What follows belongs to an exercise in optimizing a design on an open flow for small area; a production flow would make more cautious choices. At most, simulation tests tie the RTL to the original design; equivalence was not proved. The series may have gaps, and a smaller design here may also do less where the tests do not look. Only the layout flow was run in run 9; the RTL was not checked for function there.

## flow/config.mk

```make
export PLATFORM = sky130hd
export DESIGN_NAME = temp_top
export DESIGN_NICKNAME = temp_top
export VERILOG_FILES = /design/flow/design.v
export SDC_FILE = /design/flow/constraint.sdc
export NUM_CORES = 4
export LEC_CHECK = 0
export CAP_MARGIN = 20
export CORE_MARGIN = 2
export CORE_UTILIZATION = 40
export SLEW_MARGIN = 20
```

## flow/constraint.sdc

```tcl
create_clock -name core_clock -period 250.0 [get_ports {clk}]
set_input_delay 50.0000 -clock core_clock [delete_from_list [all_inputs] [get_ports {clk}]]
set_output_delay 50.0000 -clock core_clock [all_outputs]
set_load 0.01 [all_outputs]
```

## flow/design.v

```verilog
module temp_top #(parameter MS_200 = 24'd400_000)(
    input               clk,
    input               rst_n,
    input       [2:0]   key_in,
    input               dq_in,
    output reg          dq_out,
    output      [5:0]   SEL,
    output reg  [7:0]   DIG
);
    reg  [15:0] fcnt;
    wire        tick = (fcnt == 16'hbcf9);       
    reg  [2:0]  jc;                              
    reg  [2:0]  q;
    wire        end400 = tick & (&q);
    always @(posedge clk or negedge rst_n) begin
        if (!rst_n) begin
            fcnt <= 16'd0;
            jc   <= 3'b100;
            q    <= 3'd0;
        end else begin
            fcnt <= tick ? 16'd0 : {~fcnt[14:0], ~(fcnt[15] ^ fcnt[6])};
            if (tick) begin
                jc <= {jc[1:0], ~jc[2]};
                q  <= q + 3'd1;
            end
        end
    end
    wire d0 = ~jc[2] & ~jc[0];
    wire d1 = ~jc[1] &  jc[0];
    wire d2 =  jc[1] & ~jc[2];
    wire d3 =  jc[2] &  jc[0];
    wire d4 =  jc[1] & ~jc[0];
    wire d5 =  jc[2] & ~jc[1];
    assign SEL = ~{d5, d4, d3, d2, d1, d0};
    reg  [2:0]  k0;
    reg         nreg, add_flag, dd;
    reg  [19:0] dcnt;
    wire        E   = add_flag & (dcnt == 20'h96226);    
    wire        run = add_flag & ~E;
    always @(posedge clk or negedge rst_n) begin
        if (!rst_n) begin
            k0       <= 3'b001;
            nreg     <= 1'b0;
            add_flag <= 1'b0;
            dd       <= 1'b0;
        end else begin
            k0       <= key_in;
            nreg     <= |(~key_in & k0);
            add_flag <= nreg | run;
            dd       <= E;
        end
    end
    always @(posedge clk)
        dcnt <= run ? {~dcnt[18:0], ~(dcnt[19] ^ dcnt[2])} : 20'd0;
    wire        anypress = dd & ~(&k0);
    localparam [3:0] S_IDLE  = 4'b0000,
                     S_INIT0 = 4'b0010,
                     S_INIT1 = 4'b0011,
                     S_SKROM = 4'b0100,
                     S_SET   = 4'b0101,
                     S_CONVW = 4'b0110,
                     S_READW = 4'b0111,
                     S_CONVR = 4'b1010,
                     S_READR = 4'b1011;
    reg  [3:0]  st;
    reg  [14:0] cnt;
    reg  [2:0]  bitc;
    reg  [1:0]  bytec;
    reg         rx;
    reg  [11:0] sr;
    reg  [11:0] data;
    reg  [1:0]  r;           
    reg  [1:0]  ro;          
    reg         flag_set, flag_convert, flag_read;
    wire s_idle  = (st == S_IDLE);
    wire s_init  = (st == S_INIT0) | (st == S_INIT1);
    wire s_write = (st == S_SKROM) | (st == S_SET) | (st == S_CONVW) | (st == S_READW);
    wire s_read  = (st == S_CONVR) | (st == S_READR);
    wire cnt_end  = s_init ? (cnt == 15'd24999) : (cnt == 15'd3999);
    wire se       = ~s_idle & cnt_end;
    wire byte_end = se & (&bitc);
    wire samp     = (cnt == 15'd600);
    wire set2idle  = (st == S_SET)   & byte_end & (&bytec);
    wire conv2idle = (st == S_CONVR) & rx;
    wire read2idle = (st == S_READR) & byte_end & bytec[0];
    reg  [7:0] sbyte;
    always @(*) begin
        case (st)
            S_SKROM: sbyte = 8'hcc;
            S_CONVW: sbyte = 8'h44;
            S_READW: sbyte = 8'hbe;
            default:
                case (bytec)
                    2'd0: sbyte = 8'h4e;
                    2'd1: sbyte = 8'h28;
                    2'd2: sbyte = 8'hf6;
                    default: sbyte = {1'b0, r, 5'h1f};
                endcase
        endcase
    end
    wire sbit = sbyte[bitc];
    always @(*) begin
        if (s_read)
            dq_out = (cnt > 15'd150);
        else if (s_write)
            dq_out = sbit ? (cnt > 15'd350) : (cnt > 15'd3500);
        else
            dq_out = (st != S_INIT0);
    end
    always @(posedge clk or negedge rst_n) begin
        if (!rst_n) begin
            st <= S_IDLE;
        end else begin
            case (st)
                S_IDLE:  if (flag_set | flag_convert | flag_read) st <= S_INIT0;
                S_INIT0: if (se) st <= S_INIT1;
                S_INIT1: if (se) st <= rx ? S_SKROM : S_IDLE;
                S_SKROM: if (byte_end) st <= flag_set ? S_SET : flag_convert ? S_CONVW : S_READW;
                S_SET:   if (set2idle) st <= S_IDLE;
                S_CONVW: if (byte_end) st <= S_CONVR;
                S_CONVR: if (rx) st <= S_IDLE;
                S_READW: if (byte_end) st <= S_READR;
                S_READR: if (read2idle) st <= S_IDLE;
                default: st <= S_IDLE;
            endcase
        end
    end
    always @(posedge clk) begin
        cnt <= (s_idle | cnt_end) ? 15'd0 : cnt + 15'd1;
        if (s_idle | s_init)
            bitc <= 3'd0;
        else if (se)
            bitc <= bitc + 3'd1;
        if (!((st == S_SET) | (st == S_READR)))
            bytec <= 2'd0;
        else if (byte_end)
            bytec <= bytec + 2'd1;
        if ((st == S_INIT0) | (st == S_CONVW))
            rx <= 1'b0;
        else if (st == S_INIT1)
            rx <= rx | ~dq_in;
        else if (samp)
            rx <= dq_in;
        if ((st == S_READR) & samp & ~(bytec[0] & bitc[2]))
            sr <= {dq_in, sr[11:1]};
    end
    always @(posedge clk or negedge rst_n) begin
        if (!rst_n) begin
            flag_set     <= 1'b0;
            flag_convert <= 1'b0;
            flag_read    <= 1'b0;
            r            <= 2'd3;
            ro           <= 2'd3;
            data         <= 12'd0;
        end else begin
            if (anypress)
                flag_set <= 1'b1;
            else if (set2idle)
                flag_set <= 1'b0;
            if (end400)
                flag_convert <= 1'b1;
            else if (conv2idle)
                flag_convert <= 1'b0;
            if (conv2idle)
                flag_read <= 1'b1;
            else if (read2idle)
                flag_read <= 1'b0;
            if (anypress)
                case (k0)
                    3'b011:  r <= 2'd0;
                    3'b101:  r <= 2'd1;
                    3'b110:  r <= 2'd2;
                    default: r <= 2'd3;
                endcase
            if (read2idle) begin
                data <= sr;
                ro   <= r;
            end
        end
    end
    wire [6:0] pi = data[10:4];
    wire       hund = (pi >= 7'd100);
    reg  [3:0] tens, units;
    always @(*) begin
        tens  = (pi % 7'd100) / 7'd10;
        units = pi % 7'd10;
    end
    reg  [3:0] m0a, m0b, m0c, m0d;       
    always @(*) begin
        case (data[3:0])
            4'd0:  {m0a, m0b, m0c, m0d} = 16'h0000;
            4'd1:  {m0a, m0b, m0c, m0d} = 16'h0625;
            4'd2:  {m0a, m0b, m0c, m0d} = 16'h1250;
            4'd3:  {m0a, m0b, m0c, m0d} = 16'h1875;
            4'd4:  {m0a, m0b, m0c, m0d} = 16'h2500;
            4'd5:  {m0a, m0b, m0c, m0d} = 16'h3125;
            4'd6:  {m0a, m0b, m0c, m0d} = 16'h3750;
            4'd7:  {m0a, m0b, m0c, m0d} = 16'h4375;
            4'd8:  {m0a, m0b, m0c, m0d} = 16'h5000;
            4'd9:  {m0a, m0b, m0c, m0d} = 16'h5625;
            4'd10: {m0a, m0b, m0c, m0d} = 16'h6250;
            4'd11: {m0a, m0b, m0c, m0d} = 16'h6875;
            4'd12: {m0a, m0b, m0c, m0d} = 16'h7500;
            4'd13: {m0a, m0b, m0c, m0d} = 16'h8125;
            4'd14: {m0a, m0b, m0c, m0d} = 16'h8750;
            default: {m0a, m0b, m0c, m0d} = 16'h9375;
        endcase
    end
    reg  [3:0] m3a, m3b, m3c;
    always @(*) begin
        case (data[3:1])
            3'd0: {m3a, m3b, m3c} = 12'h000;
            3'd1: {m3a, m3b, m3c} = 12'h125;
            3'd2: {m3a, m3b, m3c} = 12'h250;
            3'd3: {m3a, m3b, m3c} = 12'h375;
            3'd4: {m3a, m3b, m3c} = 12'h500;
            3'd5: {m3a, m3b, m3c} = 12'h625;
            3'd6: {m3a, m3b, m3c} = 12'h750;
            default: {m3a, m3b, m3c} = 12'h875;
        endcase
    end
    reg  [3:0] m2a, m2b;
    always @(*) begin
        case (data[3:2])
            2'd0: {m2a, m2b} = 8'h00;
            2'd1: {m2a, m2b} = 8'h25;
            2'd2: {m2a, m2b} = 8'h50;
            default: {m2a, m2b} = 8'h75;
        endcase
    end
    wire [3:0] sgn   = data[11] ? 4'd11 : 4'd10;
    wire [3:0] hdig  = hund ? 4'd1 : 4'd10;
    wire [1:0] mode  = ro + 2'd1;       
    reg  [3:0] tmp;
    reg        point;
    always @(*) begin
        point = 1'b1;
        tmp   = 4'd10;
        case (mode)
            2'd0: begin
                if (d0) tmp = tens;
                if (d1) begin tmp = units; point = 1'b0; end
                if (d2) tmp = m0a;
                if (d3) tmp = m0b;
                if (d4) tmp = m0c;
                if (d5) tmp = m0d;
            end
            2'd1: begin
                if (d0) tmp = sgn;
                if (d2) tmp = hdig;
                if (d3) tmp = tens;
                if (d4) begin tmp = units; point = 1'b0; end
                if (d5) tmp = data[3] ? 4'd5 : 4'd0;
            end
            2'd2: begin
                if (d0) tmp = sgn;
                if (d1) tmp = hdig;
                if (d2) tmp = tens;
                if (d3) begin tmp = units; point = 1'b0; end
                if (d4) tmp = m2a;
                if (d5) tmp = m2b;
            end
            default: begin
                if (d0) tmp = sgn;
                if (d1) tmp = tens;
                if (d2) begin tmp = units; point = 1'b0; end
                if (d3) tmp = m3a;
                if (d4) tmp = m3b;
                if (d5) tmp = m3c;
            end
        endcase
    end
    always @(*) begin
        case (tmp)
            4'd0 : DIG = {point, 7'b100_0000};
            4'd1 : DIG = {point, 7'b111_1001};
            4'd2 : DIG = {point, 7'b010_0100};
            4'd3 : DIG = {point, 7'b011_0000};
            4'd4 : DIG = {point, 7'b001_1001};
            4'd5 : DIG = {point, 7'b001_0010};
            4'd6 : DIG = {point, 7'b000_0010};
            4'd7 : DIG = {point, 7'b111_1000};
            4'd8 : DIG = {point, 7'b000_0000};
            4'd9 : DIG = {point, 7'b001_0000};
            4'd10: DIG = {point, 7'b111_1111};
            default: DIG = {point, 7'b011_1111};
        endcase
    end
endmodule
```

## flow/run.sh

```bash
#!/bin/bash
# synth_recipe.tcl (not shown) runs the flow's synth.tcl, then flattens the netlist and writes it again
# the make line also repeats each setting of config.mk as NAME=value (left out here)
make -C /OpenROAD-flow-scripts/flow DESIGN_CONFIG=/design/flow/config.mk WORK_HOME=/design/flow/orfs CLKGATE_MAP_FILE= SYNTH_SCRIPT=/design/flow/synth_recipe.tcl finish
```

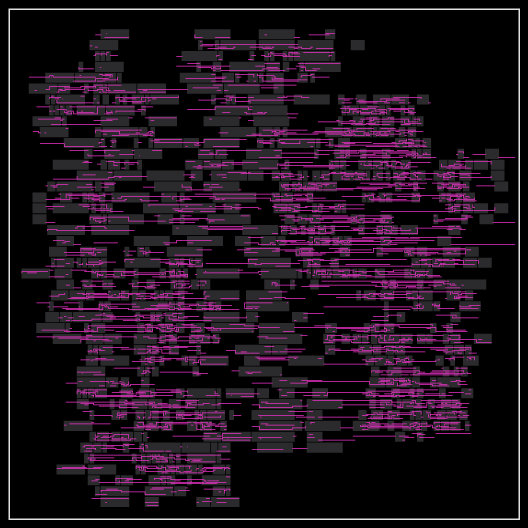
Run 1: signal wires on met1
(4 px per um) Cells faint in the background.
share of all routed wire: 47%
wire length on this layer: 6590 um
Routed WL: 14000 um
Via Count: 5087

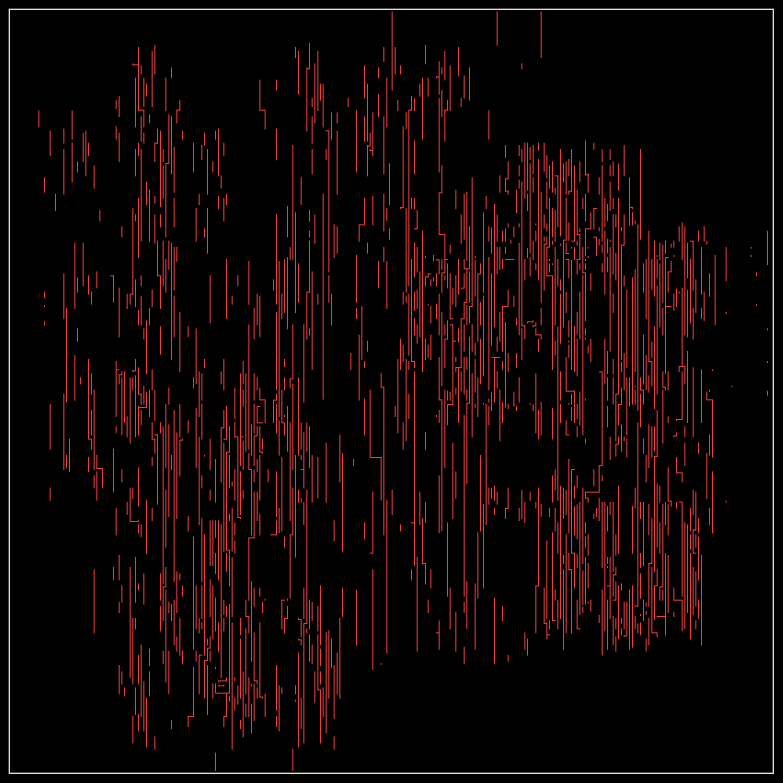
Run 1: met2 routing
(6 px per um)
share of all routed wire: 46%
longest straight run: 34.2 um
nets with wire on the layer: 580
wire length on this layer: 6420 um
GRT met2 Usage: 28.7%

==> flow_metrics.tcl, run 1 <==
set metrics [dict create \
    status "no timing/DRC/antenna violations" \
    holdBufCountCts 0 \
    grt_antenna_before_repair 0 \
    finalSetupViolations 0 \
    muxShareOfSynthArea_pct 4.98 \
    routabilityCongestion 0.924 \
    dp_hpwl_um 10000 \
    viasPerCell 5.89 \
    tap_cells 184 \
    clock_latency_ps 350 \
    detail_route.wl_per_cell_um 16.2 \
    cp_max_fo 25 \
    syn_area_per_cell_um2 8.84 \
    seqCellArea_mm2 0.00246 \
    core-area_mm2 0.0146 \
    finalCriticalPeriod_ps 55260 \
    clk_share_pct 4.41 \
    grt-ovfl-total 0 \
    max-cap-violations 0 \
    initial_core_util_pct 41.4 \
    cts_resized 0 \
    synth_async_sr_flop_share_pct 49.0 \
    hp-class "flop to flop" \
    cts_tree "built" \
    yosysMostFrequentCell "nor2_1" \
    clock-root-buffer "clkbuf_16" \
    drt_iter0_markers 505 \
    met1_usage_pct 24.4 \
    num-fill-cells 1422 \
    multi_input_cells 501 \
    die_area_mm2 0.0162 \
    nFlopsAndLatches 104 \
    multi_input_area_mm2 0.00327 \
    crit_chain "nor2b_1 > a22oi_1 > o221a_2 > ha_1 > nor2b_1 > a22oi_1 > o21ai_0 > a311oi_2 > a41oi_1 > o31ai_2 > o21ai_0 > a211o_1 > clkdlybuf4s50_1" \
    clock_path_buffers 2 \
    ios 21 \
    synth_nets 710 \
    final_nets 699 \
    synth-seq-cells 104 \
    synth_commonest_cells "nor2_1 (83), dfrtp_1 (45), nand2_1 (45)" \
    drc_errors 0 \
    drv_slew 0 \
    startpoint_type "flop" \
    n_all_buffers 21 \
    worst_pin_slew_ps 986 \
    grt_max_degree 52 \
    area.share.sequential_pct 37.3 \
    cts_setup_buffers 0 \
    fin_worst_skew_ps 5.80 \
    rsz0062_at_grt "no" \
    seq_area_frac_synth_pct 40.7 \
    yosys.area_share.adder_pct 3.72 \
    synth.top_cell.area_share_pct 18.6 \
    cp.required_ps 200000 \
    synth_area_mm2 0.00606 \
    synth_warnings 1 \
    cp_slowest_cell "dfrtp_1" \
    clockBufferCount 9 \
    nonClkBufAreaFrac_pct 3.11 \
    fp.dieH_um 127 \
    synth_cells 686 \
    drive_above_1_share_pct 8.38 \
    synth_top_area_cell "dfrtp_1" \
    numCtsBuffers 9 \
    synthSimpleGateAreaFrac_pct 21.3 \
    met3_usage_pct 2.60 \
    inverters_excl_clock 38 \
    ant_nets 0 \
    grt_pass1_vias 4819 \
    synth_top_family_by_area "simple AND/OR/NAND/NOR gates" \
    grt_first_pass_wirelength_um 23900 \
    grt_busiest_layer "met2" \
    cts_sinks 104 \
    clk_pin_slew_worst_paths_ps 70 \
    syn2layout_area_growth_pct 8.98 \
    n_antenna_cell 0 \
    port-buffer-count 20 \
    placementRows 44 \
    slew_headroom_pct 33.9 \
    fin_crit_sh_pct 22.1 \
    multi_input_area_share_pct 49.5 \
    yosysUniqueCellTypes 82 \
    cp-end-kind "output port" \
    die_w_um 127 \
    final_area_mm2 0.00661 \
    hold_violations 0 \
    drtPass1Iterations 5 \
    final.setup.tns_ps 0 \
    worstPathArrival_ps 5260 \
    worst-setup-path-type "flop to output port" \
    cts-htree-levels 3 \
    synth_compound_area_share_pct 20.6 \
    synth_edf_count 12 \
    placed_cell_area_mm2 0.00631 \
    synthXorXnorAreaFrac_pct 3.32 \
]
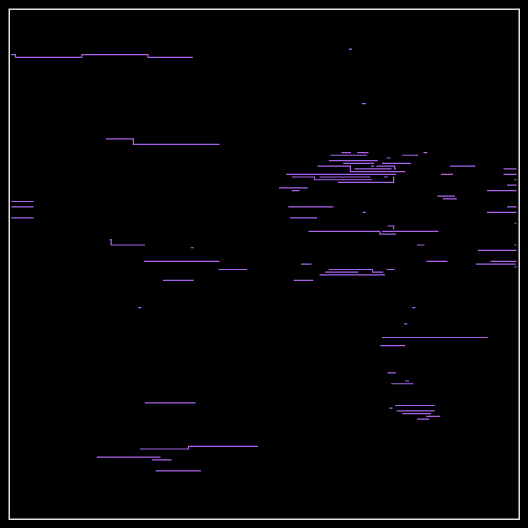
Run 1: signal wires on met3
(4 px per um)
share of all routed wire: 4.5%
longest straight run: 27.1 um
wire length on this layer: 625 um
main direction: horizontal
nets with wire on the layer: 58

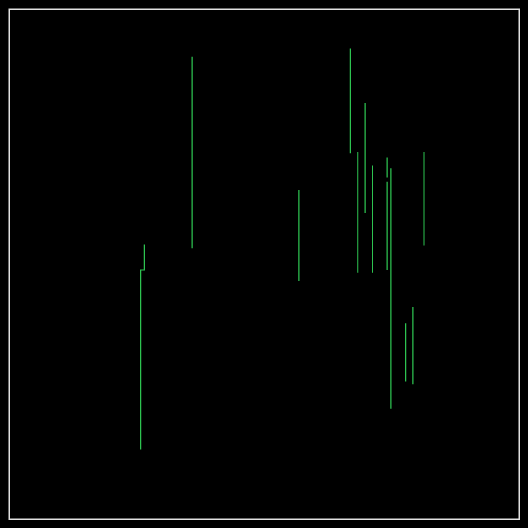
Run 1: the metal 4 layer
(4 px per um)
share of all routed wire: 2.7%
wire length on this layer: 374 um

==> run 1: final timing paths <==
check	startpoint	to	slack [ps]	cells past startpoint
max in group asynchronous	rst_n	data[7]	199910	1
worst max register to register	cnt[1]	data[5]	246840	7
worst min-delay path	fcnt[13]	fcnt[14]	400	1
worst max-delay path	data[8]	DIG[0]	194740	13
worst min register to register	fcnt[13]	fcnt[14]	400	1
min in group asynchronous	rst_n	fcnt[11]	49660	1
==> run 1: per-stage QoR <==
stage	setup WS [ps]	hold WS, ps	cells	utilization [%]
global placement	195410	384	848	43.1
detailed placement	195220	392	848	43.1
global route	194400	422	864	45.1
CTS	194820	403	864	45.1
finish	194740	399	864	45.1
floorplan	196590	377	686	-
==> run 1: logic make-up after synthesis <==
family | count (synthesis)
AOI/OAI and AO/OA | 178
xor gates and xnor gates | 23
adders and majority gates | 18
buffers and inverters | 81
DFF | 104
muxes | 28
and+or+nand+nor | 254
==> run 1: cells in the final DEF (no fill, tap or decap), types with 5 or more instances in the layout <==
cell	count
a211oi_1	6
a21oi_1	28
a31oi_1	11
and2_1	5
clkbuf_16	9
clkdlybuf4s50_1	19
dfrtp_1	45
dfstp_2	6
dfxtp_1	41
edfxtp_1	12
ha_1	18
inv_1	34
mux2_2	17
mux2i_1	11
nand2_1	45
nand2b_1	18
nand3_1	22
nand4_1	8
nor2_1	83
nor2b_1	14
nor3_1	14
o211ai_1	10
o21ai_0	40
o21ai_1	5
o221ai_1	6
o22ai_1	9
o31ai_1	6
or3_1	6
or4_1	7
xnor2_1	8
xor2_1	15
==> run 1: critical path: cells and delay by family (launching register included) <==
family / cells / cell delay (ps)
compound gates: 9 / 2550
flops: 1 / 780
fa+ha+maj: 1 / 320
buf+inv: 1 / 470
simple gates: 2 / 800
==> run 1: metal layers <==
layer	part of all wire, %	vias to the layer above
li1	-	2480
met4	2.7	0
met2	46	134
met1	47	2445
met3	4.5	28
met5	0	-
==> run 1: sequential cells by signal, indices dropped and copies added (netlist names) <==
signal        cells
add_flag          1
bitc              3
bytec             2
cnt              15
data             12
dcnt             20
dd                1
fcnt             16
flag_convert      1
flag_read         1
flag_set          1
jc                3
k0                3
nreg              1
q                 3
r                 2
ro                2
rx                1
sr               12
st                4
--- run 2 (changed files replaced; the others as in run 1) ---
==> flow/design.v <==
module disp_logic(
    input      [11:0] data,
    input      [1:0]  ro,
    input      [2:0]  pos,
    output reg [7:0]  DIG,
    output     [5:0]  SEL
);
    assign SEL = ~(6'b1 << pos);
    wire [5:0] p = data[10:5];
    reg        hund;
    reg  [3:0] tens;
    reg  [2:0] rm;
    always @(*) begin
        case (p)
            6'd0: {hund, tens, rm} = 8'b0_0000_000;
            6'd1: {hund, tens, rm} = 8'b0_0000_001;
            6'd2: {hund, tens, rm} = 8'b0_0000_010;
            6'd3: {hund, tens, rm} = 8'b0_0000_011;
            6'd4: {hund, tens, rm} = 8'b0_0000_100;
            6'd5: {hund, tens, rm} = 8'b0_0001_000;
            6'd6: {hund, tens, rm} = 8'b0_0001_001;
            6'd7: {hund, tens, rm} = 8'b0_0001_010;
            6'd8: {hund, tens, rm} = 8'b0_0001_011;
            6'd9: {hund, tens, rm} = 8'b0_0001_100;
            6'd10: {hund, tens, rm} = 8'b0_0010_000;
            6'd11: {hund, tens, rm} = 8'b0_0010_001;
            6'd12: {hund, tens, rm} = 8'b0_0010_010;
            6'd13: {hund, tens, rm} = 8'b0_0010_011;
            6'd14: {hund, tens, rm} = 8'b0_0010_100;
            6'd15: {hund, tens, rm} = 8'b0_0011_000;
            6'd16: {hund, tens, rm} = 8'b0_0011_001;
            6'd17: {hund, tens, rm} = 8'b0_0011_010;
            6'd18: {hund, tens, rm} = 8'b0_0011_011;
            6'd19: {hund, tens, rm} = 8'b0_0011_100;
            6'd20: {hund, tens, rm} = 8'b0_0100_000;
            6'd21: {hund, tens, rm} = 8'b0_0100_001;
            6'd22: {hund, tens, rm} = 8'b0_0100_010;
            6'd23: {hund, tens, rm} = 8'b0_0100_011;
            6'd24: {hund, tens, rm} = 8'b0_0100_100;
            6'd25: {hund, tens, rm} = 8'b0_0101_000;
            6'd26: {hund, tens, rm} = 8'b0_0101_001;
            6'd27: {hund, tens, rm} = 8'b0_0101_010;
            6'd28: {hund, tens, rm} = 8'b0_0101_011;
            6'd29: {hund, tens, rm} = 8'b0_0101_100;
            6'd30: {hund, tens, rm} = 8'b0_0110_000;
            6'd31: {hund, tens, rm} = 8'b0_0110_001;
            6'd32: {hund, tens, rm} = 8'b0_0110_010;
            6'd33: {hund, tens, rm} = 8'b0_0110_011;
            6'd34: {hund, tens, rm} = 8'b0_0110_100;
            6'd35: {hund, tens, rm} = 8'b0_0111_000;
            6'd36: {hund, tens, rm} = 8'b0_0111_001;
            6'd37: {hund, tens, rm} = 8'b0_0111_010;
            6'd38: {hund, tens, rm} = 8'b0_0111_011;
            6'd39: {hund, tens, rm} = 8'b0_0111_100;
            6'd40: {hund, tens, rm} = 8'b0_1000_000;
            6'd41: {hund, tens, rm} = 8'b0_1000_001;
            6'd42: {hund, tens, rm} = 8'b0_1000_010;
            6'd43: {hund, tens, rm} = 8'b0_1000_011;
            6'd44: {hund, tens, rm} = 8'b0_1000_100;
            6'd45: {hund, tens, rm} = 8'b0_1001_000;
            6'd46: {hund, tens, rm} = 8'b0_1001_001;
            6'd47: {hund, tens, rm} = 8'b0_1001_010;
            6'd48: {hund, tens, rm} = 8'b0_1001_011;
            6'd49: {hund, tens, rm} = 8'b0_1001_100;
            6'd50: {hund, tens, rm} = 8'b1_0000_000;
            6'd51: {hund, tens, rm} = 8'b1_0000_001;
            6'd52: {hund, tens, rm} = 8'b1_0000_010;
            6'd53: {hund, tens, rm} = 8'b1_0000_011;
            6'd54: {hund, tens, rm} = 8'b1_0000_100;
            6'd55: {hund, tens, rm} = 8'b1_0001_000;
            6'd56: {hund, tens, rm} = 8'b1_0001_001;
            6'd57: {hund, tens, rm} = 8'b1_0001_010;
            6'd58: {hund, tens, rm} = 8'b1_0001_011;
            6'd59: {hund, tens, rm} = 8'b1_0001_100;
            6'd60: {hund, tens, rm} = 8'b1_0010_000;
            6'd61: {hund, tens, rm} = 8'b1_0010_001;
            6'd62: {hund, tens, rm} = 8'b1_0010_010;
            6'd63: {hund, tens, rm} = 8'b1_0010_011;
            default: {hund, tens, rm} = 8'b0;
        endcase
    end
    wire [3:0] units = {rm, data[4]};
    wire [2:0] nd = {1'b0, ro} + 3'd1;           
    wire [3:0] w  = {1'b0, pos} + {1'b0, nd};    
    wire [3:0] nm = data[3:0] & ~(4'b0111 >> ro);
    wire [1:0] k  = w[1:0] + 2'd2;               
    reg  [3:0] dec;
    always @(*) begin
        case ({k, nm})
            6'd0: dec = 4'd0;
            6'd1: dec = 4'd0;
            6'd2: dec = 4'd1;
            6'd3: dec = 4'd1;
            6'd4: dec = 4'd2;
            6'd5: dec = 4'd3;
            6'd6: dec = 4'd3;
            6'd7: dec = 4'd4;
            6'd8: dec = 4'd5;
            6'd9: dec = 4'd5;
            6'd10: dec = 4'd6;
            6'd11: dec = 4'd6;
            6'd12: dec = 4'd7;
            6'd13: dec = 4'd8;
            6'd14: dec = 4'd8;
            6'd15: dec = 4'd9;
            6'd16: dec = 4'd0;
            6'd17: dec = 4'd6;
            6'd18: dec = 4'd2;
            6'd19: dec = 4'd8;
            6'd20: dec = 4'd5;
            6'd21: dec = 4'd1;
            6'd22: dec = 4'd7;
            6'd23: dec = 4'd3;
            6'd24: dec = 4'd0;
            6'd25: dec = 4'd6;
            6'd26: dec = 4'd2;
            6'd27: dec = 4'd8;
            6'd28: dec = 4'd5;
            6'd29: dec = 4'd1;
            6'd30: dec = 4'd7;
            6'd31: dec = 4'd3;
            6'd32: dec = 4'd0;
            6'd33: dec = 4'd2;
            6'd34: dec = 4'd5;
            6'd35: dec = 4'd7;
            6'd36: dec = 4'd0;
            6'd37: dec = 4'd2;
            6'd38: dec = 4'd5;
            6'd39: dec = 4'd7;
            6'd40: dec = 4'd0;
            6'd41: dec = 4'd2;
            6'd42: dec = 4'd5;
            6'd43: dec = 4'd7;
            6'd44: dec = 4'd0;
            6'd45: dec = 4'd2;
            6'd46: dec = 4'd5;
            6'd47: dec = 4'd7;
            6'd48: dec = 4'd0;
            6'd49: dec = 4'd5;
            6'd50: dec = 4'd0;
            6'd51: dec = 4'd5;
            6'd52: dec = 4'd0;
            6'd53: dec = 4'd5;
            6'd54: dec = 4'd0;
            6'd55: dec = 4'd5;
            6'd56: dec = 4'd0;
            6'd57: dec = 4'd5;
            6'd58: dec = 4'd0;
            6'd59: dec = 4'd5;
            6'd60: dec = 4'd0;
            6'd61: dec = 4'd5;
            6'd62: dec = 4'd0;
            6'd63: dec = 4'd5;
            default: dec = 4'd0;
        endcase
    end
    reg  [3:0] tmp;
    reg        point;
    always @(*) begin
        point = 1'b1;
        if (pos == 3'd0 && ro != 2'd3)
            tmp = data[11] ? 4'd11 : 4'd10;
        else if (w >= 4'd6)
            tmp = dec;
        else if (w == 4'd5) begin
            tmp = units;
            point = 1'b0;
        end else if (w == 4'd4)
            tmp = tens;
        else if (w == 4'd3)
            tmp = hund ? 4'd1 : 4'd10;
        else
            tmp = 4'd10;
    end
    always @(*) begin
        case (tmp)
            4'd0 : DIG = {point, 7'b100_0000};
            4'd1 : DIG = {point, 7'b111_1001};
            4'd2 : DIG = {point, 7'b010_0100};
            4'd3 : DIG = {point, 7'b011_0000};
            4'd4 : DIG = {point, 7'b001_1001};
            4'd5 : DIG = {point, 7'b001_0010};
            4'd6 : DIG = {point, 7'b000_0010};
            4'd7 : DIG = {point, 7'b111_1000};
            4'd8 : DIG = {point, 7'b000_0000};
            4'd9 : DIG = {point, 7'b001_0000};
            4'd10: DIG = {point, 7'b111_1111};
            default: DIG = {point, 7'b011_1111};
        endcase
    end
endmodule
module temp_top #(parameter MS_200 = 24'd400_000)(
    input               clk,
    input               rst_n,
    input       [2:0]   key_in,
    input               dq_in,
    output reg          dq_out,
    output      [5:0]   SEL,
    output      [7:0]   DIG
);
    reg  [15:0] fcnt;
    wire        tick = (fcnt == 16'hbcf9);       
    reg  [2:0]  pos;                             
    reg  [2:0]  q;
    wire        end400 = tick & (&q);
    always @(posedge clk or negedge rst_n) begin
        if (!rst_n) begin
            fcnt <= 16'd0;
            pos  <= 3'd5;
            q    <= 3'd0;
        end else begin
            fcnt <= tick ? 16'd0 : {~fcnt[14:0], ~(fcnt[15] ^ fcnt[6])};
            if (tick) begin
                pos <= (pos == 3'd5) ? 3'd0 : pos + 3'd1;
                q   <= q + 3'd1;
            end
        end
    end
    reg  [2:0]  k0;
    reg         nreg, add_flag, dd;
    reg  [19:0] dcnt;
    wire        E   = add_flag & (dcnt == 20'h96226);    
    wire        run = add_flag & ~E;
    always @(posedge clk or negedge rst_n) begin
        if (!rst_n) begin
            k0       <= 3'b001;
            nreg     <= 1'b0;
            add_flag <= 1'b0;
            dd       <= 1'b0;
        end else begin
            k0       <= key_in;
            nreg     <= |(~key_in & k0);
            add_flag <= nreg | run;
            dd       <= E;
        end
    end
    always @(posedge clk)
        dcnt <= run ? {~dcnt[18:0], ~(dcnt[19] ^ dcnt[2])} : 20'd0;
    wire        anypress = dd & ~(&k0);
    localparam [3:0] S_IDLE  = 4'b0000,
                     S_INIT0 = 4'b0010,
                     S_INIT1 = 4'b0011,
                     S_SKROM = 4'b0100,
                     S_SET   = 4'b0101,
                     S_CONVW = 4'b0110,
                     S_READW = 4'b0111,
                     S_CONVR = 4'b1010,
                     S_READR = 4'b1011;
    reg  [3:0]  st;
    reg  [11:0] cnt;
    reg  [2:0]  bitc;
    reg  [1:0]  bytec;
    reg         rx;
    reg  [11:0] sr;
    reg  [11:0] data;
    reg  [1:0]  r;           
    reg  [1:0]  ro;          
    reg         flag_set, flag_convert, flag_read;
    wire s_idle  = (st == S_IDLE);
    wire s_init  = (st == S_INIT0) | (st == S_INIT1);
    wire s_write = (st == S_SKROM) | (st == S_SET) | (st == S_CONVW) | (st == S_READW);
    wire s_read  = (st == S_CONVR) | (st == S_READR);
    wire c3999    = (cnt == 12'd3999);
    wire cnt_end  = s_init ? ((bitc == 3'd6) & (cnt == 12'd999)) : c3999;
    wire se       = ~s_idle & cnt_end;
    wire byte_end = se & (&bitc);
    wire samp     = (cnt == 12'd600);
    wire set2idle  = (st == S_SET)   & byte_end & (&bytec);
    wire conv2idle = (st == S_CONVR) & rx;
    wire read2idle = (st == S_READR) & byte_end & bytec[0];
    reg  [7:0] sbyte;
    always @(*) begin
        case (st)
            S_SKROM: sbyte = 8'hcc;
            S_CONVW: sbyte = 8'h44;
            S_READW: sbyte = 8'hbe;
            default:
                case (bytec)
                    2'd0: sbyte = 8'h4e;
                    2'd1: sbyte = 8'h28;
                    2'd2: sbyte = 8'hf6;
                    default: sbyte = {1'b0, r, 5'h1f};
                endcase
        endcase
    end
    wire sbit = sbyte[bitc];
    always @(*) begin
        if (s_read)
            dq_out = (cnt > 12'd150);
        else if (s_write)
            dq_out = sbit ? (cnt > 12'd350) : (cnt > 12'd3500);
        else
            dq_out = (st != S_INIT0);
    end
    always @(posedge clk or negedge rst_n) begin
        if (!rst_n) begin
            st <= S_IDLE;
        end else begin
            case (st)
                S_IDLE:  if (flag_set | flag_convert | flag_read) st <= S_INIT0;
                S_INIT0: if (se) st <= S_INIT1;
                S_INIT1: if (se) st <= rx ? S_SKROM : S_IDLE;
                S_SKROM: if (byte_end) st <= flag_set ? S_SET : flag_convert ? S_CONVW : S_READW;
                S_SET:   if (set2idle) st <= S_IDLE;
                S_CONVW: if (byte_end) st <= S_CONVR;
                S_CONVR: if (rx) st <= S_IDLE;
                S_READW: if (byte_end) st <= S_READR;
                S_READR: if (read2idle) st <= S_IDLE;
                default: st <= S_IDLE;
            endcase
        end
    end
    always @(posedge clk) begin
        cnt <= (s_idle | cnt_end | c3999) ? 12'd0 : cnt + 12'd1;
        if (s_idle | (s_init & cnt_end))
            bitc <= 3'd0;
        else if (c3999)
            bitc <= bitc + 3'd1;
        if (!((st == S_SET) | (st == S_READR)))
            bytec <= 2'd0;
        else if (byte_end)
            bytec <= bytec + 2'd1;
        if ((st == S_INIT0) | (st == S_CONVW))
            rx <= 1'b0;
        else if (st == S_INIT1)
            rx <= rx | ~dq_in;
        else if (samp)
            rx <= dq_in;
        if ((st == S_READR) & samp & ~(bytec[0] & bitc[2]))
            sr <= {dq_in, sr[11:1]};
    end
    always @(posedge clk or negedge rst_n) begin
        if (!rst_n) begin
            flag_set     <= 1'b0;
            flag_convert <= 1'b0;
            flag_read    <= 1'b0;
            r            <= 2'd3;
            ro           <= 2'd3;
            data         <= 12'd0;
        end else begin
            if (anypress)
                flag_set <= 1'b1;
            else if (set2idle)
                flag_set <= 1'b0;
            if (end400)
                flag_convert <= 1'b1;
            else if (conv2idle)
                flag_convert <= 1'b0;
            if (conv2idle)
                flag_read <= 1'b1;
            else if (read2idle)
                flag_read <= 1'b0;
            if (anypress)
                case (k0)
                    3'b011:  r <= 2'd0;
                    3'b101:  r <= 2'd1;
                    3'b110:  r <= 2'd2;
                    default: r <= 2'd3;
                endcase
            if (read2idle) begin
                data <= sr;
                ro   <= r;
            end
        end
    end
    disp_logic u_disp (
        .data (data),
        .ro   (ro),
        .pos  (pos),
        .DIG  (DIG),
        .SEL  (SEL)
    );
endmodule
==> flow/config.mk <==
export PLATFORM = sky130hd
export DESIGN_NAME = temp_top
export DESIGN_NICKNAME = temp_top
export VERILOG_FILES = /design/flow/design.v
export SDC_FILE = /design/flow/constraint.sdc
export NUM_CORES = 4
export LEC_CHECK = 0
export ABC_AREA = 1
export CAP_MARGIN = 20
export CORE_MARGIN = 2
export CORE_UTILIZATION = 40
export CTS_BUF_LIST = sky130_fd_sc_hd__clkbuf_8
export SLEW_MARGIN = 20
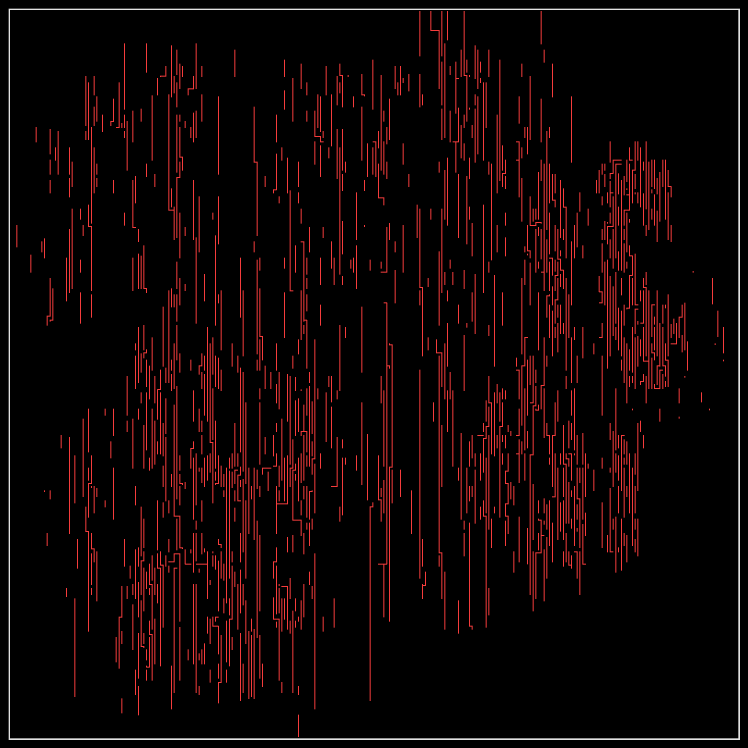
Run 2: met2 routing
(6 px per um)
longest straight run: 43.5 um
share of all routed wire: 48%
wire length on this layer: 5450 um
main direction: vertical
nets with wire on the layer: 627

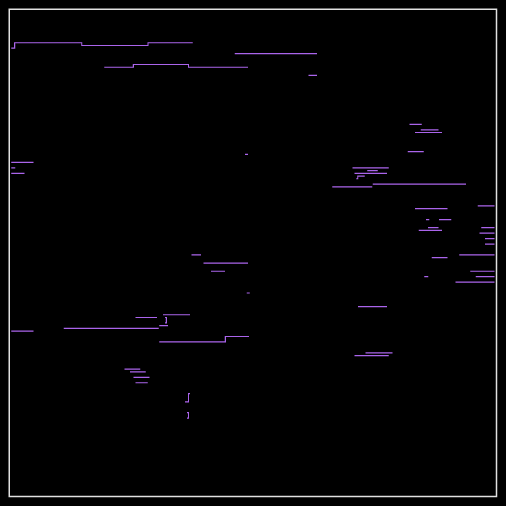
Run 2: signal wires on met3
(4 px per um)
main direction: horizontal
share of all routed wire: 3.3%
nets with wire on the layer: 48
wire length on this layer: 377 um
longest straight run: 23.5 um
Via Count: 4700
Routed WL: 11400 um
met3 Use GR: 2.40%

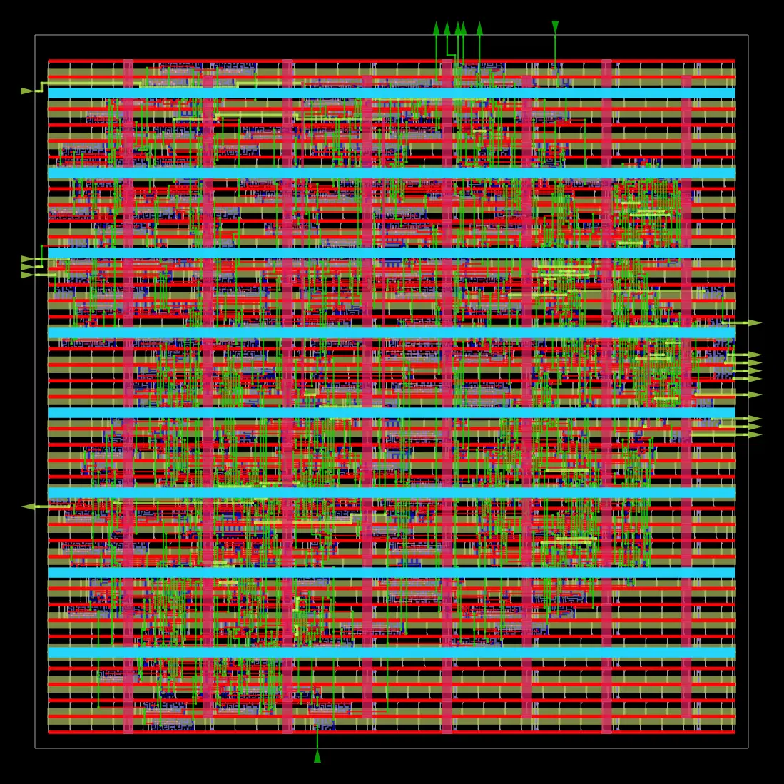
Run 2: the whole layout, all layers
design area: 0.00604 mm2
Layout Utilization: 45.3%
DIE HEIGHT: 121 um

==> run 2 against run 1 <==
Against the previous run:
- still clean on timing, DRC and antenna
- sequential share of layout area increased by 2.5 points
- synthesized cell count up 7.6%
- clock-buffer cell count unchanged
- first-iteration DRC count down 49%
- worst setup slack improved by 1500 ps
- critical path type unchanged
- largest cell class unchanged
==> flow_metrics.tcl, run 2 <==
set metrics [dict create \
    stdcell_count 936 \
    holdBufCountCts 0 \
    whs_ps 383 \
    worstPathArrival_ps 3730 \
    hp-start "fcnt[3]" \
    finalCriticalPeriod_ps 53730 \
    cts-htree-levels 3 \
    synth_commonest_cells "nand2_1 (203), inv_1 (101), nor2_1 (78)" \
    cp_max_fo 6 \
    layout_setup_ws_ps 196270 \
    drive_above_1_share_pct 5.66 \
    clock_latency_ps 370 \
    drc_errors 0 \
    syn_area_per_cell_um2 7.47 \
    dp_hpwl_um 8550 \
    synth_async_sr_flop_share_pct 50.5 \
    min_to "fcnt[4]" \
    synth-seq-cells 101 \
    grt_pass1_vias 4510 \
    hp-class "flop to flop" \
    place_ws_ps 196730 \
    grt-ovfl-total 0 \
    numCtsBuffers 9 \
    cp_top_family "simple AND/OR/NAND/NOR gates" \
    worst_pin_slew_ps 856 \
    core-area_mm2 0.0133 \
    status "no timing/DRC/antenna violations" \
    die_area_mm2 0.0147 \
    cp_num_buf_inv 2 \
    num-fill-cells 1384 \
    ios 21 \
    worst-setup-path-type "flop to output port" \
    rr_endpoint "data[11]" \
    grt_first_pass_wirelength_um 20000 \
    crit_chain "inv_1 > ha_1 > fa_1 > nor2_1 > nand2_1 > nor2_1 > nand3_1 > nand2_1 > nand2_1 > nand3_1 > nand2_1 > nor2_1 > nand3_1 > nand2_1 > nor2_1 > nand2_1 > clkdlybuf4s50_1" \
    clk_pin_slew_worst_paths_ps 110 \
    grt_max_degree 52 \
    synth_top_area_cell "dfrtp_1" \
    routabilityCongestion 0.890 \
    fin_crit_sh_pct 21.5 \
    cts_resized 0 \
    syn2layout_area_growth_pct 9.62 \
    detail_route.wl_per_cell_um 12.2 \
    max-cap-violations 0 \
    placementRows 42 \
    seq_area_frac_synth_pct 43.6 \
]
## run 2: layer usage
| metal | global-route usage [%] | vias up | share of wire, % |
|---|---|---|---|
| met2 | 28.2 | 92 | 48 |
| met3 | 2.40 | 8 | 3.3 |
| li1 | - | 2420 | - |
| met5 | 0 | - | 0 |
| met4 | 4.60 | 0 | 1.1 |
| met1 | 21.7 | 2180 | 48 |
## run 2: final cells by class
type / count / area, um2 / share of cell area (%)
Sequential cell: 101 / 2410 / 39.8
Clock inverter: 7 / 73.8 / 1.22
Multi-Input combinational cell: 516 / 2620 / 43.3
Tap cell: 176 / 220 / 3.64
Clock buffer: 9 / 124 / 2.05
Inverter: 105 / 394 / 6.52
Timing Repair Buffer: 22 / 210 / 3.48
## run 2: worst max-delay path by stage
| stage | to | slack (ps) | cells past startpoint |
|---|---|---|---|
| 6_report | DIG[3] | 196270 | 17 |
| 5_1_grt | DIG[0] | 196000 | 18 |
| 4_1_cts | DIG[3] | 196290 | 17 |
| 3_5_place_dp | DIG[3] | 196730 | 17 |
| 3_3_place_gp | DIG[3] | 196830 | 17 |
| 2_1_floorplan | DIG[3] | 197450 | 17 |
## run 2: stage by stage
step                      utilization (%)  area [um2]
final                                45.3        6040
after CTS                            45.3        6040
after global placement               43.8        5850
after floorplan                         -        5510
after detailed placement             43.8        5850
after global routing                 45.3        6040
## run 2: logic make-up after synthesis
logic type / share of synthesized area (%)
buffers and inverters: 8.92
and+or+nand+nor: 31.9
xor gates and xnor gates: 1.11
DFF: 43.6
adders and majority gates: 6.26
muxes: 0.204
AOI/OAI and AO/OA: 7.94
## Run 3: what changed since run 2
==> flow/flow/run.sh (new file) <==
#!/bin/bash
# Own layout flow: the standard synthesis, then its combinational logic
# mapped again with a stronger, area-oriented ABC script (the flip-flops,
# their names and cell types are kept as the standard synthesis made them),
# then the standard layout, with 1x buffers on the ports.
# Each tool's output goes to a log file of its own in the work folder.
set -euo pipefail
W=$(pwd)
F=$W/flow
R=$W/orfs/results/$FLOW_PLATFORM/temp_top/base
L=$W/orfs/logs/$FLOW_PLATFORM/temp_top/base
LIB=$FLOW_HOME/platforms/$FLOW_PLATFORM/lib/sky130_fd_sc_hd__tt_025C_1v80.lib
YOSYS=$FLOW_HOME/../tools/install/yosys/bin/yosys
[[ -x $YOSYS ]] || YOSYS=$(command -v yosys)

# 1. standard synthesis
bash standard.sh "$R/1_2_yosys.v" > "$W/flow_synth.log" 2>&1
cp "$R/1_2_yosys.v" "$W/std_1_2_yosys.v"

# 2. remap the combinational logic
python3 "$F/gen_models.py" "$LIB" "$W/combmodels.v" > "$W/flow_models.log" 2>&1
DONT_USE=$(grep -o -- '-dont_use [A-Za-z0-9_]*' "$L/1_2_yosys.log" | sort -u | tr '\n' ' ')
cat > "$W/remap.ys" <<EOF
read_liberty -lib $LIB
read_verilog -overwrite $W/combmodels.v
read_verilog $W/std_1_2_yosys.v
hierarchy -top $FLOW_TOP
flatten
proc
techmap
opt -fast -purge
abc -liberty $LIB $DONT_USE -script $F/remap.abc
opt_clean -purge
hilomap -singleton -hicell sky130_fd_sc_hd__conb_1 HI -locell sky130_fd_sc_hd__conb_1 LO
insbuf -buf sky130_fd_sc_hd__buf_4 A X
opt_clean -purge
stat -liberty $LIB
write_verilog -noattr -nohex -nodec $W/remap_1_2_yosys.v
EOF
"$YOSYS" -s "$W/remap.ys" > "$W/flow_remap.log" 2>&1
cat > "$W/remap_check.ys" <<EOF
read_liberty -lib $LIB
read_verilog $W/remap_1_2_yosys.v
hierarchy -top $FLOW_TOP
check -assert -mapped
stat -liberty $LIB
EOF
"$YOSYS" -s "$W/remap_check.ys" > "$W/flow_remap_check.log" 2>&1
cp "$W/remap_1_2_yosys.v" "$R/1_2_yosys.v"

# 3. standard layout from the remapped netlist
export BUFFER_PORTS_ARGS="-buffer_cell sky130_fd_sc_hd__buf_1"
export CTS_ARGS="-sink_clustering_enable -repair_clock_nets -buf_list {sky130_fd_sc_hd__clkbuf_4 sky130_fd_sc_hd__clkbuf_8} -root_buf sky130_fd_sc_hd__clkbuf_8 -dont_use_dummy_load -sink_clustering_size 12"
bash standard.sh > "$W/flow_layout.log" 2>&1
==> flow/flow/gen_models.py (new file) <==
#!/usr/bin/env python3
"""Write a Verilog model (assign statements) of every combinational cell of a
liberty file, so that Yosys can flatten a mapped netlist's gates back into
logic while the flip-flops stay as library cells.
usage: gen_models.py LIB OUT.v"""
import re
import sys

lib = open(sys.argv[1]).read()
out = []
for c in re.split(r'\n\s*cell\s*\(', lib)[1:]:
    name = re.match(r'\s*"?(\w+)"?', c).group(1)
    if re.search(r'\n\s*(ff|ff_bank|latch|latch_bank|statetable)\s*\(', c):
        continue
    ins, outs = [], []
    for m in re.finditer(r'(?<![\w])pin\s*\(\s*"?(\w+)"?\s*\)\s*\{', c):
        body = c[m.end():]
        d = re.search(r'direction\s*:\s*"?(\w+)"?', body).group(1)
        if d == 'input':
            ins.append(m.group(1))
        elif d == 'output':
            head = body.split('timing')[0]
            f = re.search(r'function\s*:\s*"([^"]*)"', head)
            outs.append((m.group(1), f.group(1) if f else None))
    if not outs or any(f is None or 'VPWR' in f or 'VGND' in f for _, f in outs):
        continue
    s = 'module %s(%s);\n' % (name, ', '.join(ins + [o for o, _ in outs]))
    for i in ins:
        s += '  input %s;\n' % i
    for o, f in outs:
        s += '  output %s;\n  assign %s = %s;\n' % (o, o, f.replace('!', '~'))
    out.append(s + 'endmodule\n')
open(sys.argv[2], 'w').write(''.join(out))
print(len(out), 'combinational cell models')
==> flow/flow/remap.abc (new file) <==
strash
&get -n
&deepsyn -T 30
&put
strash
dch -f
amap
topo
==> flow/standard.sh (new file) <==
#!/bin/bash
# synth_recipe.tcl (not shown) runs the flow's synth.tcl, then flattens the netlist and writes it again
# the make line also repeats each setting of config.mk as NAME=value (left out here)
make -C /OpenROAD-flow-scripts/flow DESIGN_CONFIG=/design/flow/config.mk WORK_HOME=/design/flow/orfs CLKGATE_MAP_FILE= SYNTH_SCRIPT=/design/flow/synth_recipe.tcl "${@:-finish}"
--- a/flow/config.mk
+++ b/flow/config.mk
@@ -5,7 +5,6 @@
 export SDC_FILE = /design/flow/constraint.sdc
 export NUM_CORES = 4
 export LEC_CHECK = 0
-export ABC_AREA = 1
 export CAP_MARGIN = 20
 export CORE_MARGIN = 2
 export CORE_UTILIZATION = 40
removed: flow/run.sh
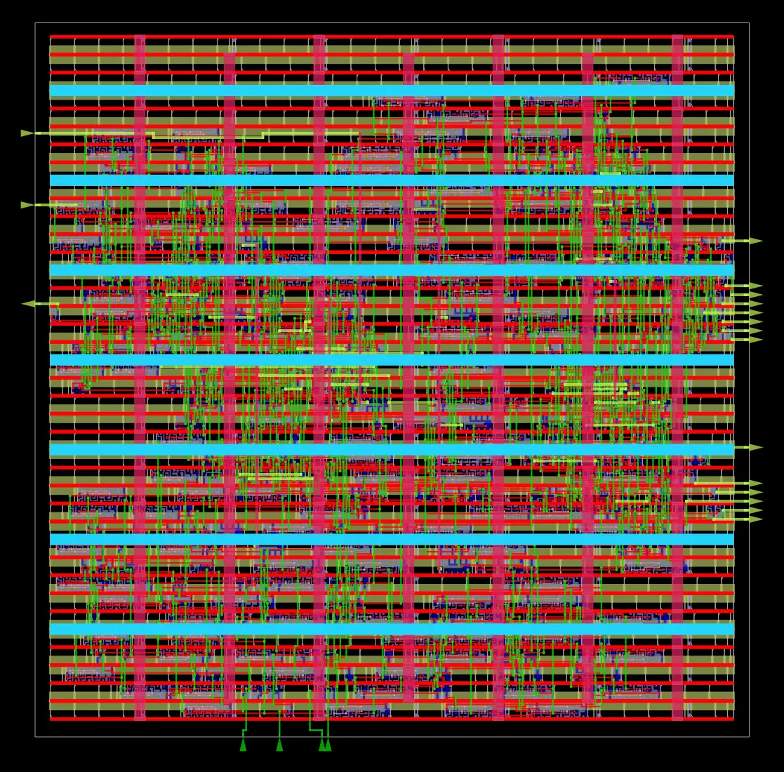
Run 3: the whole layout, all layers
die width: 108 um
Layout Utilization: 44.4%
fin cells: 668

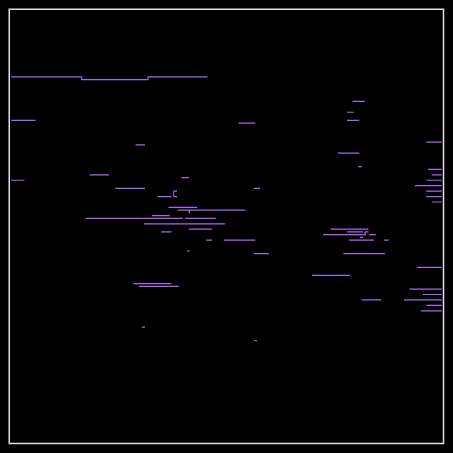
Run 3: signal wires on met3
(4 px per um)
longest straight run: 23.9 um
nets with wire on the layer: 42
wire length on this layer: 338 um
met3 Use GR: 2.71%
Routed WL: 9000 um
Via Count: 3550

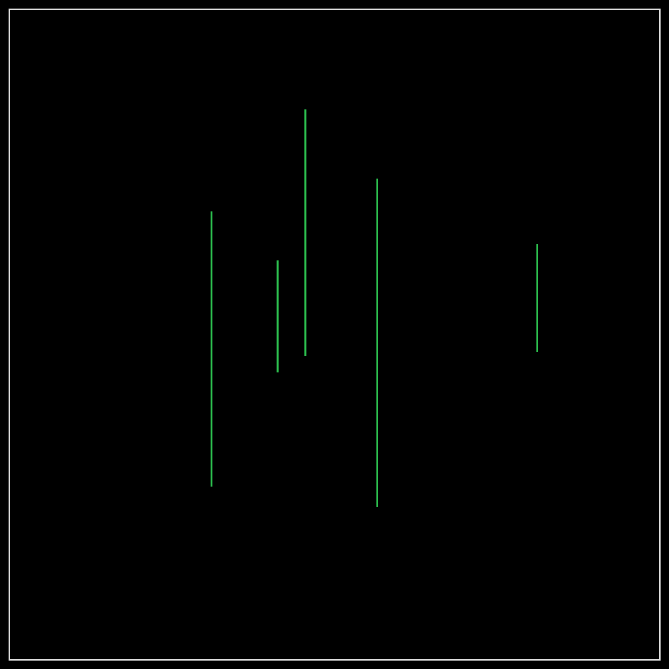
Run 3: the metal 4 layer
(6 px per um)
main direction: vertical
wire length on this layer: 177 um
nets with wire on the layer: 4
longest straight run: 54.4 um

==> run 3 against run 2 <==
Against the previous run:
- highest routed layer unchanged
- maximum frequency fell by 0.71%
- worst hold slack improved by 8.5 ps
- largest cell class is now flip-flops and latches
- non-clock buffer count up 2
- area after synthesis down 21%
==> flow_metrics.tcl, run 3 <==
set metrics [dict create \
    status "no timing/DRC/antenna violations" \
    r2r_setup_slack_ps 246220 \
    grt_busiest_layer "met2" \
    hold_violations 0 \
    drtPass1Iterations 4 \
    syn2layout_area_growth_pct 9.48 \
    cts_resized 0 \
    fin_worst_skew_ps 22.7 \
    startpoint_type "flop" \
    clock_latency_ps 370 \
    grt_pass1_vias 3396 \
    die_area_mm2 0.0117 \
    viasPerCell 5.31 \
    final_nets 536 \
    rr_endpoint "st[0]" \
    core-area_mm2 0.0107 \
    final.setup.tns_ps 0 \
    grt_antenna_before_repair 0 \
    hp-class "flop to flop" \
    holdBufCountCts 0 \
    met1_usage_pct 22.0 \
    dp_hpwl_um 6630 \
    syn_area_per_cell_um2 8.77 \
    layout_setup_ws_ps 195880 \
    synth_nets 501 \
    worst-setup-path-type "flop to output port" \
    n_antenna_cell 0 \
    reg_top3 "dcnt: 20 flops, fcnt: 16 flops" \
    cts_sinks 101 \
    placementRows 38 \
    clock-root-buffer "clkbuf_8" \
    drt_iter0_markers 244 \
    placed_cells 659 \
    cts_tree "built" \
    synth_cells 495 \
    finalSetupViolations 0 \
    numCtsBuffers 9 \
    hold-path-cell-count 1 \
    grt_max_degree 52 \
    cts_setup_buffers 0 \
    ios 21 \
    clk_pin_slew_worst_paths_ps 100 \
    cp.required_ps 200000 \
    cp-end-kind "output port" \
    place_ws_ps 196350 \
    cp_max_fo 7 \
    drive_above_1_share_pct 4.17 \
    initial_core_util_pct 40.6 \
    detail_route.wl_per_cell_um 13.5 \
    finalCriticalPeriod_ps 54120 \
    max-cap-violations 0 \
    port-buffer-count 20 \
    ant_nets 0 \
    worstPathArrival_ps 4120 \
    worstReg2RegStart "cnt[2]" \
    slew_headroom_pct 36.7 \
    grt-ovfl-total 0 \
    worst_pin_slew_ps 947 \
    synth_warnings 2 \
    largest_reg_flops 20 \
    drv_slew 0 \
    cp-startpoint "pos[0]" \
    grt_first_pass_wirelength_um 15500 \
    met2_usage_pct 27.3 \
    final_common_cell "nor2_1" \
    top_register "dcnt" \
    fin_crit_sh_pct 21.6 \
]
==> run 3: worst min-delay path by stage <==
stage	end	slack (ps)	from
final	dcnt[15]	390	dcnt[14]
after global routing	dcnt[15]	400	dcnt[14]
after CTS	dcnt[15]	390	dcnt[14]
after detailed placement	dcnt[4]	400	dcnt[3]
after global placement	dcnt[2]	390	dcnt[1]
after floorplan	dcnt[15]	380	dcnt[14]
==> run 3: final cells by class <==
| type | count | area, um2 |
|---|---|---|
| flip-flops and latches | 101 | 2410 |
| clock buffers | 9 | 124 |
| fillers | 1102 | 5940 |
| inverters | 71 | 267 |
| well taps | 140 | 175 |
| multi-input cells | 323 | 1680 |
| repair buffers | 24 | 106 |
==> run 3: critical path, stage by stage, from the launching register on <==
cell and delay, ps:
dfstp_2 560, clkinv_1 160, nor2_1 290, clkinv_1 170, nor4_1 440, nor2b_1 240
o32ai_1 120, o22a_1 230, nor2_1 90, nor2_1 70, o311a_1 110, nor3_1 450
clkinv_1 220, a21oi_1 250, nor2_1 100, a21o_1 160, buf_1 120
==> run 3: metal layers <==
metal	up-vias	part of all wire, %
li1	1792	-
met2	82	46
met3	15	3.8
met4	0	2.0
met1	1661	48
met5	-	0
==> run 3: per-stage QoR <==
stage	instance area (um2)
after floorplan	4340
after global placement	4630
after detailed placement	4630
after CTS	4750
after global routing	4750
final	4750
## Run 4: what changed since run 3
--- a/flow/flow/run.sh
+++ b/flow/flow/run.sh
@@ -50,5 +50,4 @@
 
 # 3. standard layout from the remapped netlist
 export BUFFER_PORTS_ARGS="-buffer_cell sky130_fd_sc_hd__buf_1"
-export CTS_ARGS="-sink_clustering_enable -repair_clock_nets -buf_list {sky130_fd_sc_hd__clkbuf_4 sky130_fd_sc_hd__clkbuf_8} -root_buf sky130_fd_sc_hd__clkbuf_8 -dont_use_dummy_load -sink_clustering_size 12"
 bash standard.sh > "$W/flow_layout.log" 2>&1
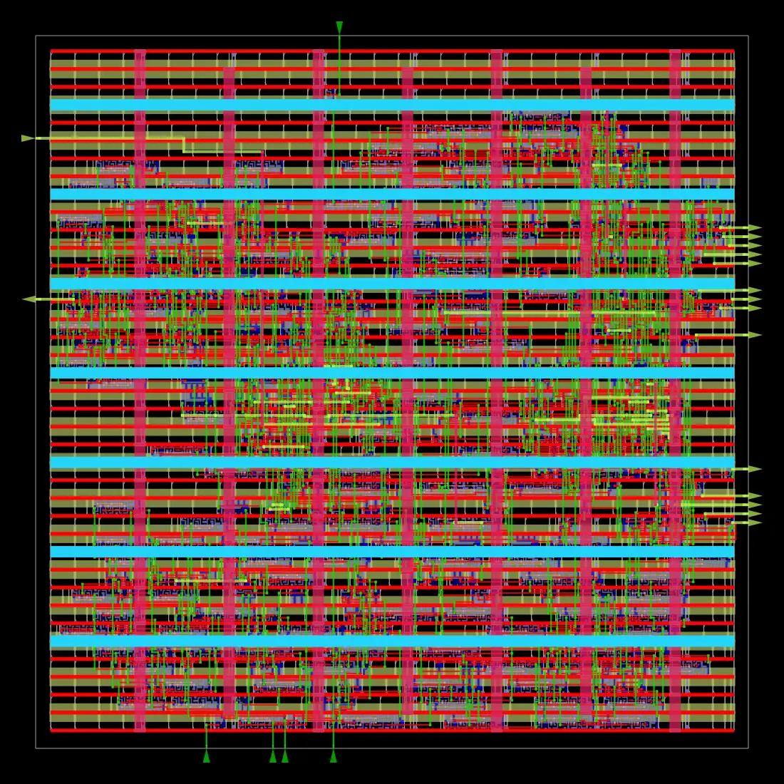
Run 4: the whole layout, all layers
design area: 0.00481 mm2
Site Rows: 38

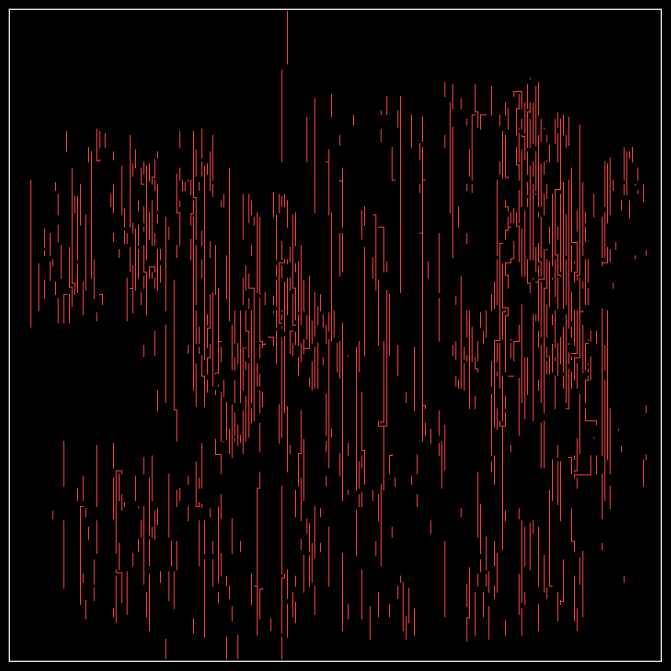
Run 4: met2 routing
(6 px per um)
share of all routed wire: 45%
longest straight run: 49.0 um
main direction: vertical
nets with wire on the layer: 467
wire length on this layer: 4030 um

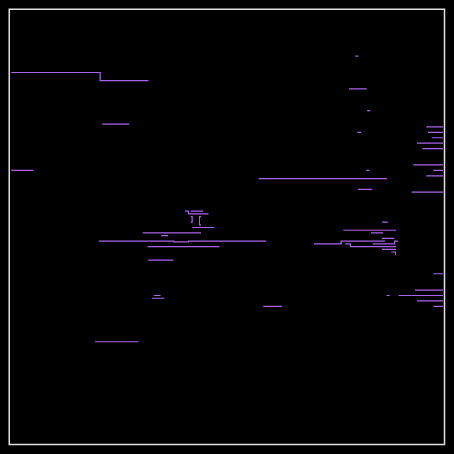
Run 4: signal wires on met3
(4 px per um)
main direction: horizontal
nets with wire on the layer: 42
wire length on this layer: 339 um
share of all routed wire: 3.8%
longest straight run: 31.7 um
Routed WL: 8920 um
Via Count: 3540
met3 Use GR: 2.89%

==> run 4 against run 3 <==
Against the previous run:
- clock skew down 8.7 ps
- core utilization up 0.34 points
- clock-buffer cell count unchanged
- worst hold slack better by 13 ps
- non-clock buffer count down 2
- critical path type unchanged
==> flow_metrics.tcl, run 4 <==
set metrics [dict create \
    status "no timing/DRC/antenna violations" \
    grt_pass1_vias 3376 \
    grt_first_pass_wirelength_um 15600 \
    detail_route.wl_per_cell_um 13.0 \
    cts_resized 0 \
    final.setup.tns_ps 0 \
    grt-ovfl-total 0 \
    die_w_um 108 \
    hp-start "dcnt[16]" \
    hold-path-cell-count 1 \
    synth_cells 509 \
    cts_tree "built" \
    holdBufCountCts 0 \
    final_nets 548 \
    top_register "dcnt" \
    clock-root-buffer "clkbuf_8" \
    cp.required_ps 200000 \
    cts-htree-levels 3 \
    die_area_mm2 0.0118 \
    drive_above_1_share_pct 4.57 \
    rsz0062_at_grt "no" \
    cp_max_fo 6 \
    cp-end-kind "output port" \
    dp_hpwl_um 6670 \
    rr_worst_depth 14 \
    numCtsBuffers 9 \
    cts_sinks 101 \
    final_common_cell "nor2_1" \
    finalSetupViolations 0 \
    placed_cells 671 \
    core-area_mm2 0.0107 \
    syn2layout_area_growth_pct 10.3 \
    largest_reg_flops 20 \
    stdcell_count 687 \
    startpoint_type "flop" \
    syn_area_per_cell_um2 8.57 \
    synth_warnings 2 \
    worstPathArrival_ps 3660 \
    n_antenna_cell 0 \
    ios 21 \
    slew_headroom_pct 35.5 \
    cpPeakStageDelay_ps 600 \
    clock_path_buffers 2 \
    fp.dieH_um 108 \
    synth_area_mm2 0.00436 \
    drtPass1Iterations 6 \
    cp_num_buf_inv 5 \
    cts_setup_buffers 0 \
    worst_pin_slew_ps 958 \
]
## run 4: worst paths after layout
kind / to / slack [ps]
min: dcnt[17] / 400
max in group asynchronous: data[11] / 199840
min in group asynchronous: fcnt[12] / 49740
max reg2reg: data[11] / 246550
min reg2reg: dcnt[17] / 400
max: DIG[6] / 196340
## run 4: stage by stage
step / setup WS (ps) / hold slack, ps / cell area, um2 / util (%)
5_1_grt: 195910 / 421 / 4810 / 44.8
2_1_floorplan: 197190 / 378 / 4360 / -
6_report: 196340 / 404 / 4810 / 44.8
3_3_place_gp: 196930 / 392 / 4630 / 43.1
3_5_place_dp: 196810 / 394 / 4630 / 43.1
4_1_cts: 196380 / 409 / 4810 / 44.8
## run 4: final cells by class
class / instances / area [um2]
clock buffer: 9 / 124
clock inverter: 7 / 57.6
fill: 1130 / 5930
inverter: 83 / 312
multi-input combinational: 325 / 1650
sequential: 101 / 2410
tap: 140 / 175
timing repair buffer: 22 / 91.3
## run 4: per-layer routing
metal	vias up	track usage, %	wire (um)
met4	0	5.40	110
li1	1819	-	-
met2	75	27.1	4030
met5	-	0	0
met1	1636	22.1	4430
met3	10	2.89	338
## Run 5: what changed since run 4
--- a/flow/design.v
+++ b/flow/design.v
@@ -199,17 +199,17 @@
     output      [7:0]   DIG
 );
     reg  [15:0] fcnt;
-    wire        tick = (fcnt == 16'hbcf9);       
+    wire        tick = (fcnt == 16'h98c6);
     reg  [2:0]  pos;                             
     reg  [2:0]  q;
     wire        end400 = tick & (&q);
     always @(posedge clk or negedge rst_n) begin
         if (!rst_n) begin
-            fcnt <= 16'd0;
+            fcnt <= 16'h218c;
             pos  <= 3'd5;
             q    <= 3'd0;
         end else begin
-            fcnt <= tick ? 16'd0 : {~fcnt[14:0], ~(fcnt[15] ^ fcnt[6])};
+            fcnt <= {fcnt[14:12], fcnt[11] ^ tick, fcnt[10:0], fcnt[15] ^ fcnt[2]};
             if (tick) begin
                 pos <= (pos == 3'd5) ? 3'd0 : pos + 3'd1;
                 q   <= q + 3'd1;
@@ -251,7 +251,7 @@
     reg  [2:0]  bitc;
     reg  [1:0]  bytec;
     reg         rx;
-    reg  [11:0] sr;
+    reg  [12:0] sr;          
     reg  [11:0] data;
     reg  [1:0]  r;           
     reg  [1:0]  ro;          
@@ -265,6 +265,14 @@
     wire se       = ~s_idle & cnt_end;
     wire byte_end = se & (&bitc);
     wire samp     = (cnt == 12'd600);
+    wire ins = (st == S_READR) & samp & ~(bytec[0] & bitc[2]);
+    wire [11:0] rd;
+    genvar gk;
+    generate
+        for (gk = 0; gk < 12; gk = gk + 1) begin : g_rd
+            assign rd[gk] = sr[(9 * gk + 2) % 13];
+        end
+    endgenerate
     wire set2idle  = (st == S_SET)   & byte_end & (&bytec);
     wire conv2idle = (st == S_CONVR) & rx;
     wire read2idle = (st == S_READR) & byte_end & bytec[0];
@@ -326,8 +334,7 @@
             rx <= rx | ~dq_in;
         else if (samp)
             rx <= dq_in;
-        if ((st == S_READR) & samp & ~(bytec[0] & bitc[2]))
-            sr <= {dq_in, sr[11:1]};
+        sr <= {ins ? dq_in : sr[0], sr[12:1]};
     end
     always @(posedge clk or negedge rst_n) begin
         if (!rst_n) begin
@@ -358,7 +365,7 @@
                     default: r <= 2'd3;
                 endcase
             if (read2idle) begin
-                data <= sr;
+                data <= rd;
                 ro   <= r;
             end
         end
--- a/flow/flow/run.sh
+++ b/flow/flow/run.sh
@@ -50,4 +50,5 @@
 
 # 3. standard layout from the remapped netlist
 export BUFFER_PORTS_ARGS="-buffer_cell sky130_fd_sc_hd__buf_1"
+export CTS_ARGS="-sink_clustering_enable -repair_clock_nets -buf_list {sky130_fd_sc_hd__clkbuf_4 sky130_fd_sc_hd__clkbuf_8} -root_buf sky130_fd_sc_hd__clkbuf_8 -dont_use_dummy_load -sink_clustering_size 12"
 bash standard.sh > "$W/flow_layout.log" 2>&1
==> run 5 against run 4 <==
Against the previous run:
- synthesized cell count shrank 3.5%
- largest cell class unchanged
- first-iteration DRC count shrank 35%
- non-clock buffer count shrank 1
- via count shrank 1.9%
- worst hold slack lost 73 ps
- global-route usage grew 0.50 points
- cell count shrank 4.4%
==> flow_metrics.tcl, run 5 <==
set metrics [dict create \
    cpPeakStageDelay_ps 590 \
    cts_resized 0 \
    grt-ovfl-total 0 \
    dp_hpwl_um 6680 \
    drive_above_1_share_pct 4.41 \
    n_antenna_cell 0 \
    cp_top_family "compound AO/OA/AOI/OAI gates" \
    hold-path-cell-count 0 \
    cp-end-kind "output port" \
    hp-class "flop to flop" \
    placed_cell_area_mm2 0.00450 \
    holdBufCountCts 0 \
    final_nets 529 \
    status "no timing/DRC/antenna violations" \
    die_w_um 107 \
    cp.required_ps 200000 \
    core-area_mm2 0.0103 \
    numCtsBuffers 9 \
    clock-root-buffer "clkbuf_8" \
    final_cell_mix "nor2_1 (104), clkinv_1 (66), dfxtp_1 (51)" \
    grt_first_pass_wirelength_um 15700 \
    grt_antenna_before_repair 0 \
    port-buffer-count 20 \
    drtPass1Iterations 5 \
    cts_tree "built" \
    grt_pass1_vias 3412 \
    whs_ps 331 \
    fin_worst_skew_ps 26.6 \
    drc_errors 0 \
    fin_crit_sh_pct 21.6 \
    clock_path_buffers 2 \
    viasPerCell 5.29 \
    syn_area_per_cell_um2 8.64 \
    synth_nets 497 \
    final.setup.tns_ps 0 \
    cts_sinks 102 \
    seqCellArea_mm2 0.00231 \
    rr_worst_depth 14 \
    slew_headroom_pct 42.8 \
    rsz0062_at_grt "no" \
    final_common_cell "nor2_1" \
    final_area_mm2 0.00462 \
    clk_pin_slew_worst_paths_ps 90 \
]
[run 5: routing by layer]
layer	global-route usage, %	routed length (um)
met1	22.0	4190
met2	27.9	4140
met3	3.47	311
met4	6.96	201
met5	0	0
[run 5: final timing paths]
| path | from | end | slack [ps] |
|---|---|---|---|
| min | sr[6] | sr[5] | 330 |
| max reg2reg | cnt[2] | data[2] | 245890 |
| max in group asynchronous | rst_n | data[3] | 199830 |
| min in group asynchronous | rst_n | st[3] | 49740 |
| max | pos[0] | DIG[0] | 196040 |
| min reg2reg | sr[6] | sr[5] | 330 |
[run 5: area by class of cell]
cell class,count,area share (%)
Sequential cell,102,50.1
Multi-Input combinational cell,323,36.4
Inverter,66,5.36
Tap cell,136,3.68
Clock buffer,9,2.68
Timing Repair Buffer,21,1.81
[run 5: per-stage QoR]
stage	cells	utilization (%)	setup WS (ps)
4_1_cts	657	44.7	196120
3_5_place_dp	648	43.5	196540
6_report	657	44.7	196040
5_1_grt	657	44.7	195630
3_3_place_gp	648	43.5	196640
2_1_floorplan	491	-	196970
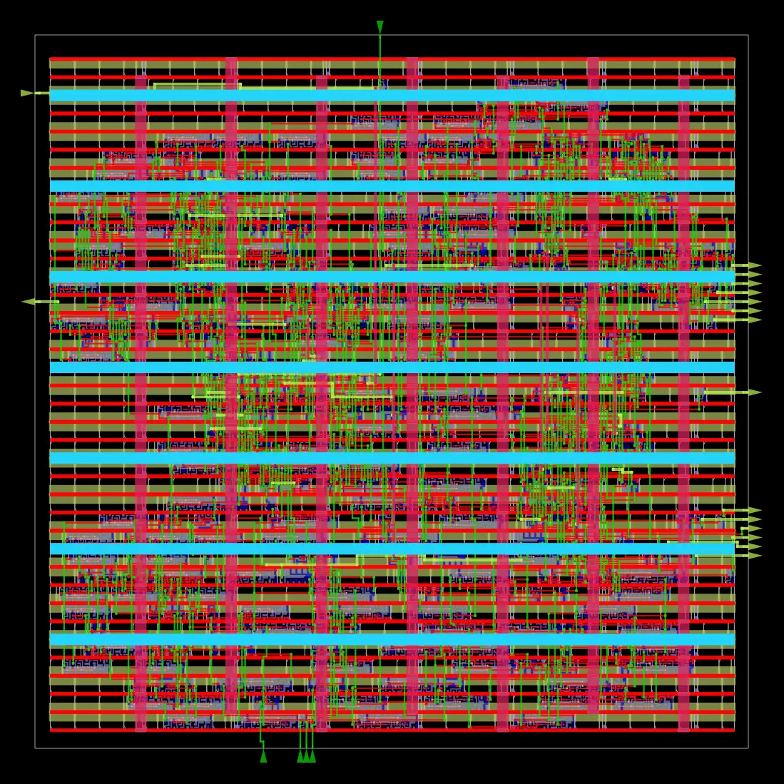
Run 5: the whole layout, all layers
fin cells: 657
Layout Utilization: 44.7%
# IOs: 21

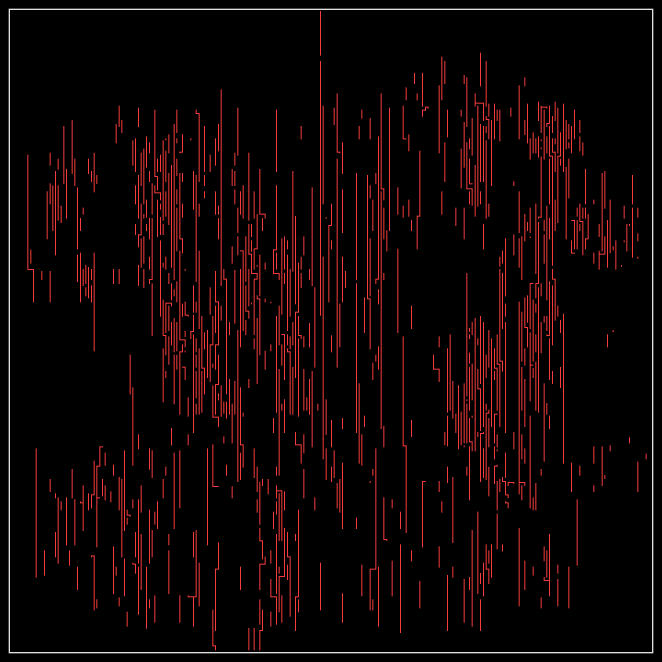
Run 5: met2 routing
(6 px per um)
main direction: vertical
wire length on this layer: 4140 um
longest straight run: 42.3 um
GRT met2 Usage: 27.9%
Routed WL: 8850 um
Via Count: 3474

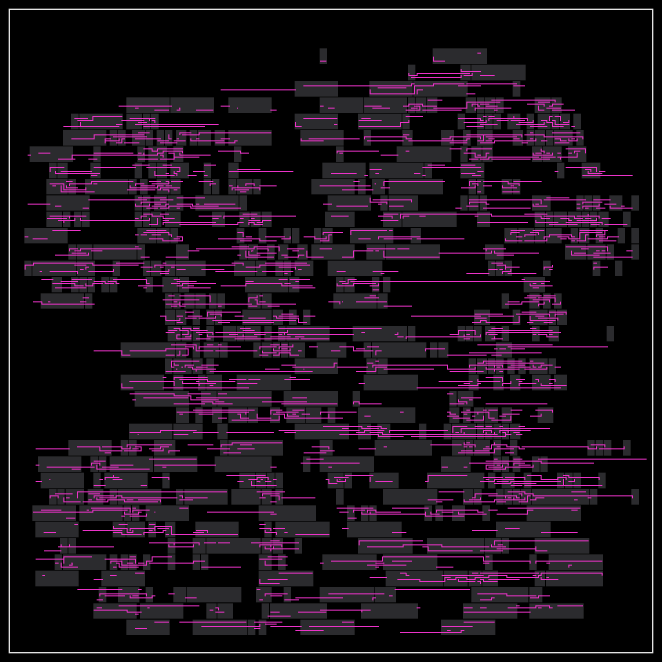
Run 5: signal wires on met1
(6 px per um) Cells faint in the background.
share of all routed wire: 47%
main direction: horizontal
nets with wire on the layer: 497
wire length on this layer: 4190 um
longest straight run: 33.1 um

## Run 6: what changed since run 5
--- a/flow/design.v
+++ b/flow/design.v
@@ -200,35 +200,37 @@
 );
     reg  [15:0] fcnt;
     wire        tick = (fcnt == 16'h98c6);
-    reg  [2:0]  pos;                             
+    reg  [2:0]  posx;                            
+    wire [2:0]  pos = posx ^ 3'd5;
     reg  [2:0]  q;
     wire        end400 = tick & (&q);
     always @(posedge clk or negedge rst_n) begin
         if (!rst_n) begin
             fcnt <= 16'h218c;
-            pos  <= 3'd5;
+            posx <= 3'd0;
             q    <= 3'd0;
         end else begin
             fcnt <= {fcnt[14:12], fcnt[11] ^ tick, fcnt[10:0], fcnt[15] ^ fcnt[2]};
             if (tick) begin
-                pos <= (pos == 3'd5) ? 3'd0 : pos + 3'd1;
+                posx <= ((pos == 3'd5) ? 3'd0 : pos + 3'd1) ^ 3'd5;
                 q   <= q + 3'd1;
             end
         end
     end
-    reg  [2:0]  k0;
+    reg  [2:0]  k0x;                             
+    wire [2:0]  k0 = k0x ^ 3'b001;
     reg         nreg, add_flag, dd;
     reg  [19:0] dcnt;
     wire        E   = add_flag & (dcnt == 20'h96226);    
     wire        run = add_flag & ~E;
     always @(posedge clk or negedge rst_n) begin
         if (!rst_n) begin
-            k0       <= 3'b001;
+            k0x      <= 3'b000;
             nreg     <= 1'b0;
             add_flag <= 1'b0;
             dd       <= 1'b0;
         end else begin
-            k0       <= key_in;
+            k0x      <= key_in ^ 3'b001;
             nreg     <= |(~key_in & k0);
             add_flag <= nreg | run;
             dd       <= E;
@@ -252,9 +254,12 @@
     reg  [1:0]  bytec;
     reg         rx;
     reg  [12:0] sr;          
-    reg  [11:0] data;
-    reg  [1:0]  r;           
-    reg  [1:0]  ro;          
+    reg  [11:0] data;        
+    reg         valid;
+    reg  [1:0]  rn;          
+    reg  [1:0]  ron;         
+    wire [1:0]  r  = ~rn;
+    wire [1:0]  ro = ~ron;
     reg         flag_set, flag_convert, flag_read;
     wire s_idle  = (st == S_IDLE);
     wire s_init  = (st == S_INIT0) | (st == S_INIT1);
@@ -336,14 +341,17 @@
             rx <= dq_in;
         sr <= {ins ? dq_in : sr[0], sr[12:1]};
     end
+    always @(posedge clk)
+        if (read2idle)
+            data <= rd;
     always @(posedge clk or negedge rst_n) begin
         if (!rst_n) begin
             flag_set     <= 1'b0;
             flag_convert <= 1'b0;
             flag_read    <= 1'b0;
-            r            <= 2'd3;
-            ro           <= 2'd3;
-            data         <= 12'd0;
+            rn           <= 2'd0;
+            ron          <= 2'd0;
+            valid        <= 1'b0;
         end else begin
             if (anypress)
                 flag_set <= 1'b1;
@@ -359,19 +367,19 @@
                 flag_read <= 1'b0;
             if (anypress)
                 case (k0)
-                    3'b011:  r <= 2'd0;
-                    3'b101:  r <= 2'd1;
-                    3'b110:  r <= 2'd2;
-                    default: r <= 2'd3;
+                    3'b011:  rn <= 2'd3;
+                    3'b101:  rn <= 2'd2;
+                    3'b110:  rn <= 2'd1;
+                    default: rn <= 2'd0;
                 endcase
             if (read2idle) begin
-                data <= rd;
-                ro   <= r;
+                valid <= 1'b1;
+                ron   <= rn;
             end
         end
     end
     disp_logic u_disp (
-        .data (data),
+        .data (data & {12{valid}}),
         .ro   (ro),
         .pos  (pos),
         .DIG  (DIG),
--- a/flow/flow/run.sh
+++ b/flow/flow/run.sh
@@ -2,7 +2,8 @@
 # Own layout flow: the standard synthesis, then its combinational logic
 # mapped again with a stronger, area-oriented ABC script (the flip-flops,
 # their names and cell types are kept as the standard synthesis made them),
-# then the standard layout, with 1x buffers on the ports.
+# then the standard layout, with 1x buffers on the ports and a clock
+# tree without dummy loads.
 # Each tool's output goes to a log file of its own in the work folder.
 set -euo pipefail
 W=$(pwd)
@@ -17,36 +18,58 @@
 bash standard.sh "$R/1_2_yosys.v" > "$W/flow_synth.log" 2>&1
 cp "$R/1_2_yosys.v" "$W/std_1_2_yosys.v"
 
-# 2. remap the combinational logic
+# 2. remap the combinational logic: rounds of ABC runs with different seeds,
+#    each round starting from the smallest netlist so far
 python3 "$F/gen_models.py" "$LIB" "$W/combmodels.v" > "$W/flow_models.log" 2>&1
 DONT_USE=$(grep -o -- '-dont_use [A-Za-z0-9_]*' "$L/1_2_yosys.log" | sort -u | tr '\n' ' ')
-cat > "$W/remap.ys" <<EOF
+area() { grep 'Chip area' "$1" | tail -1 | awk '{print $NF}'; }
+
+cur=$W/std_1_2_yosys.v
+best=""
+for round in 1 2 3; do
+  for s in 1 2 3 4; do
+    tag=r${round}_s${s}
+    sed "s/&deepsyn -T 30/\&deepsyn -T 60 -S $s/" "$F/remap.abc" > "$W/remap_$tag.abc"
+    cat > "$W/remap_$tag.ys" <<EOF
 read_liberty -lib $LIB
 read_verilog -overwrite $W/combmodels.v
-read_verilog $W/std_1_2_yosys.v
+read_verilog $cur
 hierarchy -top $FLOW_TOP
 flatten
 proc
 techmap
 opt -fast -purge
-abc -liberty $LIB $DONT_USE -script $F/remap.abc
+abc -liberty $LIB $DONT_USE -script $W/remap_$tag.abc
 opt_clean -purge
 hilomap -singleton -hicell sky130_fd_sc_hd__conb_1 HI -locell sky130_fd_sc_hd__conb_1 LO
 insbuf -buf sky130_fd_sc_hd__buf_4 A X
 opt_clean -purge
 stat -liberty $LIB
-write_verilog -noattr -nohex -nodec $W/remap_1_2_yosys.v
+write_verilog -noattr -nohex -nodec $W/remap_$tag.v
 EOF
-"$YOSYS" -s "$W/remap.ys" > "$W/flow_remap.log" 2>&1
+    "$YOSYS" -s "$W/remap_$tag.ys" > "$W/flow_remap_$tag.log" 2>&1 &
+  done
+  wait
+  for s in 1 2 3 4; do
+    tag=r${round}_s${s}
+    a=$(area "$W/flow_remap_$tag.log" || true)
+    [[ -n "$a" && -s "$W/remap_$tag.v" ]] || continue
+    if [[ -z "$best" ]] || python3 -c "import sys; sys.exit(0 if $a < $best else 1)"; then
+      best=$a; cur=$W/remap_$tag.v
+    fi
+  done
+  echo "round $round: best $best from $cur" >> "$W/flow_remap_rounds.log"
+done
+
 cat > "$W/remap_check.ys" <<EOF
 read_liberty -lib $LIB
-read_verilog $W/remap_1_2_yosys.v
+read_verilog $cur
 hierarchy -top $FLOW_TOP
 check -assert -mapped
 stat -liberty $LIB
 EOF
 "$YOSYS" -s "$W/remap_check.ys" > "$W/flow_remap_check.log" 2>&1
-cp "$W/remap_1_2_yosys.v" "$R/1_2_yosys.v"
+cp "$cur" "$R/1_2_yosys.v"
 
 # 3. standard layout from the remapped netlist
 export BUFFER_PORTS_ARGS="-buffer_cell sky130_fd_sc_hd__buf_1"
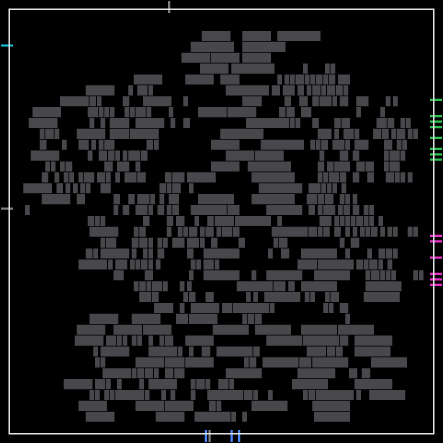
Run 6: pin placement
(4 px per um) Pins as bars across the die edge, other pins in grey.
| colour | port | pins | direction | edge |
|---|---|---|---|---|
| magenta | `SEL` | 6 | output | right |
| cyan | `clk` | 1 | input | left |
| green | `DIG` | 8 | output | right |
| blue | `key_in` | 3 | input | bottom |

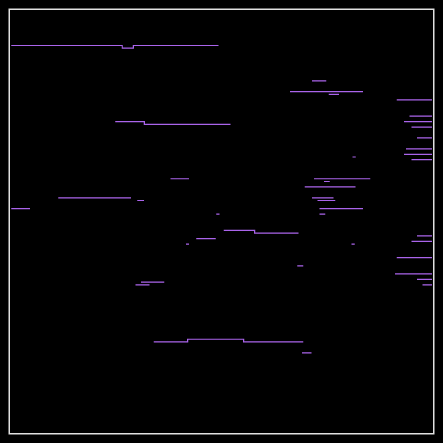
Run 6: signal wires on met3
(4 px per um)
share of all routed wire: 4.2%
nets with wire on the layer: 33
main direction: horizontal
Routed WL: 7980 um
met3 Use GR: 3.34%
Via Count: 3281

==> run 6 against run 5 <==
Against the previous run:
- still clean
- sequential cell count up 1
- clock-buffer cell count unchanged
- area after synthesis shrank 2.3%
- via count fell by 5.6%
- register-to-register slack better by 1300 ps
- cell count fell by 4.9%
- highest routed layer unchanged
==> flow_metrics.tcl, run 6 <==
set metrics [dict create \
    status "no timing/DRC/antenna violations" \
    synth_nets 464 \
    drt_iter0_markers 191 \
    grt_antenna_before_repair 0 \
    max-cap-violations 0 \
    fp.dieH_um 106 \
    hold_violations 0 \
    cts-htree-levels 3 \
    top_register "dcnt" \
    final.setup.tns_ps 0 \
    initial_core_util_pct 40.7 \
    synth_area_mm2 0.00414 \
    fin_crit_sh_pct 21.7 \
    die_w_um 106 \
    grt-ovfl-total 0 \
    syn2layout_area_growth_pct 9.30 \
    drc_errors 0 \
    drv_slew 0 \
    hp-start "sr[6]" \
    whs_ps 330 \
    finalSetupViolations 0 \
    grt_pass1_vias 3122 \
    clk_pin_slew_worst_paths_ps 80 \
    largest_reg_flops 20 \
    placementRows 37 \
    finalCriticalPeriod_ps 54210 \
    dp_hpwl_um 5950 \
    core-area_mm2 0.0102 \
    met1_usage_pct 20.2 \
    ios 21 \
    cts_sinks 103 \
    syn_area_per_cell_um2 9.05 \
    cts_tree "built" \
    slew_headroom_pct 37.6 \
    synth_cells 458 \
    fin_worst_skew_ps 25.1 \
    rsz0062_at_grt "no" \
    final_area_mm2 0.00453 \
    clock_latency_ps 360 \
    grt_first_pass_wirelength_um 13900 \
    detail_route.wl_per_cell_um 12.8 \
    synth_warnings 2 \
    grt_busiest_layer "met2" \
    grt_max_degree 41 \
    final_cell_mix "nor2_1 (100), clkinv_1 (53), dfxtp_1 (51)" \
    cp-end-kind "output port" \
    final_nets 497 \
    startpoint_type "flop" \
    placed_cell_area_mm2 0.00440 \
    met2_usage_pct 24.3 \
    final_common_cell "nor2_1" \
    clock_path_buffers 2 \
    drive_above_1_share_pct 3.48 \
    n_antenna_cell 0 \
    drtPass1Iterations 5 \
    num-fill-cells 1012 \
    port-buffer-count 20 \
    cts_resized 0 \
    numCtsBuffers 9 \
    reg_top3 "dcnt: 20 flops, fcnt: 16 flops, sr: 13 flops" \
    worst-setup-path-type "flop to output port" \
    die_area_mm2 0.0112 \
    worstPathArrival_ps 4210 \
    routabilityCongestion 0.871 \
    worst_pin_slew_ps 936 \
    cts_setup_buffers 0 \
    cp-startpoint "posx[0]" \
    viasPerCell 5.25 \
    ant_nets 0 \
    holdBufCountCts 0 \
    clock-root-buffer "clkbuf_8" \
    hp-class "flop to flop" \
]
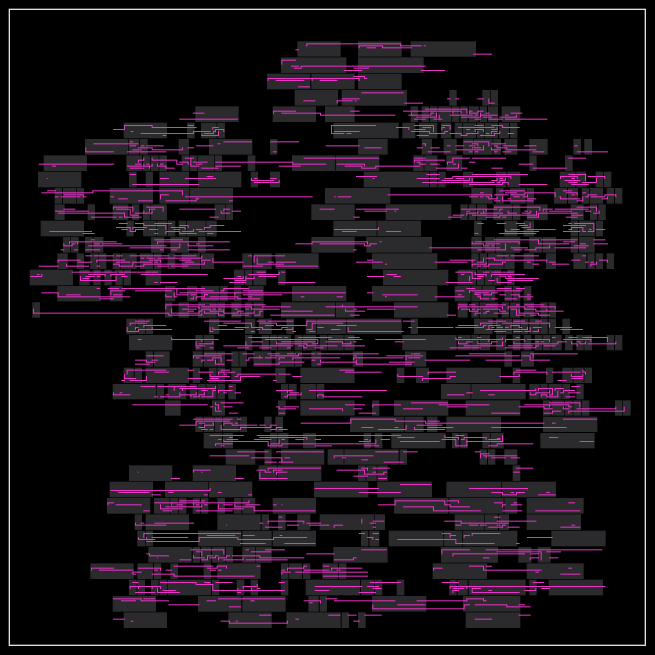
Run 6: signal wires on met1
(6 px per um) Cells faint in the background.
share of all routed wire: 49%
nets with wire on the layer: 469
main direction: horizontal
wire length on this layer: 3880 um

## run 6: changes by cell type in the layout (fill, tap and decap cells not counted), sizes merged, moves of 6 or more
cell / before / now
or3: 0 / 6
dfstp: 12 / 5
edfxtp: 0 / 12
nand2: 43 / 37
clkinv: 66 / 53
a21oi: 18 / 9
nor3: 26 / 20
## run 6: cell type report
cell class,count,area [um2],area share [%]
Sequential cell,103,2390,52.7
Multi-Input combinational cell,302,1560,34.3
Inverter,53,199,4.39
Tap cell,136,170,3.76
Clock buffer,9,124,2.74
Timing Repair Buffer,22,91.3,2.02
## run 6: critical path, stage by stage (launching register included)
cell and delay [ps]:
dfrtp_1 420, clkinv_1 140, nor2_1 90, nor2_1 370
clkinv_1 200, nand2_1 130, clkinv_1 80, a41oi_1 230
o21ai_0 170, o41a_1 140, or3_1 340, a222oi_1 690
nor2_1 130, a22oi_1 260, o31ai_1 130, or2_0 230
buf_1 130
## run 6: worst paths after layout
path / depth (start not counted) / end / slack (ps)
hold reg to reg: 0 / sr[5] / 330
max in group asynchronous: 1 / st[2] / 199630
setup / recovery: 16 / DIG[3] / 195790
hold / removal: 0 / sr[5] / 330
setup reg to reg: 15 / st[1] / 247160
min in group asynchronous: 1 / add_flag / 49760
## run 6: routing by layer
layer  share of wire (%)  wire (um)
met4                 1.4        110
met3                 4.2        334
met5                   0          0
met1                  49       3880
met2                  46       3650
## run 6: through the flow
stage          setup WS, ps  util, %  std cells
6_report             195790     44.5        625
5_1_grt              195510     44.5        625
4_1_cts              195880     44.5        625
3_5_place_dp         196280     43.2        616
3_3_place_gp         196540     43.2        616
2_1_floorplan        196780        -        458
## Run 7: what changed since run 6
--- a/flow/design.v
+++ b/flow/design.v
@@ -200,23 +200,33 @@
 );
     reg  [15:0] fcnt;
     wire        tick = (fcnt == 16'h98c6);
-    reg  [2:0]  posx;                            
-    wire [2:0]  pos = posx ^ 3'd5;
-    reg  [2:0]  q;
+    reg  [2:0]  q;                               
+    reg  [1:0]  ax;                              
     wire        end400 = tick & (&q);
     always @(posedge clk or negedge rst_n) begin
         if (!rst_n) begin
             fcnt <= 16'h218c;
-            posx <= 3'd0;
             q    <= 3'd0;
+            ax   <= 2'd0;
         end else begin
             fcnt <= {fcnt[14:12], fcnt[11] ^ tick, fcnt[10:0], fcnt[15] ^ fcnt[2]};
             if (tick) begin
-                posx <= ((pos == 3'd5) ? 3'd0 : pos + 3'd1) ^ 3'd5;
-                q   <= q + 3'd1;
+                q  <= q + 3'd1;
+                ax <= (ax == 2'd0) ? 2'd2 : (ax == 2'd2) ? 2'd3 : 2'd0;
             end
         end
     end
+    reg  [2:0]  pos;
+    always @(*) begin
+        case ({ax ^ 2'd2, q[0]})
+            3'b00_1: pos = 3'd0;
+            3'b00_0: pos = 3'd3;
+            3'b01_1: pos = 3'd4;
+            3'b01_0: pos = 3'd1;
+            3'b10_1: pos = 3'd2;
+            default: pos = 3'd5;
+        endcase
+    end
     reg  [2:0]  k0x;                             
     wire [2:0]  k0 = k0x ^ 3'b001;
     reg         nreg, add_flag, dd;
@@ -239,19 +249,22 @@
     always @(posedge clk)
         dcnt <= run ? {~dcnt[18:0], ~(dcnt[19] ^ dcnt[2])} : 20'd0;
     wire        anypress = dd & ~(&k0);
-    localparam [3:0] S_IDLE  = 4'b0000,
-                     S_INIT0 = 4'b0010,
-                     S_INIT1 = 4'b0011,
-                     S_SKROM = 4'b0100,
-                     S_SET   = 4'b0101,
-                     S_CONVW = 4'b0110,
-                     S_READW = 4'b0111,
-                     S_CONVR = 4'b1010,
-                     S_READR = 4'b1011;
+    localparam [3:0] S_IDLE   = 4'b0000,
+                     S_INIT0  = 4'b0001,
+                     S_INIT1  = 4'b0011,
+                     S_SKROM  = 4'b0010,
+                     S_SET0   = 4'b0100,
+                     S_SET1   = 4'b0101,
+                     S_SET2   = 4'b0110,
+                     S_SET3   = 4'b0111,
+                     S_CONVW  = 4'b1000,
+                     S_READW  = 4'b1001,
+                     S_CONVR  = 4'b1100,
+                     S_READR0 = 4'b1101,
+                     S_READR1 = 4'b1111;
     reg  [3:0]  st;
     reg  [11:0] cnt;
     reg  [2:0]  bitc;
-    reg  [1:0]  bytec;
     reg         rx;
     reg  [12:0] sr;          
     reg  [11:0] data;        
@@ -263,14 +276,14 @@
     reg         flag_set, flag_convert, flag_read;
     wire s_idle  = (st == S_IDLE);
     wire s_init  = (st == S_INIT0) | (st == S_INIT1);
-    wire s_write = (st == S_SKROM) | (st == S_SET) | (st == S_CONVW) | (st == S_READW);
-    wire s_read  = (st == S_CONVR) | (st == S_READR);
+    wire s_read  = (st == S_CONVR) | (st == S_READR0) | (st == S_READR1);
+    wire s_write = ~s_idle & ~s_init & ~s_read;
     wire c3999    = (cnt == 12'd3999);
     wire cnt_end  = s_init ? ((bitc == 3'd6) & (cnt == 12'd999)) : c3999;
     wire se       = ~s_idle & cnt_end;
     wire byte_end = se & (&bitc);
     wire samp     = (cnt == 12'd600);
-    wire ins = (st == S_READR) & samp & ~(bytec[0] & bitc[2]);
+    wire ins = ((st == S_READR0) | ((st == S_READR1) & ~bitc[2])) & samp;
     wire [11:0] rd;
     genvar gk;
     generate
@@ -278,22 +291,19 @@
             assign rd[gk] = sr[(9 * gk + 2) % 13];
         end
     endgenerate
-    wire set2idle  = (st == S_SET)   & byte_end & (&bytec);
-    wire conv2idle = (st == S_CONVR) & rx;
-    wire read2idle = (st == S_READR) & byte_end & bytec[0];
+    wire set2idle  = (st == S_SET3)   & byte_end;
+    wire conv2idle = (st == S_CONVR)  & rx;
+    wire read2idle = (st == S_READR1) & byte_end;
     reg  [7:0] sbyte;
     always @(*) begin
         case (st)
             S_SKROM: sbyte = 8'hcc;
             S_CONVW: sbyte = 8'h44;
             S_READW: sbyte = 8'hbe;
-            default:
-                case (bytec)
-                    2'd0: sbyte = 8'h4e;
-                    2'd1: sbyte = 8'h28;
-                    2'd2: sbyte = 8'hf6;
-                    default: sbyte = {1'b0, r, 5'h1f};
-                endcase
+            S_SET0:  sbyte = 8'h4e;
+            S_SET1:  sbyte = 8'h28;
+            S_SET2:  sbyte = 8'hf6;
+            default: sbyte = {1'b0, r, 5'h1f};
         endcase
     end
     wire sbit = sbyte[bitc];
@@ -310,16 +320,20 @@
             st <= S_IDLE;
         end else begin
             case (st)
-                S_IDLE:  if (flag_set | flag_convert | flag_read) st <= S_INIT0;
-                S_INIT0: if (se) st <= S_INIT1;
-                S_INIT1: if (se) st <= rx ? S_SKROM : S_IDLE;
-                S_SKROM: if (byte_end) st <= flag_set ? S_SET : flag_convert ? S_CONVW : S_READW;
-                S_SET:   if (set2idle) st <= S_IDLE;
-                S_CONVW: if (byte_end) st <= S_CONVR;
-                S_CONVR: if (rx) st <= S_IDLE;
-                S_READW: if (byte_end) st <= S_READR;
-                S_READR: if (read2idle) st <= S_IDLE;
-                default: st <= S_IDLE;
+                S_IDLE:   if (flag_set | flag_convert | flag_read) st <= S_INIT0;
+                S_INIT0:  if (se) st <= S_INIT1;
+                S_INIT1:  if (se) st <= rx ? S_SKROM : S_IDLE;
+                S_SKROM:  if (byte_end) st <= flag_set ? S_SET0 : flag_convert ? S_CONVW : S_READW;
+                S_SET0:   if (byte_end) st <= S_SET1;
+                S_SET1:   if (byte_end) st <= S_SET2;
+                S_SET2:   if (byte_end) st <= S_SET3;
+                S_SET3:   if (byte_end) st <= S_IDLE;
+                S_CONVW:  if (byte_end) st <= S_CONVR;
+                S_CONVR:  if (rx) st <= S_IDLE;
+                S_READW:  if (byte_end) st <= S_READR0;
+                S_READR0: if (byte_end) st <= S_READR1;
+                S_READR1: if (byte_end) st <= S_IDLE;
+                default:  st <= S_IDLE;
             endcase
         end
     end
@@ -329,10 +343,6 @@
             bitc <= 3'd0;
         else if (c3999)
             bitc <= bitc + 3'd1;
-        if (!((st == S_SET) | (st == S_READR)))
-            bytec <= 2'd0;
-        else if (byte_end)
-            bytec <= bytec + 2'd1;
         if ((st == S_INIT0) | (st == S_CONVW))
             rx <= 1'b0;
         else if (st == S_INIT1)
--- a/flow/flow/run.sh
+++ b/flow/flow/run.sh
@@ -73,5 +73,5 @@
 
 # 3. standard layout from the remapped netlist
 export BUFFER_PORTS_ARGS="-buffer_cell sky130_fd_sc_hd__buf_1"
-export CTS_ARGS="-sink_clustering_enable -repair_clock_nets -buf_list {sky130_fd_sc_hd__clkbuf_4 sky130_fd_sc_hd__clkbuf_8} -root_buf sky130_fd_sc_hd__clkbuf_8 -dont_use_dummy_load -sink_clustering_size 12"
+export CTS_ARGS="-sink_clustering_enable -repair_clock_nets -buf_list {sky130_fd_sc_hd__clkbuf_16} -root_buf sky130_fd_sc_hd__clkbuf_16 -dont_use_dummy_load -sink_clustering_size 50 -sink_clustering_max_diameter 200"
 bash standard.sh > "$W/flow_layout.log" 2>&1
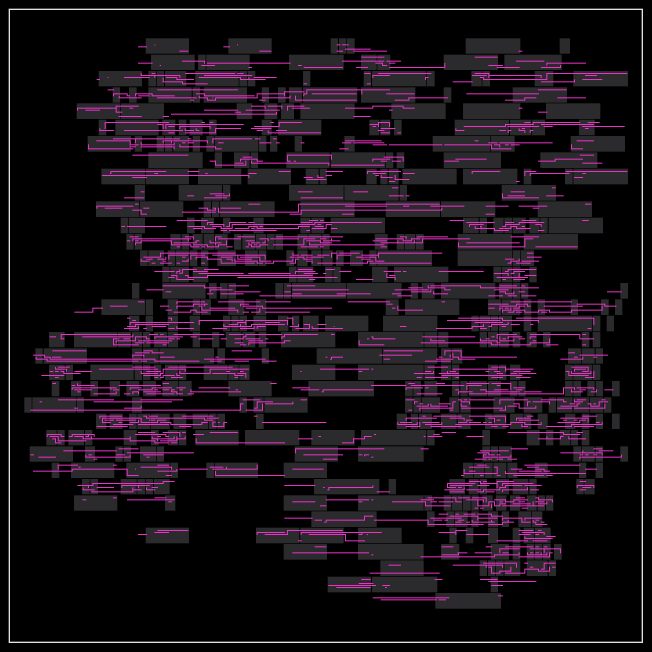
Run 7: signal wires on met1
(6 px per um) Cells faint in the background.
share of all routed wire: 49%
nets with wire on the layer: 467
longest straight run: 35.0 um
main direction: horizontal
wire length on this layer: 3940 um

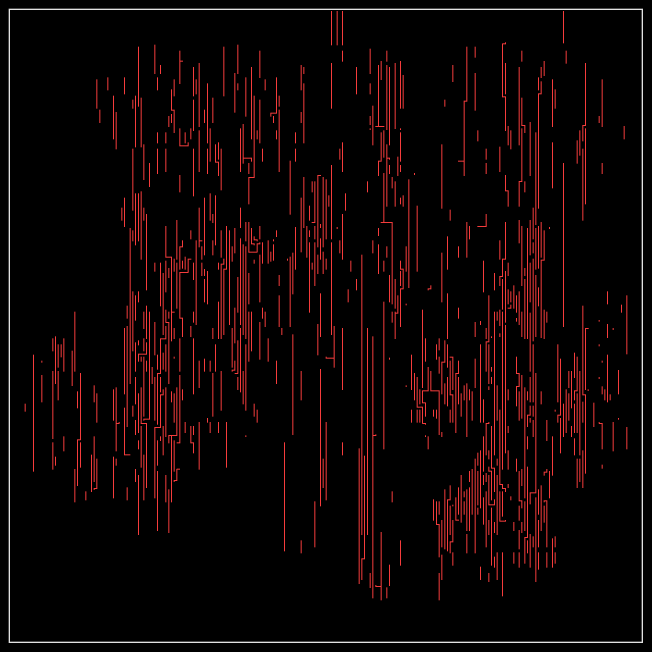
Run 7: met2 routing
(6 px per um)
main direction: vertical
wire length on this layer: 3670 um
share of all routed wire: 46%
nets with wire on the layer: 426

==> run 7 against run 6 <==
Against the previous run:
- still clean
- global-route usage is 0.29 points higher
- area after synthesis is 0.97% lower
- synthesized cell count grew 0.44%
- non-clock buffer count stayed put
- clock-buffer cell count is the same
- worst hold slack improved by 12 ps
- cell count fell by 0.16%
- sequential share of layout area is 2.1 points lower
- critical endpoint is now DIG[0]
==> flow_metrics.tcl, run 7 <==
set metrics [dict create \
    status "no timing/DRC/antenna violations" \
    drc_errors 0 \
    ios 21 \
    placed_cells 615 \
    final_common_cell "nor2_1" \
    reg_top3 "dcnt: 20 flops, fcnt: 16 flops, sr: 13 flops" \
    synth_cells 460 \
    synth_nets 466 \
    syn2layout_area_growth_pct 11.8 \
    clock_latency_ps 340 \
    cts_resized 0 \
    routed_wirelength_um 8070 \
    m1WireLength_um 3940 \
    dp_hpwl_um 5970 \
    clock-root-buffer "clkbuf_16" \
    cp_num_buf_inv 4 \
    synth_warnings 2 \
    met3_wirelength_um 338 \
    viasPerCell 5.23 \
    ant_nets 0 \
    cp_top_family "compound AO/OA/AOI/OAI gates" \
    cts_tree "built" \
    cts_setup_buffers 0 \
    vias 3266 \
    top_register "dcnt" \
    worstPathArrival_ps 4060 \
    crit_chain "clkinv_1 > nand2_1 > nor2_1 > a2111oi_0 > nor2_1 > a21oi_1 > clkinv_1 > a31oi_1 > o21ai_0 > a31oi_1 > nor2_1 > o21ai_0 > clkinv_1 > a22oi_1 > nand2_1 > o221ai_1 > and2_0 > a21o_1 > buf_1" \
    final.setup.tns_ps 0 \
    detail_route.wl_per_cell_um 12.9 \
    drive_above_1_share_pct 3.46 \
    max-cap-violations 0 \
    core-area_mm2 0.00986 \
    drt_iter0_markers 228 \
    fp.dieH_um 105 \
    die_w_um 105 \
    layout_setup_ws_ps 195940 \
    cp_slowest_cell "a2111oi_0" \
    worst-setup-path-type "flop to output port" \
    place_ws_ps 196450 \
    num-fill-cells 948 \
    holdBufCountCts 0 \
    whs_ps 342 \
    grt_pass1_vias 3113 \
    final_nets 499 \
    cts_sinks 100 \
    cts-htree-levels 3 \
    cpPeakStageDelay_ps 560 \
    final_area_mm2 0.00459 \
    rsz0062_at_grt "no" \
    cp-end-kind "output port" \
    grt_first_pass_wirelength_um 14300 \
    cp.required_ps 200000 \
    hold_violations 0 \
    clock_path_buffers 2 \
    final_cell_mix "nor2_1 (88), clkinv_1 (65), dfxtp_1 (49)" \
    die_area_mm2 0.0111 \
    syn_area_per_cell_um2 8.92 \
    routabilityCongestion 0.909 \
    drtPass1Iterations 4 \
    port-buffer-count 20 \
    initial_core_util_pct 41.6 \
    worst_pin_slew_ps 908 \
    hp-class "flop to flop" \
    fin_crit_sh_pct 21.6 \
    grt-ovfl-total 0 \
    largest_reg_flops 20 \
    placed_cell_area_mm2 0.00436 \
]
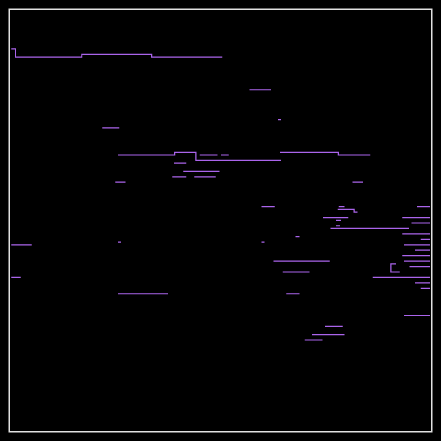
Run 7: signal wires on met3
(4 px per um)
longest straight run: 21.2 um
main direction: horizontal
wire length on this layer: 338 um

## run 7: final cells by class
class	count	area, um2	area share (%)
Inverter	65	244	5.32
Timing Repair Buffer	22	91.3	1.99
Clock buffer	9	225	4.91
Multi-Input combinational cell	295	1540	33.5
Sequential cell	100	2320	50.7
Tap cell	133	166	3.63
## run 7: final timing paths
| path | from | to | slack, ps | cells past startpoint |
|---|---|---|---|---|
| setup / recovery | ax[0] | DIG[0] | 195940 | 19 |
| hold / removal | sr[1] | sr[0] | 340 | 0 |
| setup reg to reg | cnt[3] | flag_read | 246130 | 17 |
| hold reg to reg | sr[1] | sr[0] | 340 | 0 |
| max in group asynchronous | rst_n | flag_read | 199640 | 1 |
| min in group asynchronous | rst_n | fcnt[15] | 49780 | 1 |
## run 7: through the flow
stage / util (%)
after floorplan: -
after global placement: 44.2
after detailed placement: 44.2
after global routing: 46.5
after CTS: 46.5
final: 46.5
## run 7: layer usage
layer,track usage [%],up-vias
li1,-,1669
met1,21.8,1511
met5,0,-
met2,24.1,70
met3,3.90,16
met4,5.14,0
## Run 8: what changed since run 7
--- a/flow/flow/run.sh
+++ b/flow/flow/run.sh
@@ -73,5 +73,5 @@
 
 # 3. standard layout from the remapped netlist
 export BUFFER_PORTS_ARGS="-buffer_cell sky130_fd_sc_hd__buf_1"
-export CTS_ARGS="-sink_clustering_enable -repair_clock_nets -buf_list {sky130_fd_sc_hd__clkbuf_16} -root_buf sky130_fd_sc_hd__clkbuf_16 -dont_use_dummy_load -sink_clustering_size 50 -sink_clustering_max_diameter 200"
+export CTS_ARGS="-sink_clustering_enable -repair_clock_nets -buf_list {sky130_fd_sc_hd__clkbuf_4 sky130_fd_sc_hd__clkbuf_8} -root_buf sky130_fd_sc_hd__clkbuf_8 -dont_use_dummy_load -sink_clustering_size 12"
 bash standard.sh > "$W/flow_layout.log" 2>&1
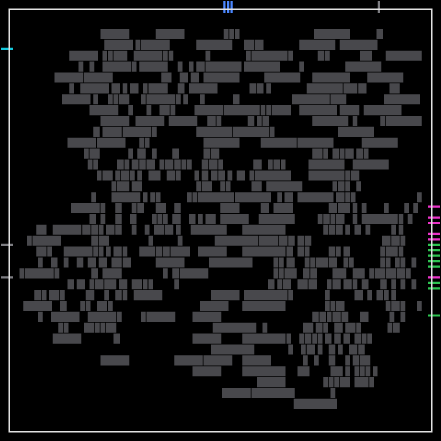
Run 8: pin placement
(4 px per um) Pins as bars across the die edge, other pins in grey.
| colour | port | pins | direction | edge |
|---|---|---|---|---|
| magenta | `SEL` | 6 | output | right |
| blue | `key_in` | 3 | input | top |
| cyan | `clk` | 1 | input | left |
| green | `DIG` | 8 | output | right |

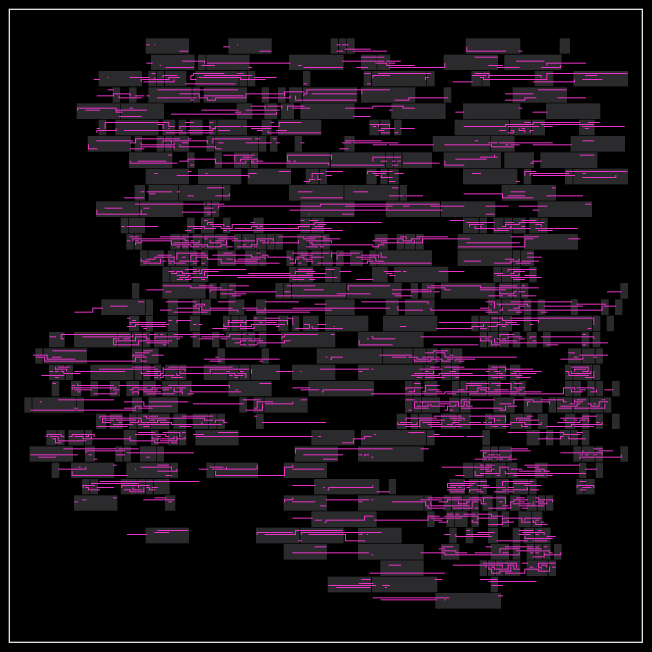
Run 8: signal wires on met1
(6 px per um) Cells faint in the background.
main direction: horizontal
longest straight run: 25.3 um
nets with wire on the layer: 466
wire length on this layer: 3990 um
share of all routed wire: 50%
Routed WL: 8050 um
GRT met1 Usage: 21.8%

==> run 8 against run 7 <==
Against the previous run:
- first-iteration DRC count increased by 1.8%
- via count increased by 0.15%
- still clean
- clock-buffer cell count unchanged
- critical path type unchanged
- critical endpoint unchanged
- sequential share of layout area increased by 1.1 points
- sequential cell count unchanged
- synthesized cell count unchanged
- die area unchanged
- global-route usage decreased by 0.11 points
==> flow_metrics.tcl, run 8 <==
set metrics [dict create \
    cts_setup_buffers 0 \
    hold_violations 0 \
    clk_pin_slew_worst_paths_ps 100 \
    synth_warnings 2 \
    fin_worst_skew_ps 23.4 \
    rr_worst_depth 17 \
    num-fill-cells 964 \
    reg_top3 "dcnt: 20 flops, fcnt: 16 flops, sr: 13 flops" \
    cp-endpoint "DIG[0]" \
    r2r_setup_slack_ps 246140 \
    core-area_mm2 0.00986 \
    syn2layout_area_growth_pct 9.30 \
    n_antenna_cell 0 \
    die_w_um 105 \
    drv_slew 0 \
    cpPeakStageDelay_ps 530 \
    seqCellArea_mm2 0.00232 \
    cts-htree-levels 3 \
    rr_endpoint "flag_read" \
    synth_cells 460 \
    ant_nets 0 \
    finalSetupViolations 0 \
    final_cell_mix "nor2_1 (88), clkinv_1 (65), dfxtp_1 (49)" \
    grt_pass1_vias 3074 \
    detail_route.wl_per_cell_um 12.9 \
    final_nets 499 \
    numCtsBuffers 9 \
    routabilityCongestion 0.909 \
    top_register "dcnt" \
    drtPass1Iterations 4 \
    grt_max_degree 40 \
    clock-root-buffer "clkbuf_8" \
    synth_area_mm2 0.00410 \
    syn_area_per_cell_um2 8.92 \
    cts_tree "built" \
    status "no timing/DRC/antenna violations" \
    fp.dieH_um 105 \
    synth_nets 466 \
    worstPathArrival_ps 4060 \
    vias 3271 \
    placementRows 36 \
    fin_crit_sh_pct 21.6 \
    finalCriticalPeriod_ps 54060 \
    cts_sinks 100 \
    startpoint_type "flop" \
    dp_hpwl_um 5970 \
    worstReg2RegStart "cnt[3]" \
    grt-ovfl-total 0 \
    multi_input_area_mm2 0.00154 \
    grt_first_pass_wirelength_um 14200 \
    final_common_cell "nor2_1" \
    initial_core_util_pct 41.6 \
    worst_pin_slew_ps 920 \
    port-buffer-count 20 \
    grt_usage_pct 15.6 \
    worst-setup-path-type "flop to output port" \
    ios 21 \
    crit_chain "clkinv_1 > nand2_1 > nor2_1 > a2111oi_0 > nor2_1 > a21oi_1 > clkinv_1 > a31oi_1 > o21ai_0 > a31oi_1 > nor2_1 > o21ai_0 > clkinv_1 > a22oi_1 > nand2_1 > o221ai_1 > and2_0 > a21o_1 > buf_1" \
    cp-startpoint "ax[0]" \
    drive_above_1_share_pct 3.46 \
    max-cap-violations 0 \
    drc_errors 0 \
    drt_iter0_markers 232 \
    placed_cells 615 \
    holdBufCountCts 0 \
    clock_path_buffers 2 \
    die_area_mm2 0.0111 \
    cp_slowest_cell "a2111oi_0" \
    clock_latency_ps 360 \
    hp-class "flop to flop" \
    final.setup.tns_ps 0 \
    timing.fmax_ghz 0.0185 \
    slew_headroom_pct 38.6 \
    cp-end-kind "output port" \
    largest_reg_flops 20 \
    stdcell_count 624 \
    viasPerCell 5.24 \
    rsz0062_at_grt "no" \
    cp.required_ps 200000 \
    grt_antenna_before_repair 0 \
    cp_max_fo 6 \
    cts_resized 0 \
]
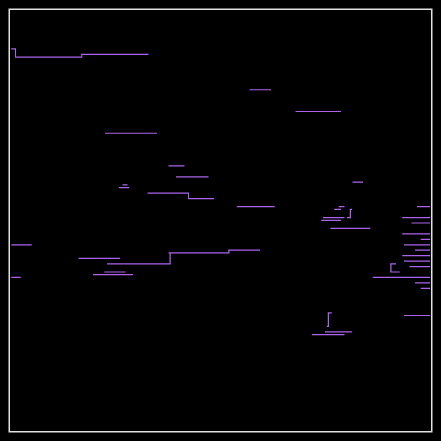
Run 8: signal wires on met3
(4 px per um)
longest straight run: 16.6 um
wire length on this layer: 307 um
main direction: horizontal
nets with wire on the layer: 36
share of all routed wire: 3.8%

[run 8: layer usage]
layer  global-route usage (%)  vias to the layer above  share of wire (%)
li1                         -                     1671                  -
met1                     21.8                     1530                 50
met2                     24.0                       64                 46
met3                     4.27                        6                3.8
met4                     4.00                        0               0.87
met5                        0                        -                  0
[run 8: final cells by class]
cell class                      count  area share [%]
Inverter                           65            5.44
Sequential cell                   100            51.8
Clock buffer                        9            2.76
Tap cell                          133            3.71
Timing Repair Buffer               22            2.04
Multi-Input combinational cell    295            34.2
[run 8: worst min-delay path by stage]
stage	startpoint	end	slack (ps)	cells past startpoint
5_1_grt	sr[1]	sr[0]	340	0
2_1_floorplan	sr[6]	sr[5]	310	0
4_1_cts	sr[1]	sr[0]	330	0
3_3_place_gp	sr[6]	sr[5]	310	0
3_5_place_dp	sr[6]	sr[5]	320	0
6_report	sr[1]	sr[0]	340	0
[run 8: worst max-delay path: cells and delay by family (launching register included)]
family,cells,cell delay (ps)
AO/OA/AOI/OAI,9,2020
buffers and inverters,4,570
flip-flops,1,450
AND/OR/NAND/NOR,6,650
[run 8: stage by stage]
step | hold slack, ps | setup WS [ps] | utilization [%] | area, um2
2_1_floorplan | 310 | 196870 | - | 4100
3_3_place_gp | 313 | 196680 | 44.2 | 4360
3_5_place_dp | 319 | 196450 | 44.2 | 4360
4_1_cts | 334 | 196020 | 45.5 | 4480
5_1_grt | 341 | 195440 | 45.5 | 4480
6_report | 337 | 195940 | 45.5 | 4480
## Run 9: what changed since run 8
--- a/flow/design.v
+++ b/flow/design.v
@@ -261,11 +261,12 @@
                      S_READW  = 4'b1001,
                      S_CONVR  = 4'b1100,
                      S_READR0 = 4'b1101,
-                     S_READR1 = 4'b1111;
+                     S_READR1 = 4'b1111,
+                     S_INIT1P = 4'b1011,     
+                     S_CONVD  = 4'b1110;     
     reg  [3:0]  st;
     reg  [11:0] cnt;
     reg  [2:0]  bitc;
-    reg         rx;
     reg  [12:0] sr;          
     reg  [11:0] data;        
     reg         valid;
@@ -275,8 +276,8 @@
     wire [1:0]  ro = ~ron;
     reg         flag_set, flag_convert, flag_read;
     wire s_idle  = (st == S_IDLE);
-    wire s_init  = (st == S_INIT0) | (st == S_INIT1);
-    wire s_read  = (st == S_CONVR) | (st == S_READR0) | (st == S_READR1);
+    wire s_init  = (st == S_INIT0) | (st == S_INIT1) | (st == S_INIT1P);
+    wire s_read  = (st == S_CONVR) | (st == S_CONVD) | (st == S_READR0) | (st == S_READR1);
     wire s_write = ~s_idle & ~s_init & ~s_read;
     wire c3999    = (cnt == 12'd3999);
     wire cnt_end  = s_init ? ((bitc == 3'd6) & (cnt == 12'd999)) : c3999;
@@ -292,7 +293,7 @@
         end
     endgenerate
     wire set2idle  = (st == S_SET3)   & byte_end;
-    wire conv2idle = (st == S_CONVR)  & rx;
+    wire conv2idle = (st == S_CONVD);
     wire read2idle = (st == S_READR1) & byte_end;
     reg  [7:0] sbyte;
     always @(*) begin
@@ -322,14 +323,16 @@
             case (st)
                 S_IDLE:   if (flag_set | flag_convert | flag_read) st <= S_INIT0;
                 S_INIT0:  if (se) st <= S_INIT1;
-                S_INIT1:  if (se) st <= rx ? S_SKROM : S_IDLE;
+                S_INIT1:  if (se) st <= S_IDLE; else if (~dq_in) st <= S_INIT1P;
+                S_INIT1P: if (se) st <= S_SKROM;
                 S_SKROM:  if (byte_end) st <= flag_set ? S_SET0 : flag_convert ? S_CONVW : S_READW;
                 S_SET0:   if (byte_end) st <= S_SET1;
                 S_SET1:   if (byte_end) st <= S_SET2;
                 S_SET2:   if (byte_end) st <= S_SET3;
                 S_SET3:   if (byte_end) st <= S_IDLE;
                 S_CONVW:  if (byte_end) st <= S_CONVR;
-                S_CONVR:  if (rx) st <= S_IDLE;
+                S_CONVR:  if (samp & dq_in) st <= S_CONVD;
+                S_CONVD:  st <= S_IDLE;
                 S_READW:  if (byte_end) st <= S_READR0;
                 S_READR0: if (byte_end) st <= S_READR1;
                 S_READR1: if (byte_end) st <= S_IDLE;
@@ -343,12 +346,6 @@
             bitc <= 3'd0;
         else if (c3999)
             bitc <= bitc + 3'd1;
-        if ((st == S_INIT0) | (st == S_CONVW))
-            rx <= 1'b0;
-        else if (st == S_INIT1)
-            rx <= rx | ~dq_in;
-        else if (samp)
-            rx <= dq_in;
         sr <= {ins ? dq_in : sr[0], sr[12:1]};
     end
     always @(posedge clk)
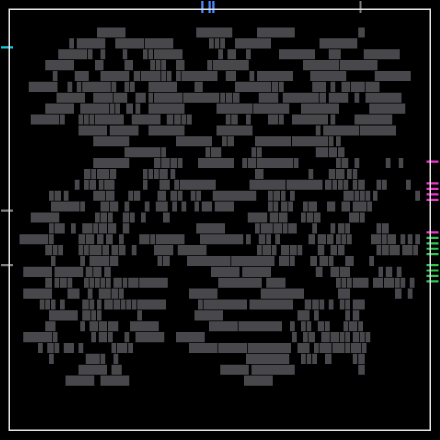
Run 9: pin placement
(4 px per um) Pins as bars across the die edge, other pins in grey.
| colour | port | pins | direction | edge |
|---|---|---|---|---|
| cyan | `clk` | 1 | input | left |
| green | `DIG` | 8 | output | right |
| blue | `key_in` | 3 | input | top |
| magenta | `SEL` | 6 | output | right |
DIE HEIGHT: 105 um
die width: 105 um
port bufs: 20

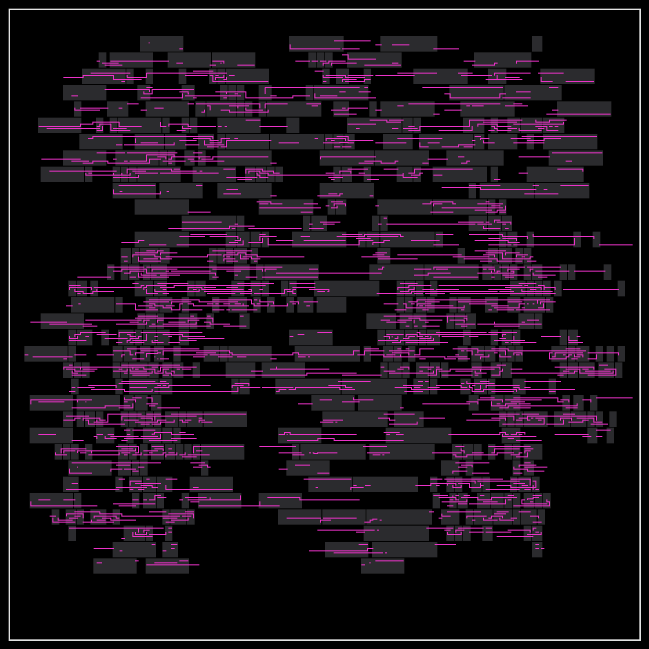
Run 9: signal wires on met1
(6 px per um) Cells faint in the background.
share of all routed wire: 50%
main direction: horizontal
wire length on this layer: 4040 um
longest straight run: 22.5 um
nets with wire on the layer: 475

==> run 9 against run 8 <==
Against the previous run:
- critical endpoint unchanged
- cell count is 0.32% lower
- critical path type unchanged
- clock-buffer cell count stayed put
- clock skew is 2.1 ps lower
- critical path depth is 3 higher
- highest routed layer unchanged
- maximum frequency is 0.86% lower
- area after synthesis is 0.73% lower
==> flow_metrics.tcl, run 9 <==
set metrics [dict create \
    drt_iter0_markers 126 \
    initial_core_util_pct 41.5 \
    cts_resized 0 \
    synth_cells 459 \
    drc_errors 0 \
    hp-class "flop to flop" \
    top_register "dcnt" \
    vias 3284 \
    worst-setup-path-type "flop to output port" \
    cts-htree-levels 3 \
    timing.fmax_ghz 0.0183 \
    whs_ps 345 \
    drv_slew 0 \
    ant_nets 0 \
    startpoint_type "flop" \
    holdBufCountCts 0 \
    n_antenna_cell 0 \
    grt_antenna_before_repair 0 \
    routed_wirelength_um 8150 \
    cts_tree "built" \
    placementRows 36 \
    status "no timing/DRC/antenna violations" \
    cts_sinks 99 \
    grt_pass1_vias 3000 \
    crit_chain "clkinv_1 > nor2_1 > clkinv_1 > nor2_1 > o21ai_0 > nand2_1 > clkinv_1 > a222oi_1 > o21a_1 > nor2_1 > o21ai_0 > nand2_1 > nand2_1 > a211oi_1 > a31oi_1 > clkinv_1 > a22oi_1 > nor2_1 > a21oi_1 > o21bai_1 > o21a_1 > buf_1" \
    final_common_cell "nor2_1" \
    cp_top_family "compound AO/OA/AOI/OAI gates" \
    largest_reg_flops 20 \
    clk_pin_slew_worst_paths_ps 90 \
    fin_worst_skew_ps 21.2 \
    cp.required_ps 200000 \
    viasPerCell 5.28 \
    cp_slowest_cell "a222oi_1" \
    placed_cell_area_mm2 0.00432 \
    grt-ovfl-total 0 \
    reg_top3 "dcnt: 20 flops, fcnt: 16 flops, sr: 13 flops" \
    cp-end-kind "output port" \
    rsz0062_at_grt "no" \
    synth_nets 465 \
    finalSetupViolations 0 \
    final_nets 497 \
    ios 21 \
    grt_first_pass_wirelength_um 13900 \
    clock_path_buffers 2 \
    drtPass1Iterations 5 \
    synth_area_mm2 0.00407 \
]
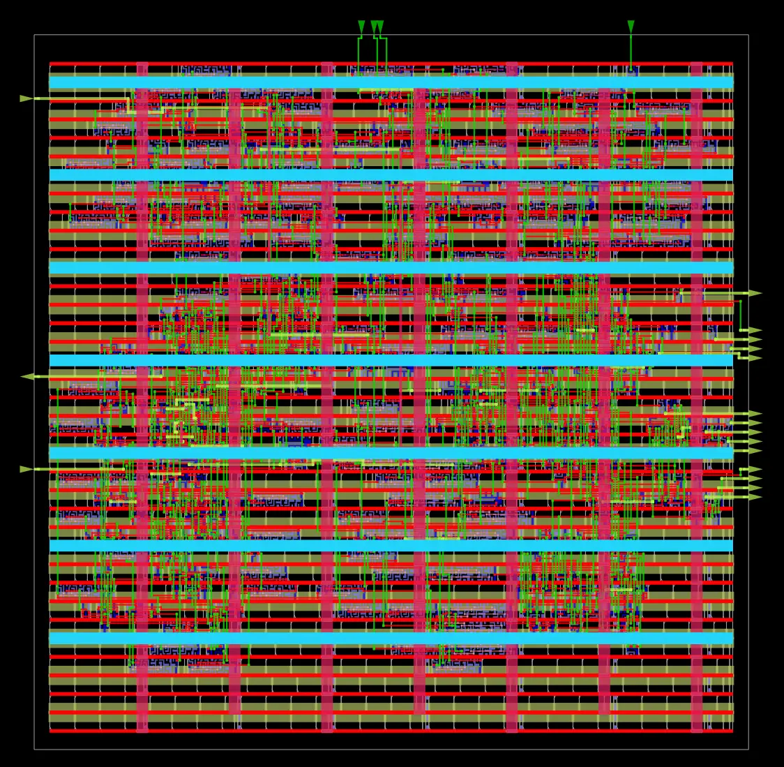
Run 9: the whole layout, all layers
design area: 0.00445 mm2
die area: 0.0110 mm2

run 9: area by class of cell:
type	instances	area, um2
fillers	972	5370
inverters	61	229
multi-input cells	299	1540
flip-flops and latches	99	2300
clock buffers	9	124
well taps	133	166
repair buffers	21	83.8
run 9: per-stage QoR:
stage                     util [%]  setup slack (ps)
after floorplan                  -            196490
after global placement        44.0            196120
after detailed placement      44.0            195930
after CTS                     45.3            195540
after global routing          45.3            195060
final                         45.3            195470
run 9: metal layers:
| metal | global-route usage, % | vias up | wire (um) |
|---|---|---|---|
| met5 | 0 | - | 0 |
| met4 | 3.81 | 0 | 82 |
| met3 | 4.93 | 8 | 355 |
| met2 | 23.3 | 70 | 3670 |
| met1 | 21.7 | 1519 | 4040 |
| li1 | - | 1687 | - |
run 9: path summary, 6_finish.rpt:
kind	slack, ps	end	cells past startpoint	startpoint
setup reg to reg	246390	ron[1]	16	cnt[3]
hold reg to reg	340	sr[5]	0	sr[6]
max in group asynchronous	199640	ax[1]	1	rst_n
min in group asynchronous	49770	fcnt[9]	1	rst_n
setup / recovery	195470	DIG[0]	22	ax[1]
hold / removal	340	sr[5]	0	sr[6]

==> screenshots <==
The whole layout, all layers.
image #1
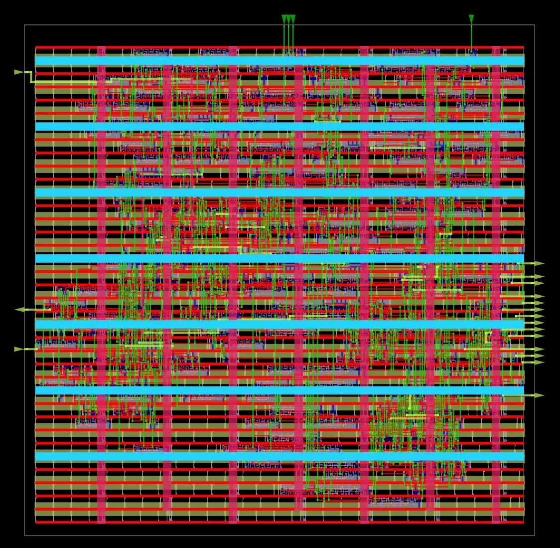
image #2
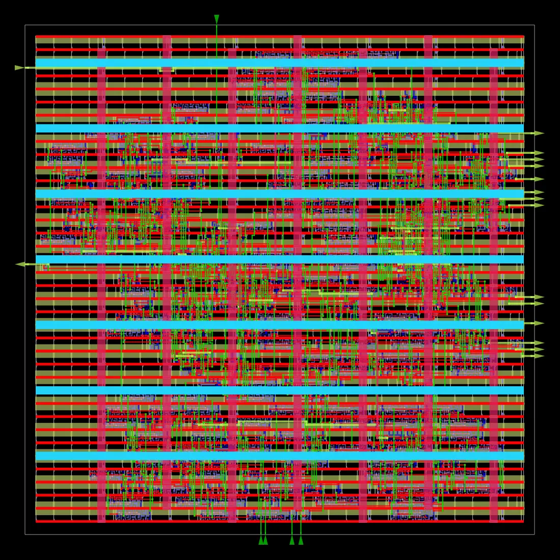
image #3
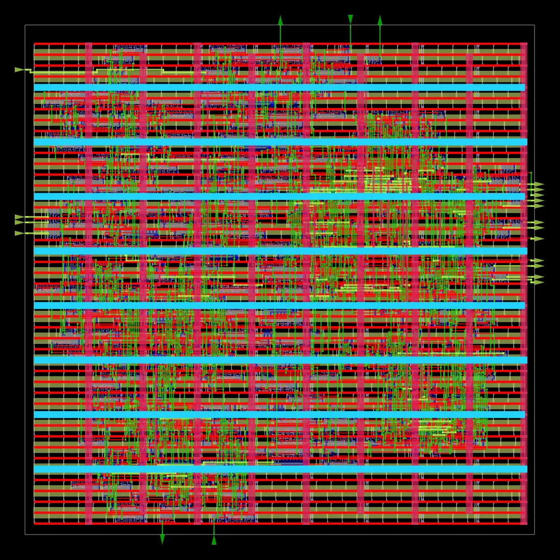
Image #1 is run 8.
Image #3 is run 1.
Image #2 is run 6.


## Gallery

Signal wires on met1.
panel A
(4 px per um) Cells faint in the background.
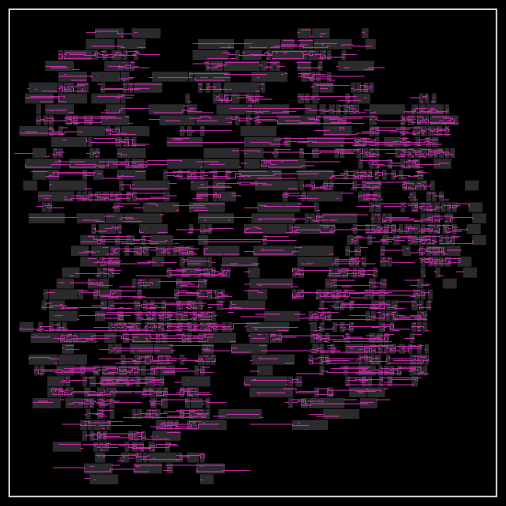
panel B
(6 px per um) Cells faint in the background.
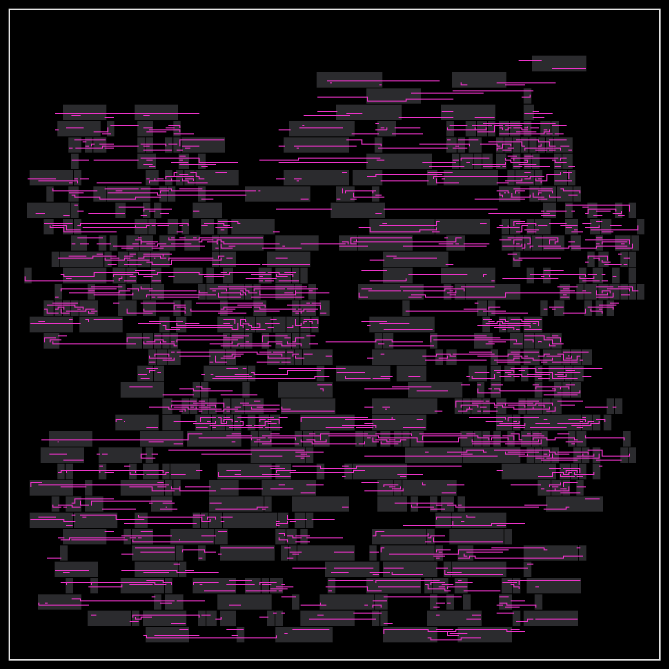
Panel B is run 3.
Panel A is run 2.

Key to panel A:
wire length on this layer: 5450 um
nets with wire on the layer: 723
share of all routed wire: 48%

## what the ideal ports hide
The flow's constraints put no driver on any port. The routed layouts listed below were extracted and timed again, unchanged, in two steps. Step 1 assumes that a clkbuf_16 drives the clock port and a buf_2 every other input. Step 2 times the ports against the registers' clock, not the clock port: input delays grow and output delays shrink by t, the midpoint of the rising clock arrivals with the driver on. a / b / c = ideal / step 1 / step 2; a / b = the first two.
| run | t (ns) | setup WS [ns] | worst hold slack (ns) | worst register clock-pin slew, ns | pins driven straight from the clock port |
|---|---|---|---|---|---|
| run 1 | 0.381 | 194.740 / 194.702 / 195.083 | 0.399 / 0.399 / 0.399 | 0.07 / 0.07 | 1 |
| run 2 | 0.399 | 196.266 / 196.232 / 196.631 | 0.383 / 0.383 / 0.383 | 0.11 / 0.11 | 1 |
| run 3 | 0.383 | 195.881 / 195.849 / 196.232 | 0.391 / 0.391 / 0.391 | 0.11 / 0.11 | 1 |
| run 4 | 0.383 | 196.338 / 196.304 / 196.687 | 0.404 / 0.404 / 0.404 | 0.11 / 0.11 | 1 |
| run 5 | 0.380 | 196.037 / 196.004 / 196.383 | 0.331 / 0.331 / 0.331 | 0.10 / 0.10 | 1 |
| run 6 | 0.377 | 195.792 / 195.761 / 196.138 | 0.330 / 0.330 / 0.330 | 0.10 / 0.10 | 1 |
| run 7 | 0.365 | 195.943 / 195.909 / 196.274 | 0.342 / 0.342 / 0.342 | 0.07 / 0.07 | 1 |
| run 8 | 0.378 | 195.943 / 195.910 / 196.288 | 0.337 / 0.337 / 0.337 | 0.10 / 0.10 | 1 |
| run 9 | 0.379 | 195.472 / 195.438 / 195.817 | 0.345 / 0.345 / 0.345 | 0.09 / 0.09 | 1 |
After both steps setup and hold are still met in every run listed.
